This is an optimization exercise on Yosys and OpenROAD, whose aim is small area, not a production implementation.
At most, simulation tests tie the RTL to the original design; equivalence was not proved.
The series may have gaps, and a smaller design here may also do less where the tests do not look.
Function not checked in runs 3 to 5: the RTL went through the layout flow alone.
Power is estimated from default activity; no workload was simulated.

--- design.v ---
module async_receiver (
	input  wire       clk,
	input  wire       rst,
	input  wire       RxD,
	output reg        RxD_data_ready,
	output reg  [7:0] RxD_data
);
	reg [13:0] acc;
	reg        tick;
	localparam [13:0] INC = 14'd151;
	wire [14:0] ac;
	wire [13:0] acc_sum;
	assign ac[0] = 1'b0;
	genvar i;
	generate for (i = 0; i < 14; i = i + 1) begin : aadd
		if (INC[i]) begin : one
			assign acc_sum[i] = ~(acc[i] ^ ac[i]);
			assign ac[i+1]    = acc[i] | ac[i];
		end else begin : zero
			assign acc_sum[i] = acc[i] ^ ac[i];
			assign ac[i+1]    = acc[i] & ac[i];
		end
	end endgenerate
	always @(posedge clk)
		if (rst) {tick, acc} <= 15'd0;
		else     {tick, acc} <= {ac[14], acc_sum};
	reg [1:0] sync_inv;
	reg [1:0] cnt_inv;
	reg       bit_inv;
	always @(posedge clk)
		if (rst) begin
			sync_inv <= 2'b00;
			cnt_inv  <= 2'b00;
			bit_inv  <= 1'b0;
		end else if (tick) begin
			sync_inv <= {sync_inv[0], ~RxD};
			if ( sync_inv[1] && cnt_inv != 2'b11) cnt_inv <= cnt_inv + 2'd1;
			else if (~sync_inv[1] && cnt_inv != 2'b00) cnt_inv <= cnt_inv - 2'd1;
			if (cnt_inv == 2'b00) bit_inv <= 1'b0;
			else if (cnt_inv == 2'b11) bit_inv <= 1'b1;
		end
	reg  [6:0] k;
	wire       idle     = (k == 7'd127);
	wire       at_stop  = k[6] & k[3] & k[1] & ~k[0];             
	wire       at_data  = ~k[2] & k[1] & ~k[0] & (k[6:3] != 4'd0) & ~(k[6] & k[3]);
	wire [7:0] kc;
	assign kc[0] = 1'b1;
	generate for (i = 0; i < 7; i = i + 1) begin : kinc
		assign kc[i+1] = kc[i] & k[i];
	end endgenerate
	wire [6:0] k_inc = k ^ kc[6:0];
	always @(posedge clk)
		if (rst) k <= 7'd127;
		else if (tick) begin
			if (at_stop) k <= 7'd127;
			else if (~idle | bit_inv) k <= k_inc;
		end
	always @(posedge clk)
		if (tick & at_data) RxD_data <= {~bit_inv, RxD_data[7:1]};
	always @(posedge clk)
		if (rst) RxD_data_ready <= 1'b0;
		else     RxD_data_ready <= tick & at_stop & ~bit_inv;
endmodule
module pwm (
	input  wire       clk,
	input  wire       rst,
	input  wire [7:0] pwm_input_one,
	input  wire [7:0] pwm_input_two,
	output wire       pwm_output_one,
	output wire       pwm_output_two
);
	reg [8:0] L;
	reg [7:0] Q;
	reg [6:0] E;
	reg       H;       
	reg [3:0] S;       
	wire long_q  = E[6] | (E[5] & (E[4] | E[3] | (E[2] & E[1])));    
	wire q_end   = L[8] & L[7] & L[3] & (L[0] | ~long_q);
	wire run_end = (&Q) & L[0];    
	wire [9:0] lc;
	wire [8:0] qc;
	assign lc[0] = 1'b1;
	assign qc[0] = 1'b1;
	genvar i;
	generate for (i = 0; i < 9; i = i + 1) begin : linc
		assign lc[i+1] = lc[i] & L[i];
	end
	for (i = 0; i < 8; i = i + 1) begin : qinc
		assign qc[i+1] = qc[i] & Q[i];
	end endgenerate
	wire [8:0] L_inc = L ^ lc[8:0];
	wire [7:0] Q_inc = Q ^ qc[7:0];
	wire [6:0] E_nxt = E + 7'd89 + {6'd0, long_q};
	wire [3:0] S_inc = {S[3] ^ (S[2] & S[1] & S[0]), S[2] ^ (S[1] & S[0]), S[1] ^ S[0], ~S[0]};
	always @(posedge clk)
		if (rst) begin
			L <= 9'd1;
			Q <= 8'd1;
			E <= 7'd0;
			H <= 1'b0;
			S <= 4'd0;
		end else if (run_end) begin
			Q <= 8'd1;
			E <= 7'd0;
			H <= ~H;
			L <= H ? 9'd0 : 9'd2;
			if (H) S <= (S[3] & S[0]) ? 4'd0 : S_inc;
		end else if (q_end) begin
			Q <= Q_inc;
			E <= E_nxt;
			L <= 9'd0;
		end else begin
			L <= L_inc;
		end
	wire slot0 = (S == 4'd0);
	assign pwm_output_one = ~rst & slot0 & (~H | (Q <= pwm_input_one));
	assign pwm_output_two = ~rst & slot0 & (~H | (Q <= pwm_input_two));
endmodule
module pwm_main(
	input wire clk,
	input wire rst,
	input wire RxD,
	output wire motor_one_pwm,
	output wire motor_two_pwm
	);
	wire       RxD_data_ready;
	wire [7:0] RxD_data;
	async_receiver asyncRX (
		.clk(clk),
		.rst(rst),
		.RxD(RxD),
		.RxD_data_ready(RxD_data_ready),
		.RxD_data(RxD_data)
	);
	reg [31:0] timeout;
	reg [7:0]  pwm_input_one;
	reg [7:0]  pwm_input_two;
	reg [1:0]  state;
	wire expired = (timeout > 32'd50000000);
	wire [32:0] tc;
	assign tc[0] = ~RxD_data_ready;
	genvar i;
	generate for (i = 0; i < 32; i = i + 1) begin : tinc
		assign tc[i+1] = tc[i] & timeout[i];
	end endgenerate
	wire [31:0] timeout_inc = timeout ^ tc[31:0];
	wire take_one = RxD_data_ready & (state == 2'd1);
	always @(posedge clk)
		if (rst | take_one) timeout <= 32'd0;
		else                timeout <= timeout_inc;
	always @(posedge clk)
		if (rst) begin
			state         <= 2'd0;
			pwm_input_one <= 8'd127;
			pwm_input_two <= 8'd127;
		end else begin
			if (expired) begin
				pwm_input_one <= 8'd127;
				pwm_input_two <= 8'd127;
			end
			if (RxD_data_ready) begin
				case (state)
					2'd0: state <= (RxD_data == 8'hff) ? 2'd1 : 2'd0;
					2'd1: begin
						pwm_input_one <= RxD_data;
						state         <= 2'd2;
					end
					2'd2: begin
						pwm_input_two <= RxD_data;
						state         <= 2'd0;
					end
					default: ;
				endcase
			end
		end
	pwm motors (
		.clk(clk),
		.rst(rst),
		.pwm_input_one(pwm_input_one),
		.pwm_input_two(pwm_input_two),
		.pwm_output_one(motor_one_pwm),
		.pwm_output_two(motor_two_pwm)
	);
endmodule
--- run.sh ---
#!/bin/bash
# synth_recipe.tcl (not shown) runs the flow's synth.tcl, then flattens the netlist and writes it again
# the make line also repeats each setting of config.mk as NAME=value (left out here)
make -C /OpenROAD-flow-scripts/flow DESIGN_CONFIG=/design/flow/config.mk WORK_HOME=/design/flow/orfs CLKGATE_MAP_FILE= SYNTH_SCRIPT=/design/flow/synth_recipe.tcl finish
--- config.mk ---
export PLATFORM = sky130hd
export DESIGN_NAME = pwm_main
export DESIGN_NICKNAME = pwm_main
export VERILOG_FILES = /design/flow/design.v
export SDC_FILE = /design/flow/constraint.sdc
export NUM_CORES = 4
export LEC_CHECK = 0
export CAP_MARGIN = 20
export CORE_MARGIN = 2
export CORE_UTILIZATION = 40
export SLEW_MARGIN = 20
--- constraint.sdc ---
create_clock -name core_clock -period 40.0 [get_ports {clk}]
set_input_delay 8.0000 -clock core_clock [delete_from_list [all_inputs] [get_ports {clk}]]
set_output_delay 8.0000 -clock core_clock [all_outputs]
set_load 0.01 [all_outputs]
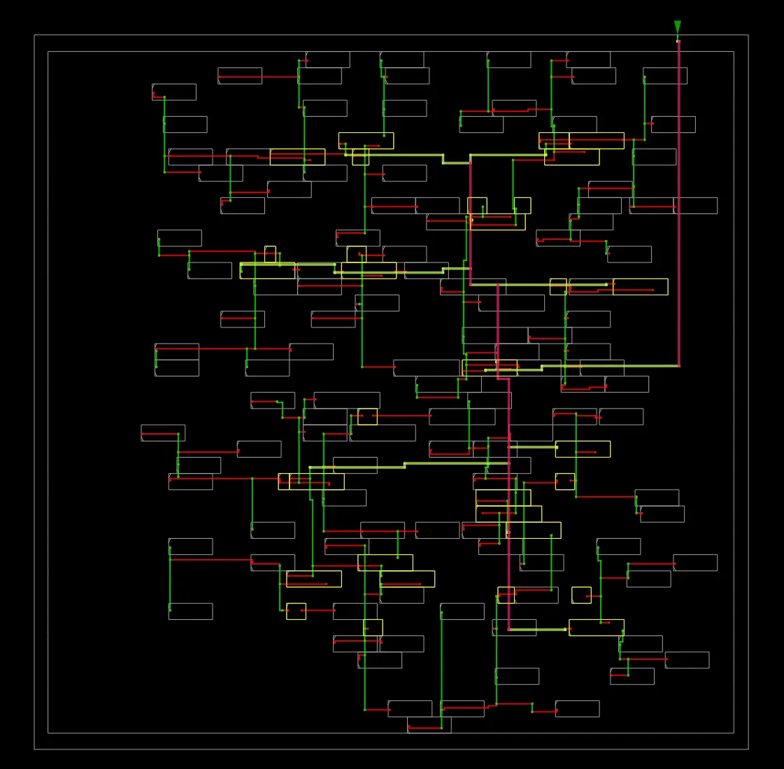
**Above:** run 1 (clock wiring as the flow saved it).
num sequential: 115
clk sinks: 115
clk_skew: 0.00621 ns
Clock Buffer Count: 18

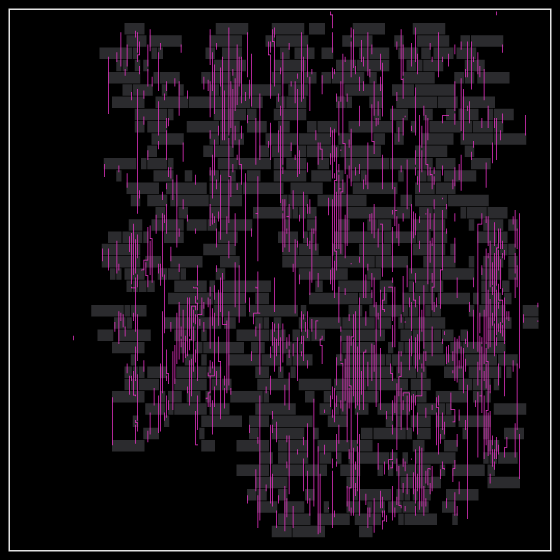
**Above:** run 1 (signal wires on met2).
Cells faint in the background.
longest straight run	34.3 um
nets with wire on the layer	522
wire length on this layer	4180 um
Post-Route WL: 9040 um
GR Util met2: 22.9%
via count: 3541

==> metrics.md, run 1 <==
| Metric | Value |
|---|---|
| Post-route antenna net violation count | `0` |
| ANT cells | `0` |
| Number of synthesized flops with an enable pin | `8` |
| Asr flop ratio synth | `0%` |
| Seq cells post-synth | `approximately 120` |
| Initial antenna violation count | `0` |
| H-tree Lvls | `4` |
| Crit. Startpoint | `rst` |
| Sw Share | `between 20 and 25%` |
| Total grt overflow | `0` |
| Worst setup EP type | `output port` |
| Status | `complete, no violations` |
| Yosys warns | `3` |
| Slew @ Worst Pin | `about 0.68 ns` |
| Complex-gate fraction of the synthesized area | `11.5%` |
| Worst vdd ir | `about 0.030 mV` |
| Die H | `120 um` |
| Worst r2r src | `asyncRX.RxD_data_ready` |
| Largest cells by area after synthesis | `dfxtp_1 (40%), ha_1 (20%), edfxtp_1 (4.5%)` |
| Fin util | `46.8%` |
| Post-synthesis sequential area ratio | `~44%` |
| Max_cap viols | `0` |
| Internal Power | `between 200 and 250 uW` |
| CTS Buf Count | `17` |
| Synth Area in Simple Gates | `17.0%` |
| Startpoint Class | `primary input` |
| Largest family of logic cells by synthesized area | `adder cells` |
| CTS tree | `done` |
| WL met2 | `approximately 4200 um` |
| DRT iter0 DRCs | `roughly 140` |
| Layout cells sized above 1 | `under 10%` |
| Share of power burned in registers | `approximately 44%` |
| Cell count after synthesis | `515` |
| M1 wire length | `between 4000 and 5000 um` |
| Drt wl/cell | `12.6 um` |
| Post-synthesis xor/xnor area fraction | `2.29%` |
| Hold buffer count at CTS | `0` |
| Synth top area share | `between 30 and 40%` |
| Number of remaining DRC errors | `0` |
| Fmax achieved | `roughly 55 MHz` |
| Routability cong. | `0.766` |
| Final hold vios | `0` |
| Area growth from synthesis to layout | `14.8%` |
| RSZ-0062 raised after global routing | `false` |
| Post-synthesis mux area share | `less than 1%` |
| Vias in the first global route | `between 3000 and 4000` |
| Synth Flop Type | `dfxtp_1` |
| Pins over their slew limit | `0` |
| Kind of critical path | `primary input to output port` |
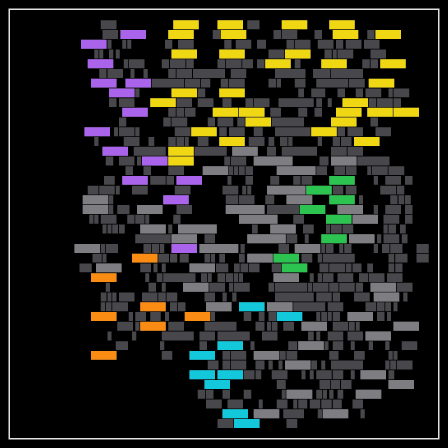
**Above:** run 1 (sequential cells grouped by signal name).
color	name in the netlist	placed flops
yellow	timeout	32
purple	asyncRX.acc	14
cyan	motors.L	9
green	pwm_input_two	8
orange	asyncRX.k	7
not colored	45
FF/Latch Area: 0.00238 mm^2
fraction of area in registers: 38.7%

## run 1: registers in the layout (all words and copies together), names as in the netlist, 4 cells and up
register,flops
motors.S,4
timeout,32
asyncRX.k,7
pwm_input_one,8
asyncRX.RxD_data,8
motors.L,9
asyncRX.acc,14
pwm_input_two,8
motors.E,7
motors.Q,8
## run 1: critical path, stage by stage
cell,delay [ns]
clkdlybuf4s50_1,0.40
buf_4,0.26
nor4b_1,0.63
o311a_1,0.29
clkdlybuf4s50_1,0.53
## run 1: layout make-up
type / count / area [um^2]
Fill cell: 1224 / 6990
Multi-Input combinational cell: 348 / 2770
Sequential cell: 115 / 2380
Clock buffer: 18 / 439
Tap cell: 176 / 220
Inverter: 38 / 143
Clock inverter: 14 / 131
Timing Repair Buffer: 7 / 62.6
## run 1: cell usage in the layout (no fill, tap or decap), types with 2 or more instances in the layout
cell type | synthesis | routed
edfxtp_1 | 8 | 8
nor3_1 | 3 | 3
o311a_1 | 2 | 2
nor2b_1 | 16 | 16
nor4b_1 | 3 | 3
xnor2_1 | 7 | 7
nor4_1 | 4 | 4
and2_1 | 37 | 37
inv_6 | 0 | 2
or2_2 | 3 | 3
o211ai_1 | 5 | 5
a32oi_4 | 2 | 2
dfxtp_1 | 107 | 107
clkinvlp_4 | 0 | 4
o22a_1 | 14 | 14
o21ai_0 | 10 | 10
nor2_1 | 36 | 36
clkbuf_16 | 0 | 17
nand3b_1 | 3 | 3
and3_1 | 2 | 2
nand2_1 | 32 | 32
nand4_1 | 11 | 11
xor2_1 | 7 | 7
buf_4 | 1 | 3
clkinv_4 | 0 | 5
ha_1 | 87 | 87
inv_1 | 38 | 38
nand2b_1 | 5 | 5
mux2i_1 | 4 | 4
a21oi_1 | 21 | 21
a211oi_1 | 3 | 3
clkdlybuf4s50_1 | 0 | 4
nand3_1 | 3 | 3
a21o_1 | 5 | 5
a211o_1 | 5 | 5
or3_1 | 2 | 2
clkinv_2 | 0 | 2
o22ai_1 | 2 | 2
## run 1: cells by family (layout without fill, tap and decap cells)
kind of cell               count (synthesis)  in the layout
and+or+nand+nor                          166            166
DFF                                      115            115
adders and majority gates                 87             87
AOI/OAI and AO/OA                         77             77
buffers and inverters                     52             77
xor gates and xnor gates                  14             14
muxes                                      4              4
## run 1: power by group through the flow
| stage | Sequential (uW) | Combinational, uW | Clock [uW] |
|---|---|---|---|
| after floorplan | 122 | 6.90 | 0 |
| after global placement | 122 | 8.58 | 0 |
| after detailed placement | 122 | 8.94 | 0 |
| after CTS | 120 | 9.11 | 146 |
| after global routing | 120 | 10.6 | 152 |
| final | 120 | 8.76 | 143 |
## run 1: per-stage QoR
step	hold WS [ns]	instance area [um^2]	setup slack, ns	total power (uW)	std cells
floorplan	0.393	5360	23.26	129	515
global placement	0.409	5580	21.96	131	684
detailed placement	0.404	5580	21.94	131	684
CTS	0.417	6150	21.91	275	716
global route	0.453	6150	21.76	283	716
finish	0.411	6150	21.88	271	716
## run 1: metal layers
metal  vias to the layer above  GRT usage (%)
met5                         -              0
met4                         0           5.07
met3                        16           4.75
met2                        30           22.9
met1                      1672           16.7
li1                       1823              -
## run 1: worst paths after layout
check	endpoint	slack, ns	cells past startpoint
setup / recovery	motor_one_pwm	21.88	5
hold / removal	asyncRX.acc[0]	0.41	1
setup reg to reg	timeout[30]	33.50	33
hold reg to reg	asyncRX.acc[0]	0.41	1
==> run 2: changes to the inputs <==
--- a/config.mk
+++ b/config.mk
@@ -9,3 +9,5 @@
 export CORE_MARGIN = 2
-export CORE_UTILIZATION = 40
+export CORE_UTILIZATION = 60
+export CTS_BUF_LIST = sky130_fd_sc_hd__clkbuf_4
+export PLACE_DENSITY = 0.8
 export SLEW_MARGIN = 20
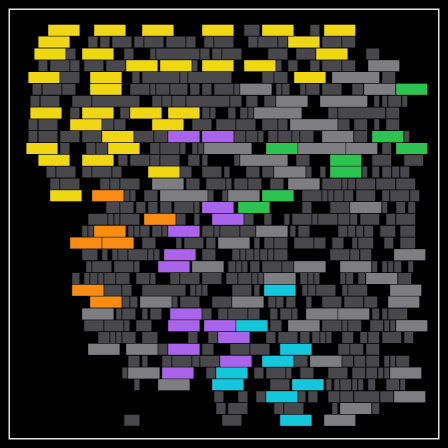
**Above:** run 2 (sequential cells grouped by signal name).
P_seq: 120 uW
fraction of area in registers: 41.1%
fin util: 66.8%

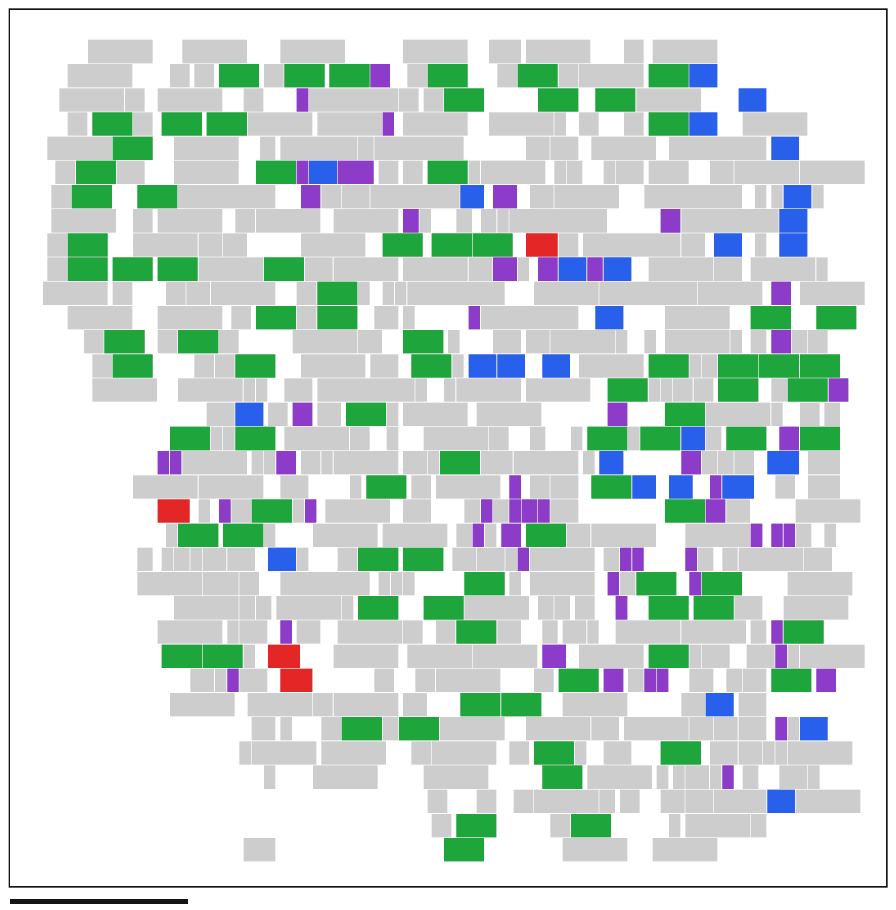
**Above:** run 2 (gate-type map).
Bar = 20 um.
color	family	cells
blue	AND-OR and OR-AND gates	27
red	multiplexers	4
purple	NAND gates	55
green	adder and majority cells	87
fraction of area in multi-input gates: 47.8%
non-filler instance count after layout: 649
leading cell type in the layout, fill and taps excluded: dfxtp_1

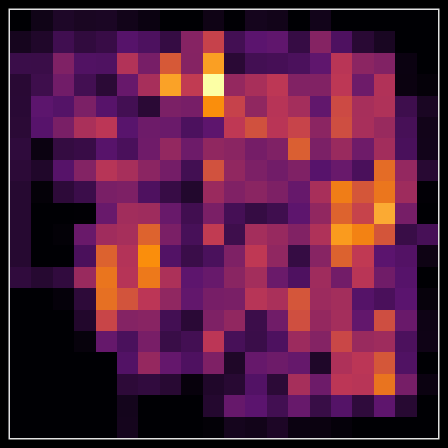
**Above:** run 2 (wiring heat map).
20 x 20 tiles, from black (low) to pale yellow (high), scaled to the fullest tile. Values are wire area over tile area, all layers added.
fullest tile	0.57
emptiest ninth of the die	lower left
mean over tiles	0.15
nearly empty tiles	18%
Post-Route WL: 9030 um
drt wl/cell: 13.9 um
via count: 3563

==> run 2 against run 1 <==
Register-to-register slack is essentially flat. Critical path depth is the same. Clock power shrank 38%. Non-clock buffer count is the same. Utilization grew 20 points. Clock skew grew 0.011 ns. Global-route usage grew 6.5 points. Combinational power grew 2%. Largest power group is now sequential cells. Fmax grew 0.82%. Die area shrank 32%. Still clean. Worst setup slack gained 0.15 ns.
==> metrics.md, run 2 <==
| Metric | Value |
|---|---|
| Status | `complete, no violations` |
| Number of remaining DRC errors | `0 (unchanged)` |
| Register-to-register path setup slack | `33.49 ns (about the same)` |
| Die H | `98.5 um (-18%)` |
| CTS tree | `done` |
| Yosys warns | `3 (unchanged)` |
| Clk sinks | `115 (unchanged)` |
| Critical Path, Cell by Cell | `clkdlybuf4s50_1 > buf_4 > nor4b_1 > o311a_1 > clkdlybuf4s50_1` |
| Clk_skew | `0.0167 ns (+0.0105 ns)` |
| Layout cells sized above 1 | `8.52% (unchanged)` |
| Post-synthesis mux area share | `0.747% (unchanged)` |
| Largest family of logic cells by synthesized area | `adder cells` |
| Fmax achieved | `55.6 MHz (+0.82%)` |
| Max reg flops | `32 (unchanged)` |
| Synth Flop Type | `dfxtp_1` |
| Commonest cells after routing, fill and taps aside | `dfxtp_1 (107), ha_1 (87), inv_1 (38), and2_1 (37), nor2_1 (36)` |
| Post-route antenna net violation count | `0 (unchanged)` |
| Hold buffer count at CTS | `0 (unchanged)` |
| H-tree Lvls | `4 (unchanged)` |
| Total grt overflow | `0 (unchanged)` |
| DRT iter0 DRCs | `100 (-29%)` |
| Final instance area | `0.00580 mm^2 (-5.8%)` |
| Hold path endpoint | `asyncRX.acc[0]` |
| Tot Pwr | `217 uW (-20%)` |
| Synth top area share | `40.0% (unchanged)` |
| CTS Buf Count | `17 (unchanged)` |
| Asr flop ratio synth | `0% (unchanged)` |
| Max_cap viols | `0 (unchanged)` |
| Pins over their slew limit | `0 (unchanged)` |
| Synth Area in Simple Gates | `17.0% (unchanged)` |
| Placed Instance Area | `0.00550 mm^2 (-1.5%)` |
| Register-to-Register Path Depth | `34 (+3.0%)` |
| Cell count after synthesis | `515 (unchanged)` |
| Most frequent CP cell | `clkdlybuf4s50_1` |
| Seq cells post-synth | `115 (unchanged)` |
[run 2: cell families after synthesis]
logic type	Yosys count
muxes	4
and+or+nand+nor	166
AOI/OAI and AO/OA	77
buffers and inverters	52
xor gates and xnor gates	14
DFF	115
adders and majority gates	87
[run 2: routing by layer]
metal	track usage (%)	wire, um
met3	5.60	278
met2	33.6	4360
met1	24.6	4170
met4	10.1	218
met5	0	0
[run 2: how the worst max path moves through the flow]
| stage | slack (ns) | start | cells after the start | end |
|---|---|---|---|---|
| detailed placement | 22.06 | rst | 5 | motor_one_pwm |
| finish | 22.03 | rst | 5 | motor_one_pwm |
| floorplan | 23.26 | rst | 3 | motor_one_pwm |
| global placement | 22.05 | rst | 5 | motor_two_pwm |
| global route | 21.92 | rst | 5 | motor_one_pwm |
| CTS | 22.03 | rst | 5 | motor_one_pwm |
[run 2: through the flow]
step,cells,hold slack [ns],setup slack (ns)
finish,649,0.425,22.03
floorplan,515,0.393,23.26
global placement,616,0.401,22.05
global route,649,0.439,21.92
detailed placement,616,0.403,22.06
CTS,648,0.420,22.03
[run 2: layout make-up]
class	instances	area, um^2
Clock buffer	17	128
Multi-Input combinational cell	348	2770
Inverter	38	143
Timing Repair Buffer	7	62.6
Antenna cell	1	2.50
Fill cell	639	2880
Tap cell	108	135
Sequential cell	115	2380
Clock inverter	15	171
[run 2: power by group]
group / internal (uW) / leakage [uW] / total (uW) / switching [uW]
combinational: 4.26 / 0.00169 / 8.94 / 4.67
clock: 38.9 / 0.000160 / 88.9 / 50.0
sequential: 118 / 0.000938 / 120 / 1.23
[run 2: worst max-delay path: cells and delay by family]
family / cells / cell delay (ns)
compound gates: 1 / 0.27
simple gates: 1 / 0.51
buf+inv: 3 / 1.18
==> run 3: changes to the inputs <==
--- a/design.v
+++ b/design.v
@@ -9,19 +9,5 @@
 	reg        tick;
-	localparam [13:0] INC = 14'd151;
-	wire [14:0] ac;
-	wire [13:0] acc_sum;
-	assign ac[0] = 1'b0;
-	genvar i;
-	generate for (i = 0; i < 14; i = i + 1) begin : aadd
-		if (INC[i]) begin : one
-			assign acc_sum[i] = ~(acc[i] ^ ac[i]);
-			assign ac[i+1]    = acc[i] | ac[i];
-		end else begin : zero
-			assign acc_sum[i] = acc[i] ^ ac[i];
-			assign ac[i+1]    = acc[i] & ac[i];
-		end
-	end endgenerate
 	always @(posedge clk)
 		if (rst) {tick, acc} <= 15'd0;
-		else     {tick, acc} <= {ac[14], acc_sum};
+		else     {tick, acc} <= {1'b0, acc} + 15'd151;
 	reg [1:0] sync_inv;
@@ -45,8 +31,2 @@
 	wire       at_data  = ~k[2] & k[1] & ~k[0] & (k[6:3] != 4'd0) & ~(k[6] & k[3]);
-	wire [7:0] kc;
-	assign kc[0] = 1'b1;
-	generate for (i = 0; i < 7; i = i + 1) begin : kinc
-		assign kc[i+1] = kc[i] & k[i];
-	end endgenerate
-	wire [6:0] k_inc = k ^ kc[6:0];
 	always @(posedge clk)
@@ -55,3 +35,3 @@
 			if (at_stop) k <= 7'd127;
-			else if (~idle | bit_inv) k <= k_inc;
+			else if (~idle | bit_inv) k <= k + 7'd1;
 		end
@@ -71,30 +51,13 @@
 );
+	localparam [255:0] LEN = 256'b1011101101110110110111011011011101101101110110110111011011011101101101110110110111011011011101101101110110110111011011011101101101110110111011011011101101101110110110111011011011101101101110110110111011011011101101101110110110111011011011101101101110110110;
 	reg [8:0] L;
 	reg [7:0] Q;
-	reg [6:0] E;
 	reg       H;       
 	reg [3:0] S;       
-	wire long_q  = E[6] | (E[5] & (E[4] | E[3] | (E[2] & E[1])));    
-	wire q_end   = L[8] & L[7] & L[3] & (L[0] | ~long_q);
 	wire run_end = (&Q) & L[0];    
-	wire [9:0] lc;
-	wire [8:0] qc;
-	assign lc[0] = 1'b1;
-	assign qc[0] = 1'b1;
-	genvar i;
-	generate for (i = 0; i < 9; i = i + 1) begin : linc
-		assign lc[i+1] = lc[i] & L[i];
-	end
-	for (i = 0; i < 8; i = i + 1) begin : qinc
-		assign qc[i+1] = qc[i] & Q[i];
-	end endgenerate
-	wire [8:0] L_inc = L ^ lc[8:0];
-	wire [7:0] Q_inc = Q ^ qc[7:0];
-	wire [6:0] E_nxt = E + 7'd89 + {6'd0, long_q};
-	wire [3:0] S_inc = {S[3] ^ (S[2] & S[1] & S[0]), S[2] ^ (S[1] & S[0]), S[1] ^ S[0], ~S[0]};
+	wire l_zero  = (L == 9'd0);
 	always @(posedge clk)
 		if (rst) begin
-			L <= 9'd1;
+			L <= 9'd391;
 			Q <= 8'd1;
-			E <= 7'd0;
 			H <= 1'b0;
@@ -103,12 +66,10 @@
 			Q <= 8'd1;
-			E <= 7'd0;
 			H <= ~H;
-			L <= H ? 9'd0 : 9'd2;
-			if (H) S <= (S[3] & S[0]) ? 4'd0 : S_inc;
-		end else if (q_end) begin
-			Q <= Q_inc;
-			E <= E_nxt;
-			L <= 9'd0;
+			L <= H ? 9'd392 : 9'd390;
+			if (H) S <= (S == 4'd9) ? 4'd0 : S + 4'd1;
+		end else if (l_zero) begin
+			Q <= Q + 8'd1;
+			L <= {8'b11000100, LEN[Q]};
 		end else begin
-			L <= L_inc;
+			L <= L - 9'd1;
 		end
@@ -139,15 +100,5 @@
 	wire expired = (timeout > 32'd50000000);
-	wire [32:0] tc;
-	assign tc[0] = ~RxD_data_ready;
-	genvar i;
-	generate for (i = 0; i < 32; i = i + 1) begin : tinc
-		assign tc[i+1] = tc[i] & timeout[i];
-	end endgenerate
-	wire [31:0] timeout_inc = timeout ^ tc[31:0];
-	wire take_one = RxD_data_ready & (state == 2'd1);
-	always @(posedge clk)
-		if (rst | take_one) timeout <= 32'd0;
-		else                timeout <= timeout_inc;
 	always @(posedge clk)
 		if (rst) begin
+			timeout       <= 32'd0;
 			state         <= 2'd0;
@@ -164,2 +115,3 @@
 					2'd1: begin
+						timeout       <= 32'd0;
 						pwm_input_one <= RxD_data;
@@ -173,2 +125,4 @@
 				endcase
+			end else begin
+				timeout <= timeout + 32'd1;
 			end
--- a/config.mk
+++ b/config.mk
@@ -9,5 +9,3 @@
 export CORE_MARGIN = 2
-export CORE_UTILIZATION = 60
-export CTS_BUF_LIST = sky130_fd_sc_hd__clkbuf_4
-export PLACE_DENSITY = 0.8
+export CORE_UTILIZATION = 40
 export SLEW_MARGIN = 20
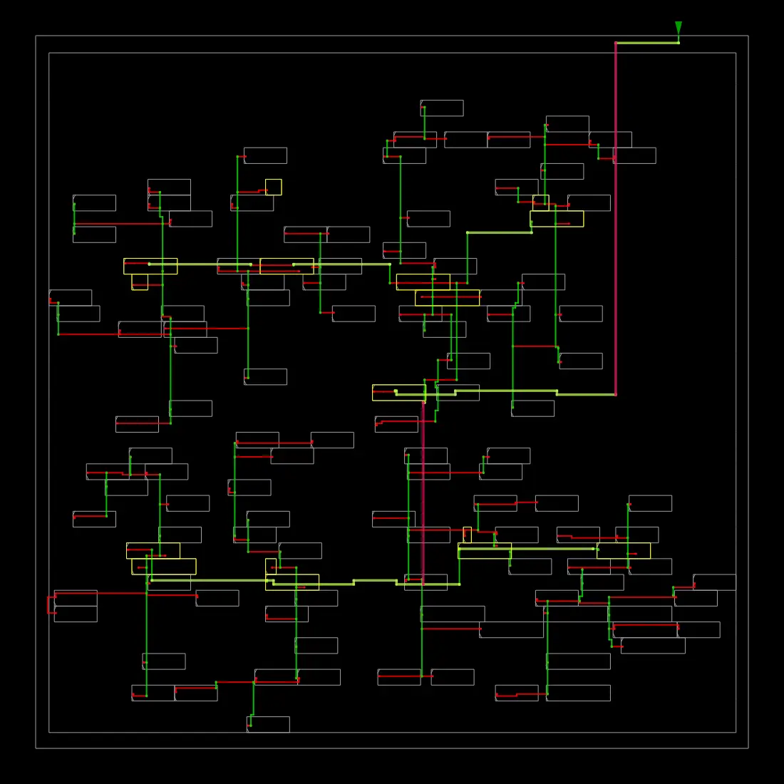
**Above:** run 3 (clock wiring as the flow saved it).
Clock Latency Late Sink: 0.35 ns
num sequential: 108

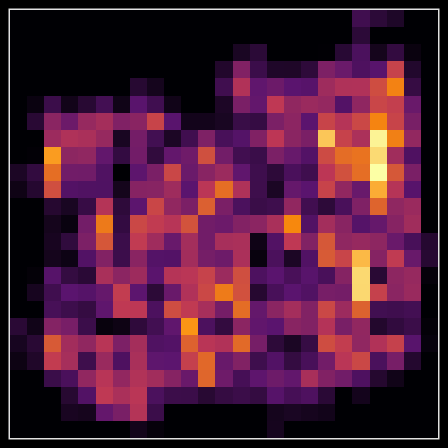
**Above:** run 3 (wiring heat map).
25 x 25 tiles, from black (low) to pale yellow (high), scaled to the fullest tile. Values are wire area over tile area, all layers added.
tiles over half the peak	12%
fullest tile	0.50
mean over tiles	0.12
nearly empty tiles	28%
via count: 4584
Post-Route WL: 11200 um
drt wl/cell: 13.3 um
total routing usage reported by global routing: 16.1%

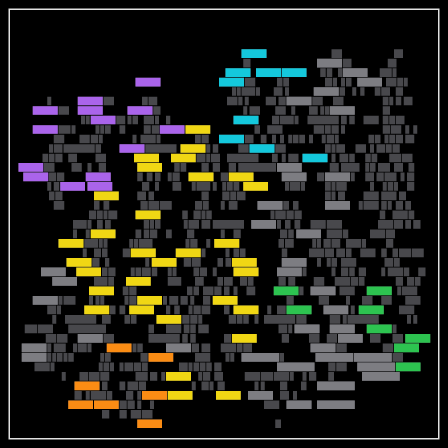
**Above:** run 3 (sequential cells grouped by signal name).
color	name in the netlist	placed flops
orange	asyncRX.k	7
cyan	motors.L	9
green	pwm_input_two	8
yellow	timeout	32
purple	asyncRX.acc	14
P_seq: 113 uW
fraction of area in registers: 36.8%
fin util: 44.1%
FF/Latch Area: 0.00224 mm^2

==> run 3 against run 2 <==
Clock power increased by 5.3%. Total power decreased by 1.5%. First-iteration DRC count increased by 71%. Clock skew decreased by 0.012 ns. Sequential share of layout area decreased by 4.3 points. Sequential power decreased by 6%. Still clean on timing, DRC and antenna. Design area increased by 5.1%. Highest routed layer unchanged. Combinational power decreased by 14%. Largest power group unchanged. Register-to-register slack improved by 4.0 ns. Fmax increased by 3.0%. Via count increased by 29%. Flip-flop and latch count decreased by 7.
==> metrics.md, run 3 <==
| Metric | Value |
|---|---|
| Post-route clock period utilization | `between 40% and 50%` |
| Synthesized-area fraction occupied by adder cells | `under 10%` |
| Leading cell type in the layout, fill and taps excluded | `dfxtp_1` |
| Chip width | `between 100 and 150 um` |
| Internal Power | `168 uW (+4.3%)` |
| Asr flop ratio synth | `0% (unchanged)` |
| Combinational fraction of design power | `3.6% (-0.5 points)` |
| CTS tree | `done` |
| CTS clk-pin slew, worst paths | `around 0.070 ns` |
| WHS | `0.460 ns (+0.0360 ns)` |
| Post-route antenna net violation count | `0 (unchanged)` |
| Seq cells post-synth | `108 (-6.1%)` |
| Count leader, synth | `dfxtp_1` |
| Share of power burned in registers | `52.7% (-2.3 points)` |
| Core footprint | `between 0.01 and 0.015 mm^2` |
| Post-synthesis mux area share | `2.44% (+1.7 points)` |
| Number of synthesized flops with an enable pin | `8` |
| Cell count after synthesis | `672 (+30%)` |
| Hold buffer count at CTS | `0 (unchanged)` |
| Largest net degree at the start of global routing | `75` |
| Status | `complete, no violations` |
| Worst setup EP type | `output port` |
| Total grt overflow | `0 (unchanged)` |
| Yosys warns | `3 (unchanged)` |
| Clk sinks | `108 (-6.1%)` |
| H-tree Lvls | `3 (-1)` |
| Slew @ Worst Pin | `between 1 and 1.5 ns` |
| Max_cap viols | `0 (unchanged)` |
| Largest family of logic cells by synthesized area | `simple AND/OR/NAND/NOR gates` |
| Commonest cells after routing, fill and taps aside | `dfxtp_1 (100), nor2_1 (70), nand2_1 (51), a21oi_1 (47), nand3_1 (40)` |
| Fmax achieved | `57.3 MHz (+3.0%)` |
| Complex-gate fraction of the synthesized area | `between 15 and 20%` |
| Synth Flop Type | `dfxtp_1` |
| Max reg flops | `32 (unchanged)` |
| Global-route wire length before repair | `between 15000 and 20000 um` |
| Clk_skew | `0.00451 ns (-0.0122 ns)` |
| Number of remaining DRC errors | `0 (unchanged)` |
| Fillers | `1369 (+110%)` |
| Worst vdd ir | `~0.033 mV` |
| Synth top area share | `35.6% (-4.4 points)` |
| WP data required | `32.00 ns` |
| Switching Power | `45.7 uW (-18%)` |
| Synth Area in Simple Gates | `26.3% (+9.4 points)` |
| Clk pwr share | `43.7% (+2.8 points)` |
| Layout cells sized above 1 | `6.03% (-2.5 points)` |
| Slew headroom | `around a quarter` |
| Post-synthesis xor/xnor area fraction | `under 10%` |
| PwrDens | `approximately 35 mW/mm^2` |
| Yosys cell types | `53` |
| Pins over their slew limit | `0 (unchanged)` |
| ANT cells | `0 (-1)` |
| Die H | `123 um (+25%)` |
| Port Buffer Count | `4` |
| CTS Buf Count | `9 (-8)` |
| Sw Share | `21.3% (-4.4 points)` |
| DRT iter0 DRCs | `171 (+71%)` |
run 3: changes by cell type in the layout (fill, tap and decap cells not counted), moves of 13 or more:
| cell | delta |
|---|---|
| nand2_1 | +19 |
| ha_1 | -57 |
| nor3_1 | +13 |
| nor2_1 | +34 |
| o21ai_0 | +18 |
| and2_1 | -34 |
| clkbuf_4 | -17 |
| a21oi_1 | +26 |
| nand3_1 | +37 |
run 3: logic make-up after synthesis:
family | after synthesis
xor+xnor | 27
fa+ha+maj | 30
compound gates | 142
buf+inv | 64
mux | 13
flops | 108
simple gates | 288
run 3: stage by stage:
step	setup slack, ns	power [uW]	utilization, %	instance area (um^2)	std cells
after detailed placement	22.56	123	41.8	5780	827
final	22.56	214	44.1	6090	843
after global routing	22.43	223	44.1	6090	843
after CTS	22.56	217	44.1	6090	843
after floorplan	23.29	121	-	5630	672
after global placement	22.59	122	41.8	5780	827
run 3: critical path: stages:
cell and delay (ns):
buf_2 0.10, buf_4 0.33, nor2_1 0.17, nand2_1 0.10, a21oi_1 0.17, clkdlybuf4s50_1 0.56
run 3: area by class of cell:
cell class              count  area (um^2)  area share (%)
clock inverters             7         91.3            1.50
flip-flops and latches    108         2240            36.8
inverters                  33          124            2.03
multi-input cells         500         3140            51.5
repair buffers              6         50.0           0.821
clock buffers               9          225            3.70
well taps                 180          225            3.70
run 3: per-layer routing:
layer / wire length, um / GRT usage, %
met3: 251 / 4.46
met1: 5320 / 19.3
met5: 0 / 0
met4: 156 / 4.67
met2: 5520 / 28.0
run 3: worst paths after layout:
| check | startpoint | endpoint | slack [ns] | cells after the start |
|---|---|---|---|---|
| worst min register to register | asyncRX.acc[0] | asyncRX.acc[0] | 0.46 | 1 |
| worst max-delay path | rst | motor_one_pwm | 22.56 | 6 |
| worst max register to register | motors.L[5] | motors.L[0] | 37.51 | 6 |
| worst min-delay path | asyncRX.acc[0] | asyncRX.acc[0] | 0.46 | 1 |
run 3: power groups by stage:
stage / clock, uW / sequential [uW] / combinational (uW)
2_1_floorplan: 0 / 115 / 6.22
3_3_place_gp: 0 / 115 / 7.41
3_5_place_dp: 0 / 115 / 7.71
4_1_cts: 96.3 / 113 / 7.78
5_1_grt: 101 / 113 / 8.87
6_report: 93.6 / 113 / 7.69
==> run 4: changes to the inputs <==
--- a/config.mk
+++ b/config.mk
@@ -7,2 +7,3 @@
 export LEC_CHECK = 0
+export ABC_AREA = 1
 export CAP_MARGIN = 20
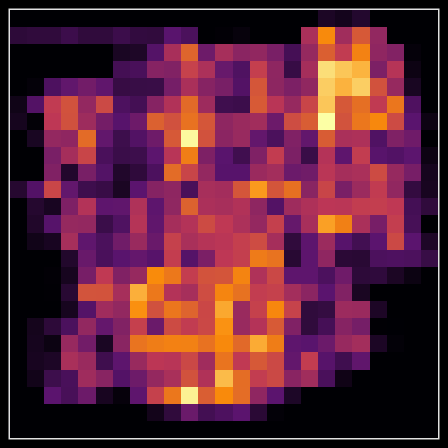
**Above:** run 4 (wiring heat map).
25 x 25 tiles, from black (low) to pale yellow (high), scaled to the fullest tile. Values are wire area over tile area, all layers added.
nearly empty tiles	25%
fullest tile	0.45
tiles over half the peak	22%
emptiest ninth of the die	lower right
mean over tiles	0.13
total routing usage reported by global routing: 17.2%
via count: 5185
Post-Route WL: 13200 um

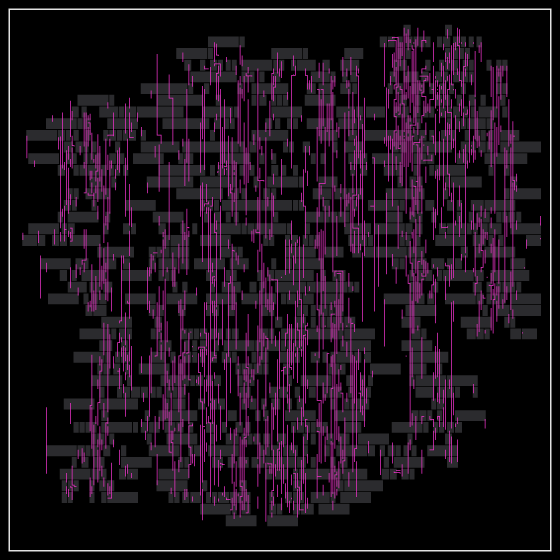
**Above:** run 4 (signal wires on met2).
Cells faint in the background.
longest straight run	44.5 um
main direction	vertical
GR Util met2: 27.2%

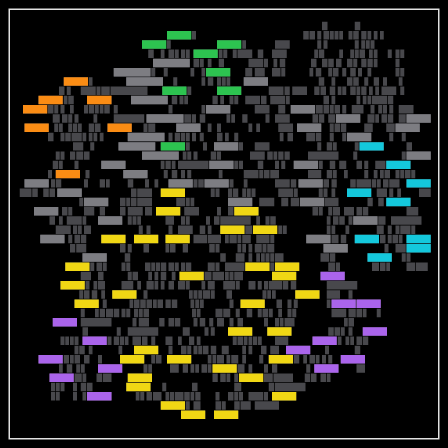
**Above:** run 4 (sequential cells grouped by signal name).
color	name in the netlist	placed flops
orange	asyncRX.k	7
green	pwm_input_two	8
purple	asyncRX.acc	14
cyan	motors.L	9
yellow	timeout	32
not colored	38
P_seq: 112 uW
fin util: 44.5%
fraction of area in registers: 34.7%

==> run 4 against run 3 <==
Synthesized cell count is 27% higher. Clock skew is 0.0047 ns higher. Routed wire length is 17% higher. Fmax is 1.3% lower. Flip-flop and latch count stayed put. Count of clock-buffer cells in the layout stayed put. Utilization is 0.39 points higher. Critical path depth stayed put. Non-clock buffer count stayed put. Worst setup slack worse by 0.22 ns. Die area is 5.1% higher. Sequential share of layout area is 2.1 points lower.
==> metrics.md, run 4 <==
| Metric | Value |
|---|---|
| GRT Max-Usage Layer | `met2` |
| Register-to-Register Path Depth | `7 (+1)` |
| CTS Buf Count | `9 (unchanged)` |
| Complex-gate fraction of the synthesized area | `12.0% (-4.1 points)` |
| Post-synthesis mux area share | `0% (-2.4 points)` |
| Largest net degree at the start of global routing | `39 (-48%)` |
| Worst slack, placed | `22.33 ns (-0.228 ns)` |
| DRT iter0 DRCs | `426 (+150%)` |
| Synth top area share | `33.8% (-1.8 points)` |
| Register-to-register path setup slack | `37.10 ns (-0.41 ns)` |
| Hold path endpoint | `asyncRX.acc[0]` |
| Top delay family on crit path | `buffers and inverters` |
| Die H | `126 um (+2.5%)` |
| Drt wl/cell | `12.6 um (-5.5%)` |
| Setup slack after layout | `22.33 ns (-0.223 ns)` |
| Worst setup EP type | `output port` |
| Seq cells post-synth | `108 (unchanged)` |
| Reg2reg end | `timeout[1]` |
| Global-route wire length before repair | `22400 um (+14%)` |
| Yosys warns | `3 (unchanged)` |
| Leading cell type in the layout, fill and taps excluded | `nand2_1` |
| CTS tree | `done` |
| Slew @ Worst Pin | `0.966 ns (-0.139 ns)` |
| Number of remaining DRC errors | `0 (unchanged)` |
| Max reg flops | `32 (unchanged)` |
| Number of synthesized flops with an enable pin | `8 (unchanged)` |
| Crit. Startpoint | `rst` |
| Synth Area in Simple Gates | `33.7% (+7.3 points)` |
| Commonest cells after routing, fill and taps aside | `nand2_1 (214), inv_1 (121), dfxtp_1 (100), nand3_1 (84), nor2_1 (64)` |
| Buf+Inv Stages, Crit Path | `3 (unchanged)` |
| Count leader, synth | `nand2_1` |
| Max_cap viols | `0 (unchanged)` |
| Grt met3 use | `3.99% (-0.47 points)` |
| Met1 usage | `23.7% (+4.4 points)` |
| Core footprint | `0.0145 mm^2 (+5.1%)` |
| PwrDens | `33.7 mW/mm^2 (-4.0%)` |
| Critical Path, Cell by Cell | `clkdlybuf4s50_1 > buf_4 > nor3_1 > nand3_1 > a21oi_1 > clkdlybuf4s50_1` |
| H-tree Lvls | `3 (unchanged)` |
| Hold buffer count at CTS | `0 (unchanged)` |
| Worst r2r src | `state[1]` |
| Asr flop ratio synth | `0% (unchanged)` |
| Status | `complete, no violations` |
| Clk_skew | `0.00924 ns (+0.00473 ns)` |
| Post-route antenna net violation count | `0 (unchanged)` |
| Post-synthesis xor/xnor area fraction | `0.886% (-3.3 points)` |
| Final instance area | `0.00646 mm^2 (+6.0%)` |
| Hold Path Depth | `1 (unchanged)` |
| Clock Latency Late Sink | `0.36 ns (about the same)` |
| Placed Instance Area | `0.00614 mm^2 (+6.3%)` |
| Worst vdd ir | `0.0219 mV (-35%)` |
run 4: layout make-up:
class	instances	area, um^2
Multi-Input combinational cell	602	3140
Clock inverter	7	95.1
Timing Repair Buffer	6	55.1
Tap cell	184	230
Fill cell	1525	8070
Inverter	127	479
Sequential cell	108	2240
Clock buffer	9	225
run 4: worst max-delay path by stage:
stage	slack [ns]	end	cells past startpoint
after floorplan	23.38	motor_one_pwm	4
after global placement	22.36	motor_two_pwm	6
after detailed placement	22.33	motor_two_pwm	6
after CTS	22.32	motor_two_pwm	6
after global routing	22.20	motor_two_pwm	6
final	22.33	motor_one_pwm	6
run 4: logic make-up after synthesis:
logic type | Yosys count
xor gates and xnor gates | 6
buffers and inverters | 143
adders and majority gates | 30
AOI/OAI and AO/OA | 127
and+or+nand+nor | 439
DFF | 108
run 4: worst reg2reg max path: stages, from the launching register on:
cell      delay, ns
dfxtp_1        0.38
inv_1          0.06
ha_1           0.20
nand2_1        0.72
inv_1          0.51
nor2_1         0.63
inv_1          0.15
a211oi_1       0.19
run 4: power by group:
| part | leakage (uW) | switching, uW | internal, uW | total (uW) |
|---|---|---|---|---|
| Clock | 0.000156 | 45.2 | 50.4 | 95.5 |
| Sequential | 0.000882 | 1.35 | 110 | 112 |
| Combinational | 0.00192 | 6.77 | 3.69 | 10.5 |
run 4: per-layer routing:
metal	vias up	wire, um
met5	-	0
met3	10	394
met4	0	150
met2	70	5880
li1	2816	-
met1	2289	6730
run 4: metrics by stage:
stage / cells / total power [uW]
3_3_place_gp: 1027 / 125
5_1_grt: 1043 / 227
4_1_cts: 1043 / 221
2_1_floorplan: 853 / 122
6_report: 1043 / 218
3_5_place_dp: 1027 / 125
--- run 5 (changed files replaced; the others as in run 4) ---
==> design.v <==
module async_receiver(clk, rst, RxD, RxD_data_ready, RxD_data, RxD_endofpacket, RxD_idle);
input clk, rst, RxD;
output RxD_data_ready;   
output [7:0] RxD_data;
parameter ClkFrequency = 25000000;	 
parameter Baud = 115200;
output RxD_endofpacket;   
output RxD_idle;   
parameter Baud8 = Baud*8;
parameter Baud8GeneratorAccWidth = 16;
wire [Baud8GeneratorAccWidth:0] Baud8GeneratorInc = ((Baud8<<(Baud8GeneratorAccWidth-7))+(ClkFrequency>>8))/(ClkFrequency>>7);
reg [Baud8GeneratorAccWidth:0] Baud8GeneratorAcc;
always @(posedge clk) if(rst) Baud8GeneratorAcc <= 0; else Baud8GeneratorAcc <= Baud8GeneratorAcc[Baud8GeneratorAccWidth-1:0] + Baud8GeneratorInc;
wire Baud8Tick = Baud8GeneratorAcc[Baud8GeneratorAccWidth];
reg [1:0] RxD_sync_inv;
always @(posedge clk) if(rst) RxD_sync_inv <= 2'b00; else if(Baud8Tick) RxD_sync_inv <= {RxD_sync_inv[0], ~RxD};
reg [1:0] RxD_cnt_inv;
reg RxD_bit_inv;
always @(posedge clk)
if(rst)
begin
	RxD_cnt_inv <= 2'b00;
	RxD_bit_inv <= 1'b0;
end
else
if(Baud8Tick)
begin
	if( RxD_sync_inv[1] && RxD_cnt_inv!=2'b11) RxD_cnt_inv <= RxD_cnt_inv + 2'h1;
	else 
	if(~RxD_sync_inv[1] && RxD_cnt_inv!=2'b00) RxD_cnt_inv <= RxD_cnt_inv - 2'h1;
	if(RxD_cnt_inv==2'b00) RxD_bit_inv <= 1'b0;
	else
	if(RxD_cnt_inv==2'b11) RxD_bit_inv <= 1'b1;
end
reg [3:0] state;
reg [3:0] bit_spacing;
wire next_bit = (bit_spacing==4'd10);
always @(posedge clk)
if(rst || state==0)
	bit_spacing <= 4'b0000;
else
if(Baud8Tick)
	bit_spacing <= {bit_spacing[2:0] + 4'b0001} | {bit_spacing[3], 3'b000};
always @(posedge clk)
if(rst)
	state <= 4'b0000;
else
if(Baud8Tick)
case(state)
	4'b0000: if(RxD_bit_inv) state <= 4'b1000;   
	4'b1000: if(next_bit) state <= 4'b1001;   
	4'b1001: if(next_bit) state <= 4'b1010;   
	4'b1010: if(next_bit) state <= 4'b1011;   
	4'b1011: if(next_bit) state <= 4'b1100;   
	4'b1100: if(next_bit) state <= 4'b1101;   
	4'b1101: if(next_bit) state <= 4'b1110;   
	4'b1110: if(next_bit) state <= 4'b1111;   
	4'b1111: if(next_bit) state <= 4'b0001;   
	4'b0001: if(next_bit) state <= 4'b0000;   
	default: state <= 4'b0000;
endcase
reg [7:0] RxD_data;
always @(posedge clk)
if(rst) RxD_data <= 8'h00; else
if(Baud8Tick && next_bit && state[3]) RxD_data <= {~RxD_bit_inv, RxD_data[7:1]};
reg RxD_data_ready, RxD_data_error;
always @(posedge clk)
if(rst)
begin
	RxD_data_ready <= 1'b0;
	RxD_data_error <= 1'b0;
end
else
begin
	RxD_data_ready <= (Baud8Tick && next_bit && state==4'b0001 && ~RxD_bit_inv);   
	RxD_data_error <= (Baud8Tick && next_bit && state==4'b0001 &&  RxD_bit_inv);   
end
reg [4:0] gap_count;
always @(posedge clk) if (rst) gap_count<=5'h00; else if (state!=0) gap_count<=5'h00; else if(Baud8Tick & ~gap_count[4]) gap_count <= gap_count + 5'h01;
assign RxD_idle = gap_count[4];
reg RxD_endofpacket; always @(posedge clk) if (rst) RxD_endofpacket <= 1'b0; else RxD_endofpacket <= Baud8Tick & (gap_count==5'h0F);
endmodule
module pwm (
	input wire clk,
	input wire rst,
	input [7:0] pwm_input,
	output reg pwm_output
	);
	reg [2:0] state;
	reg [9:0] two_ms_counter;
	reg [18:0] counter;
	reg [18:0] on_time;
	always @(negedge clk) begin
		on_time = ((100000*pwm_input) / 254) + 100000;
		if (rst) begin
			counter = 0;
			two_ms_counter = 0;
			state = 0;
			pwm_output = 0;
		end else begin
		if (counter <= 200000)
			counter = counter + 1;  
		else begin
			counter = 0;
			two_ms_counter = two_ms_counter + 1;
			if (two_ms_counter == 10) begin
				state = 0;
				two_ms_counter = 0;
			end
		end
		case (state) 
			0: begin
				if (counter <= 100000 && two_ms_counter == 0) begin
					pwm_output = 1;
					state = 0;
				end else begin
					state = 1;
				end
			end
			1: begin
				if (counter < on_time && two_ms_counter == 0) begin
					pwm_output = 1;
					state = 1;
				end else begin
					pwm_output = 0;
				end
			end
		endcase
		end
	end
endmodule
module pwm_main(
	input wire clk,
	input wire rst,
	input wire RxD,
	output wire motor_one_pwm,
	output wire motor_two_pwm
	);
	parameter InternalClkFrequency = 100000000;
	wire RxD_data_ready;
	wire [7:0] RxD_data;
	reg [31:0] timeout;
	async_receiver #(.ClkFrequency(InternalClkFrequency)) 
		asyncRX(
		.clk(clk),
		.rst(rst),
		.RxD(RxD),
		.RxD_data_ready(RxD_data_ready),
		.RxD_data(RxD_data),
		.RxD_endofpacket(),
		.RxD_idle()
		);
	reg [7:0] pwm_input_one;
	reg [7:0] pwm_input_two;
	parameter SYNC = 8'hff;
	reg [3:0] state;
	always @(posedge clk) begin
		if (rst) begin
			timeout = 0;
			state = 0;
			pwm_input_one = 127;
			pwm_input_two = 127;
		end else begin
		if (timeout > 50000000) begin 
			pwm_input_one = 127;
			pwm_input_two = 127;
		end
		if (RxD_data_ready) begin	
			case (state)
				0: begin
					if (RxD_data == SYNC) begin
						state = 1;
					end else begin
						state = 0;
					end
				end
				1: begin
					timeout = 0;
					pwm_input_one = RxD_data;
					state = 2;
				end
				2: begin
					pwm_input_two = RxD_data;
					state = 0;
				end
			endcase
		end else begin
			timeout = timeout + 1;
		end
		end
	end	
	pwm motor_one(
		.clk(clk),
		.rst(rst),
		.pwm_input(pwm_input_one),
		.pwm_output(motor_one_pwm)
		);
	pwm motor_two(
		.clk(clk),
		.rst(rst),
		.pwm_input(pwm_input_two),
		.pwm_output(motor_two_pwm)
		);
endmodule
==> config.mk <==
export PLATFORM = sky130hd
export DESIGN_NAME = pwm_main
export DESIGN_NICKNAME = pwm_main
export VERILOG_FILES = /design/flow/design.v
export SDC_FILE = /design/flow/constraint.sdc
export NUM_CORES = 4
export LEC_CHECK = 0
export CAP_MARGIN = 20
export CORE_MARGIN = 2
export CORE_UTILIZATION = 40
export SLEW_MARGIN = 20
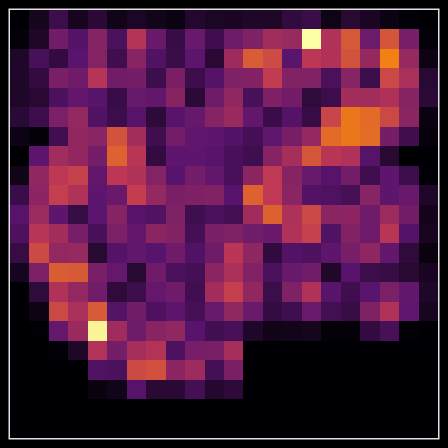
**Above:** run 5 (wiring heat map).
22 x 22 tiles, from black (low) to pale yellow (high), scaled to the fullest tile. Values are wire area over tile area, all layers added.
nearly empty tiles	22%
tiles over half the peak	7.9%
mean over tiles	0.16
fullest tile	0.68
emptiest ninth of the die	lower right
via count: 19300
Post-Route WL: 50500 um
total routing usage reported by global routing: 19.8%
drt wl/cell: 15.8 um

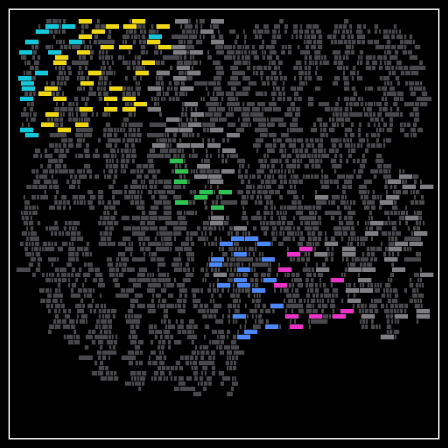
**Above:** run 5 (sequential cells grouped by signal name).
color	name in the netlist	placed flops
yellow	timeout	32
cyan	asyncRX.Baud8GeneratorAcc	15
green	pwm_input_two	8
blue	motor_two.counter	19
magenta	motor_two.two_ms_counter	10
FF/Latch Area: 0.00306 mm^2
fraction of area in registers: 14.8%

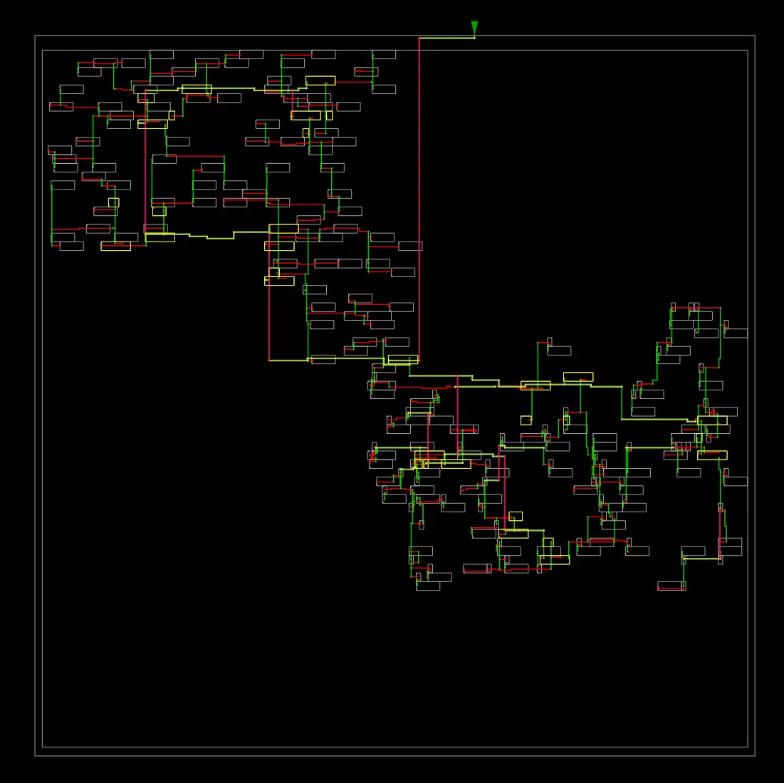
**Above:** run 5 (clock wiring as the flow saved it).
clk_skew: 0.0213 ns
Clock Latency Late Sink: 0.47 ns
clk sinks: 153
Clock group: 181 uW

==> run 5 against run 4 <==
Final cell count rose to 3.1 times the previous value. Global-route usage up 2.6 points. Via count grew to 3.7 times the previous value. Worst setup slack got worse by 20 ns. Non-clock buffer count is 1 higher. Utilization down 1.2 points. Die area grew to 3.2 times the previous value. Worst hold slack improved by 0.022 ns. Sequential power is 42% higher. Critical path depth increased by 45. Clock skew is 0.012 ns higher. Highest routed layer unchanged.
==> metrics.md, run 5 <==
| Metric | Value |
|---|---|
| Max reg flops | `32 (unchanged)` |
| Synth top area share | `15.7% (-18 points)` |
| Hold buffer count at CTS | `0 (unchanged)` |
| Most frequent CP cell | `ha_1` |
| Clk pwr share | `50.9% (+7.0 points)` |
| Placed Instance Area | `0.0199 mm^2 (+220%)` |
| Largest net degree at the start of global routing | `58 (+49%)` |
| IO Pins | `5` |
| Reg2reg end | `motor_two.pwm_output` |
| CTS Buf Count | `17 (+8)` |
| Share of power burned in registers | `44.6% (-6.7 points)` |
| Number of remaining DRC errors | `0 (unchanged)` |
| Fin util | `43.3% (-1.2 points)` |
| Post-synth top cells | `nor2_1 (265), nand2_1 (203), ha_1 (170)` |
| Slew @ Worst Pin | `1.04 ns (+0.0737 ns)` |
| Register-to-Register Path Depth | `51 (+44)` |
| Crit. Startpoint | `pwm_input_two[1]` |
| Global-route wire length before repair | `85900 um (+280%)` |
| Asr flop ratio synth | `0% (unchanged)` |
| Yosys warns | `3 (unchanged)` |
| Worst vdd ir | `0.0243 mV (+11%)` |
| H-tree Lvls | `4 (+1)` |
| Internal Power | `256 uW (+56%)` |
| Leading cell type in the layout, fill and taps excluded | `nor2_1` |
| Switching Power | `100 uW (+88%)` |
| Die H | `225 um (+79%)` |
| Final instance area | `0.0207 mm^2 (+220%)` |
| CTS clk-pin slew, worst paths | `0.07 ns` |
| Nets | `2774` |
| Max_cap viols | `0 (unchanged)` |
| Register-to-register path setup slack | `2.20 ns (-34.90 ns)` |
| PwrDens | `17.2 mW/mm^2 (-49%)` |
| Count leader, synth | `nor2_1` |
| Combinational fraction of design power | `4.6% (-0.2 points)` |
| Sw Share | `28.2% (+3.7 points)` |
| Seq cells post-synth | `153 (+42%)` |
| Status | `complete, no violations` |
| Worst setup EP type | `flop` |
| Number of synthesized flops with an enable pin | `0 (-8)` |
| Initial Util | `40.7%` |
| Worst r2r src | `pwm_input_two[1]` |
| DR pass1 iterations | `8` |
| CTS tree | `done` |
| Tot Pwr | `356 uW (+64%)` |
| Post-route antenna net violation count | `0 (unchanged)` |
-- run 5: power groups by stage --
stage / logic, uW / registers [uW] / clock network (uW)
after global placement: 16.1 / 161 / 10.2
after global routing: 18.7 / 159 / 199
after detailed placement: 16.4 / 162 / 10.2
final: 16.3 / 159 / 181
after CTS: 16.6 / 159 / 188
after floorplan: 12.4 / 161 / 10.2
-- run 5: per-layer routing --
metal,share of wire (%),global-route usage [%]
met2,46,32.9
met3,4.1,2.80
met5,0,0
met4,1.4,4.98
met1,48,27.0
-- run 5: final cells by class --
type	count	area, um^2
Fill cell	4949	27200
Sequential cell	153	3060
Inverter	97	364
Clock inverter	79	340
Timing Repair Buffer	7	60.1
Multi-Input combinational cell	2235	15700
Clock buffer	19	464
Tap cell	615	769
-- run 5: cell families (layout without fill, tap and decap cells) --
kind of cell	Yosys count	in the layout	synth area share [%]
AOI/OAI and AO/OA	717	717	26.4
other	2	6	0.0385
xor gates and xnor gates	181	181	8.20
and+or+nand+nor	1078	1078	28.9
muxes	56	56	3.23
adders and majority gates	197	197	13.5
DFF	153	153	15.7
buffers and inverters	190	202	4.05
-- run 5: critical path: cells and delay by family, from the launching register on --
family,cells,cell delay [ns]
AOI/OAI and AO/OA,18,6.09
xor gates and xnor gates,5,1.23
adders and majority gates,8,2.65
buffers and inverters,1,0.31
DFF,1,0.76
muxes,3,1.19
and+or+nand+nor,16,5.43
-- run 5: through the flow --
stage / hold slack, ns / cells / setup WS, ns
2_1_floorplan: 0.410 / 2578 / 5.34
3_3_place_gp: 0.426 / 3108 / 2.26
3_5_place_dp: 0.444 / 3108 / 2.33
4_1_cts: 0.459 / 3205 / 2.28
5_1_grt: 0.486 / 3205 / 0.818
6_report: 0.453 / 3205 / 2.20
-- run 5: how the worst min path moves through the flow --
stage	end	slack (ns)	start	cells after the start
finish	asyncRX.Baud8GeneratorAcc[2]	0.45	asyncRX.Baud8GeneratorAcc[2]	1
global route	asyncRX.Baud8GeneratorAcc[2]	0.49	asyncRX.Baud8GeneratorAcc[2]	1
CTS	asyncRX.Baud8GeneratorAcc[2]	0.46	asyncRX.Baud8GeneratorAcc[2]	1
detailed placement	asyncRX.Baud8GeneratorAcc[2]	0.44	asyncRX.Baud8GeneratorAcc[2]	1
global placement	asyncRX.Baud8GeneratorAcc[2]	0.43	asyncRX.Baud8GeneratorAcc[2]	1
floorplan	asyncRX.Baud8GeneratorAcc[2]	0.41	asyncRX.Baud8GeneratorAcc[2]	1

==> gallery <==
Gate-type map.
shot_01.png
Bar = 50 um.
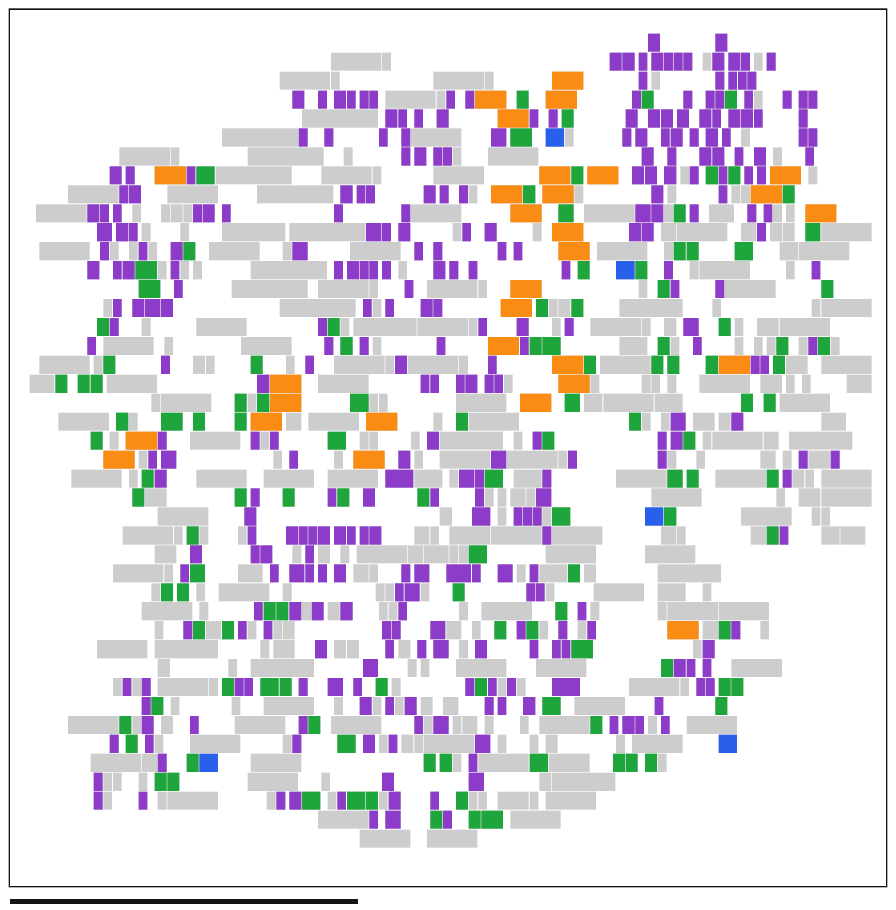
shot_02.png
Bar = 20 um.
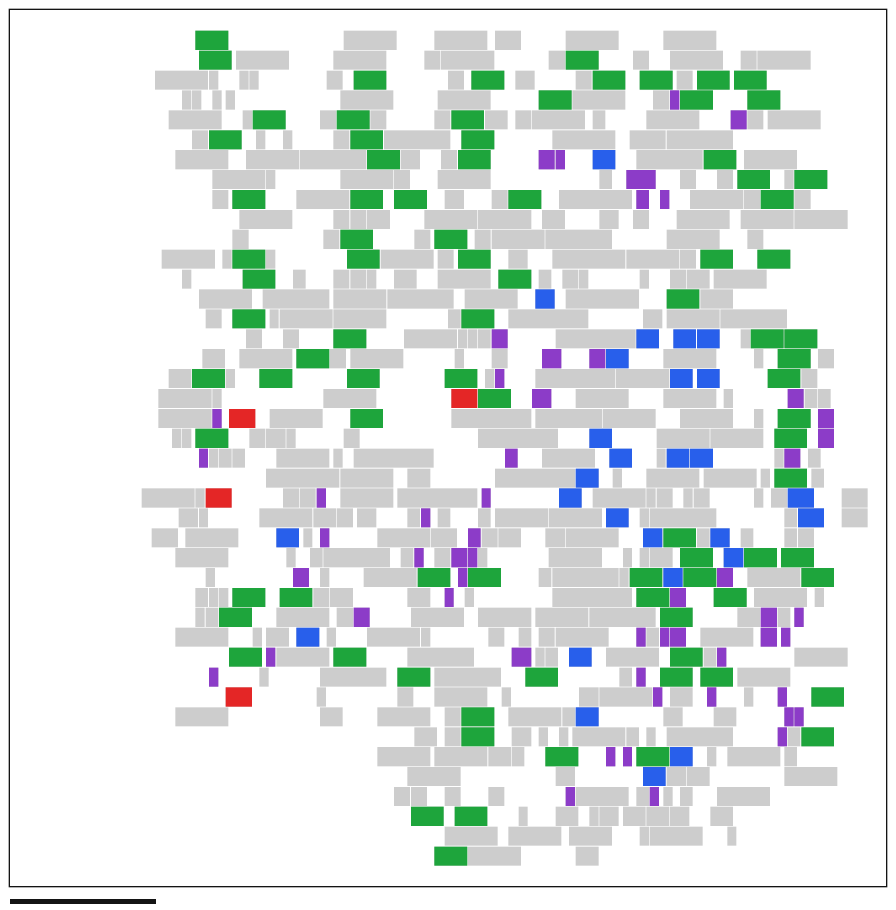
shot_03.png
Bar = 20 um.
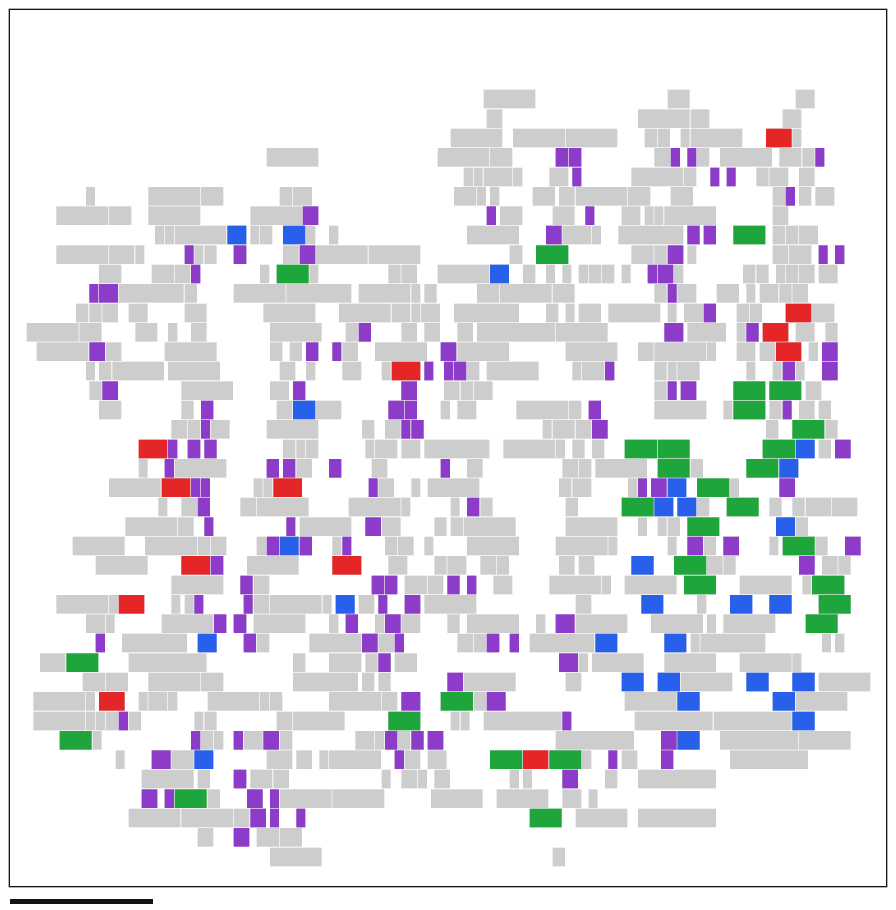
shot_04.png
Bar = 50 um.
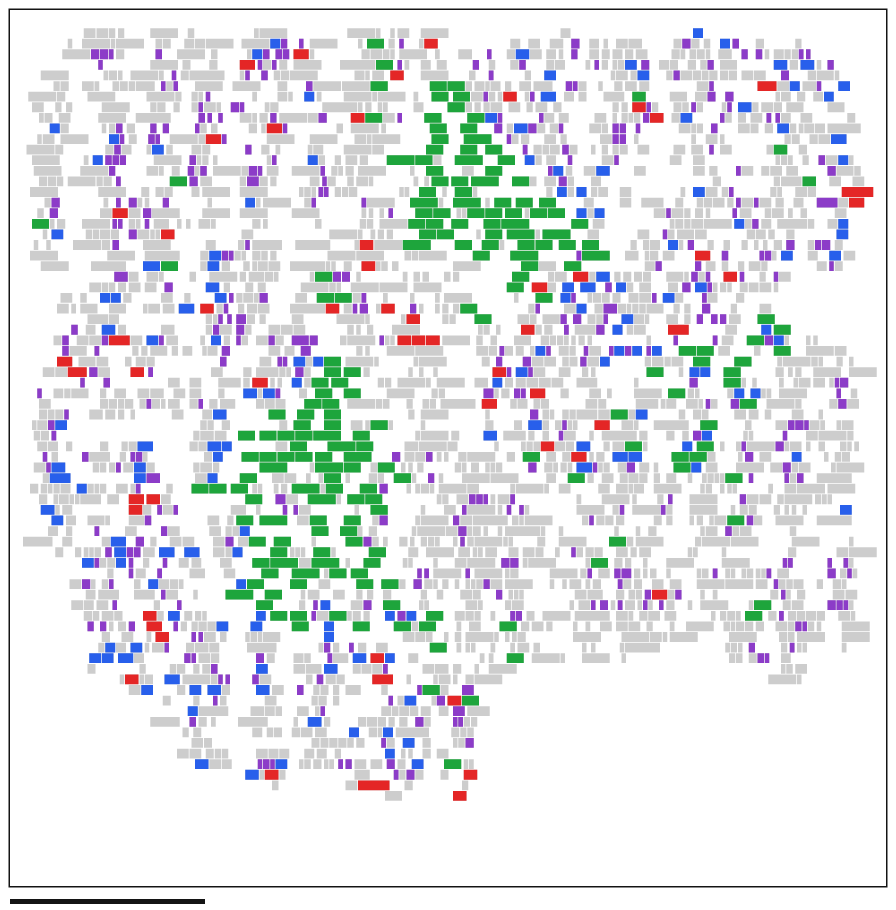
run 1: shot_02.png
run 5: shot_04.png
run 3: shot_03.png
run 4: shot_01.png
The one with the most cells is shot_04.png.


==> layout pictures side by side <==
Signal wires on met2.
Cells faint in the background.
(a)
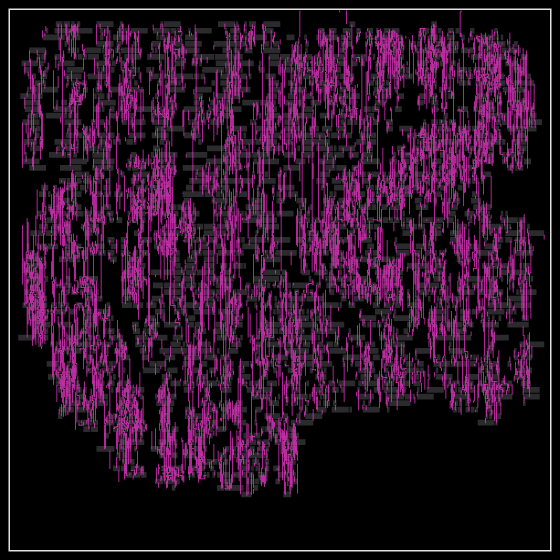
(b)
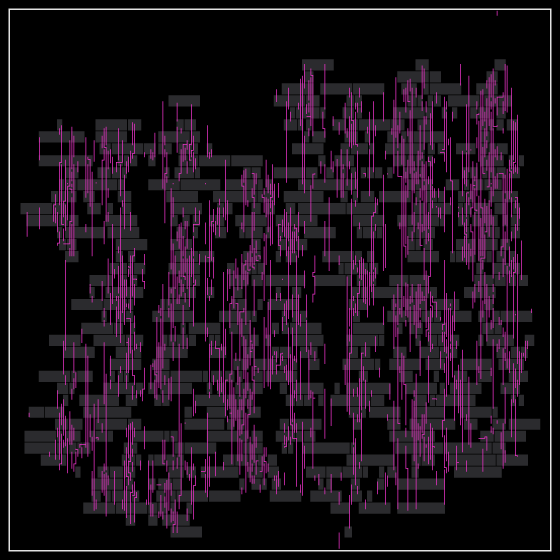
(c)
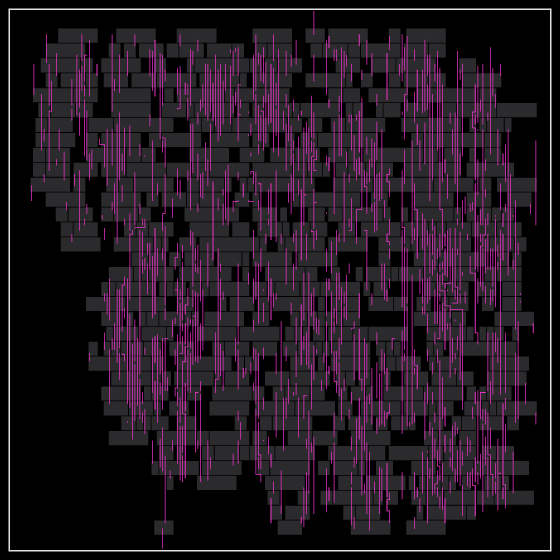
(a) is run 5.
(c) is run 2.
(b) is run 3.

Key to (c):
nets with wire on the layer	517
longest straight run	29.9 um
wire length on this layer	4360 um
share of all routed wire	48%
main direction	vertical

[what the ideal ports hide]
Ports are ideal in the flow. The routed layouts listed here were re-timed in OpenROAD. Step 1: set_driving_cell puts a clkbuf_16 on clk and a buf_2 on each other input, an assumption about the parent block. Step 2 moves the port delays by t, midway between the first and last clock arrival at a register: inputs arrive t later, outputs are due t later. That takes back most of the time a late clock gives input paths. Slacks: ideal ports / drivers / drivers and shift; pairs: ideal ports / drivers.
| run | t, ns | slack for setup (ns) | worst register clock-pin slew, ns | pins driven straight from the clock port |
|---|---|---|---|---|
| run 1 | 0.441 | 21.880 / 21.857 / 21.857 | 0.06 / 0.06 | 1 |
| run 2 | 0.550 | 22.026 / 22.006 / 22.006 | 0.12 / 0.12 | 1 |
| run 3 | 0.384 | 22.556 / 22.538 / 22.538 | 0.07 / 0.07 | 1 |
| run 4 | 0.400 | 22.333 / 22.312 / 22.312 | 0.08 / 0.08 | 1 |
After both steps every run listed still meets setup and hold. The setup slack of run 1, which loses most, moves by -0.023 ns with the drivers and by -0.023 ns with both steps.
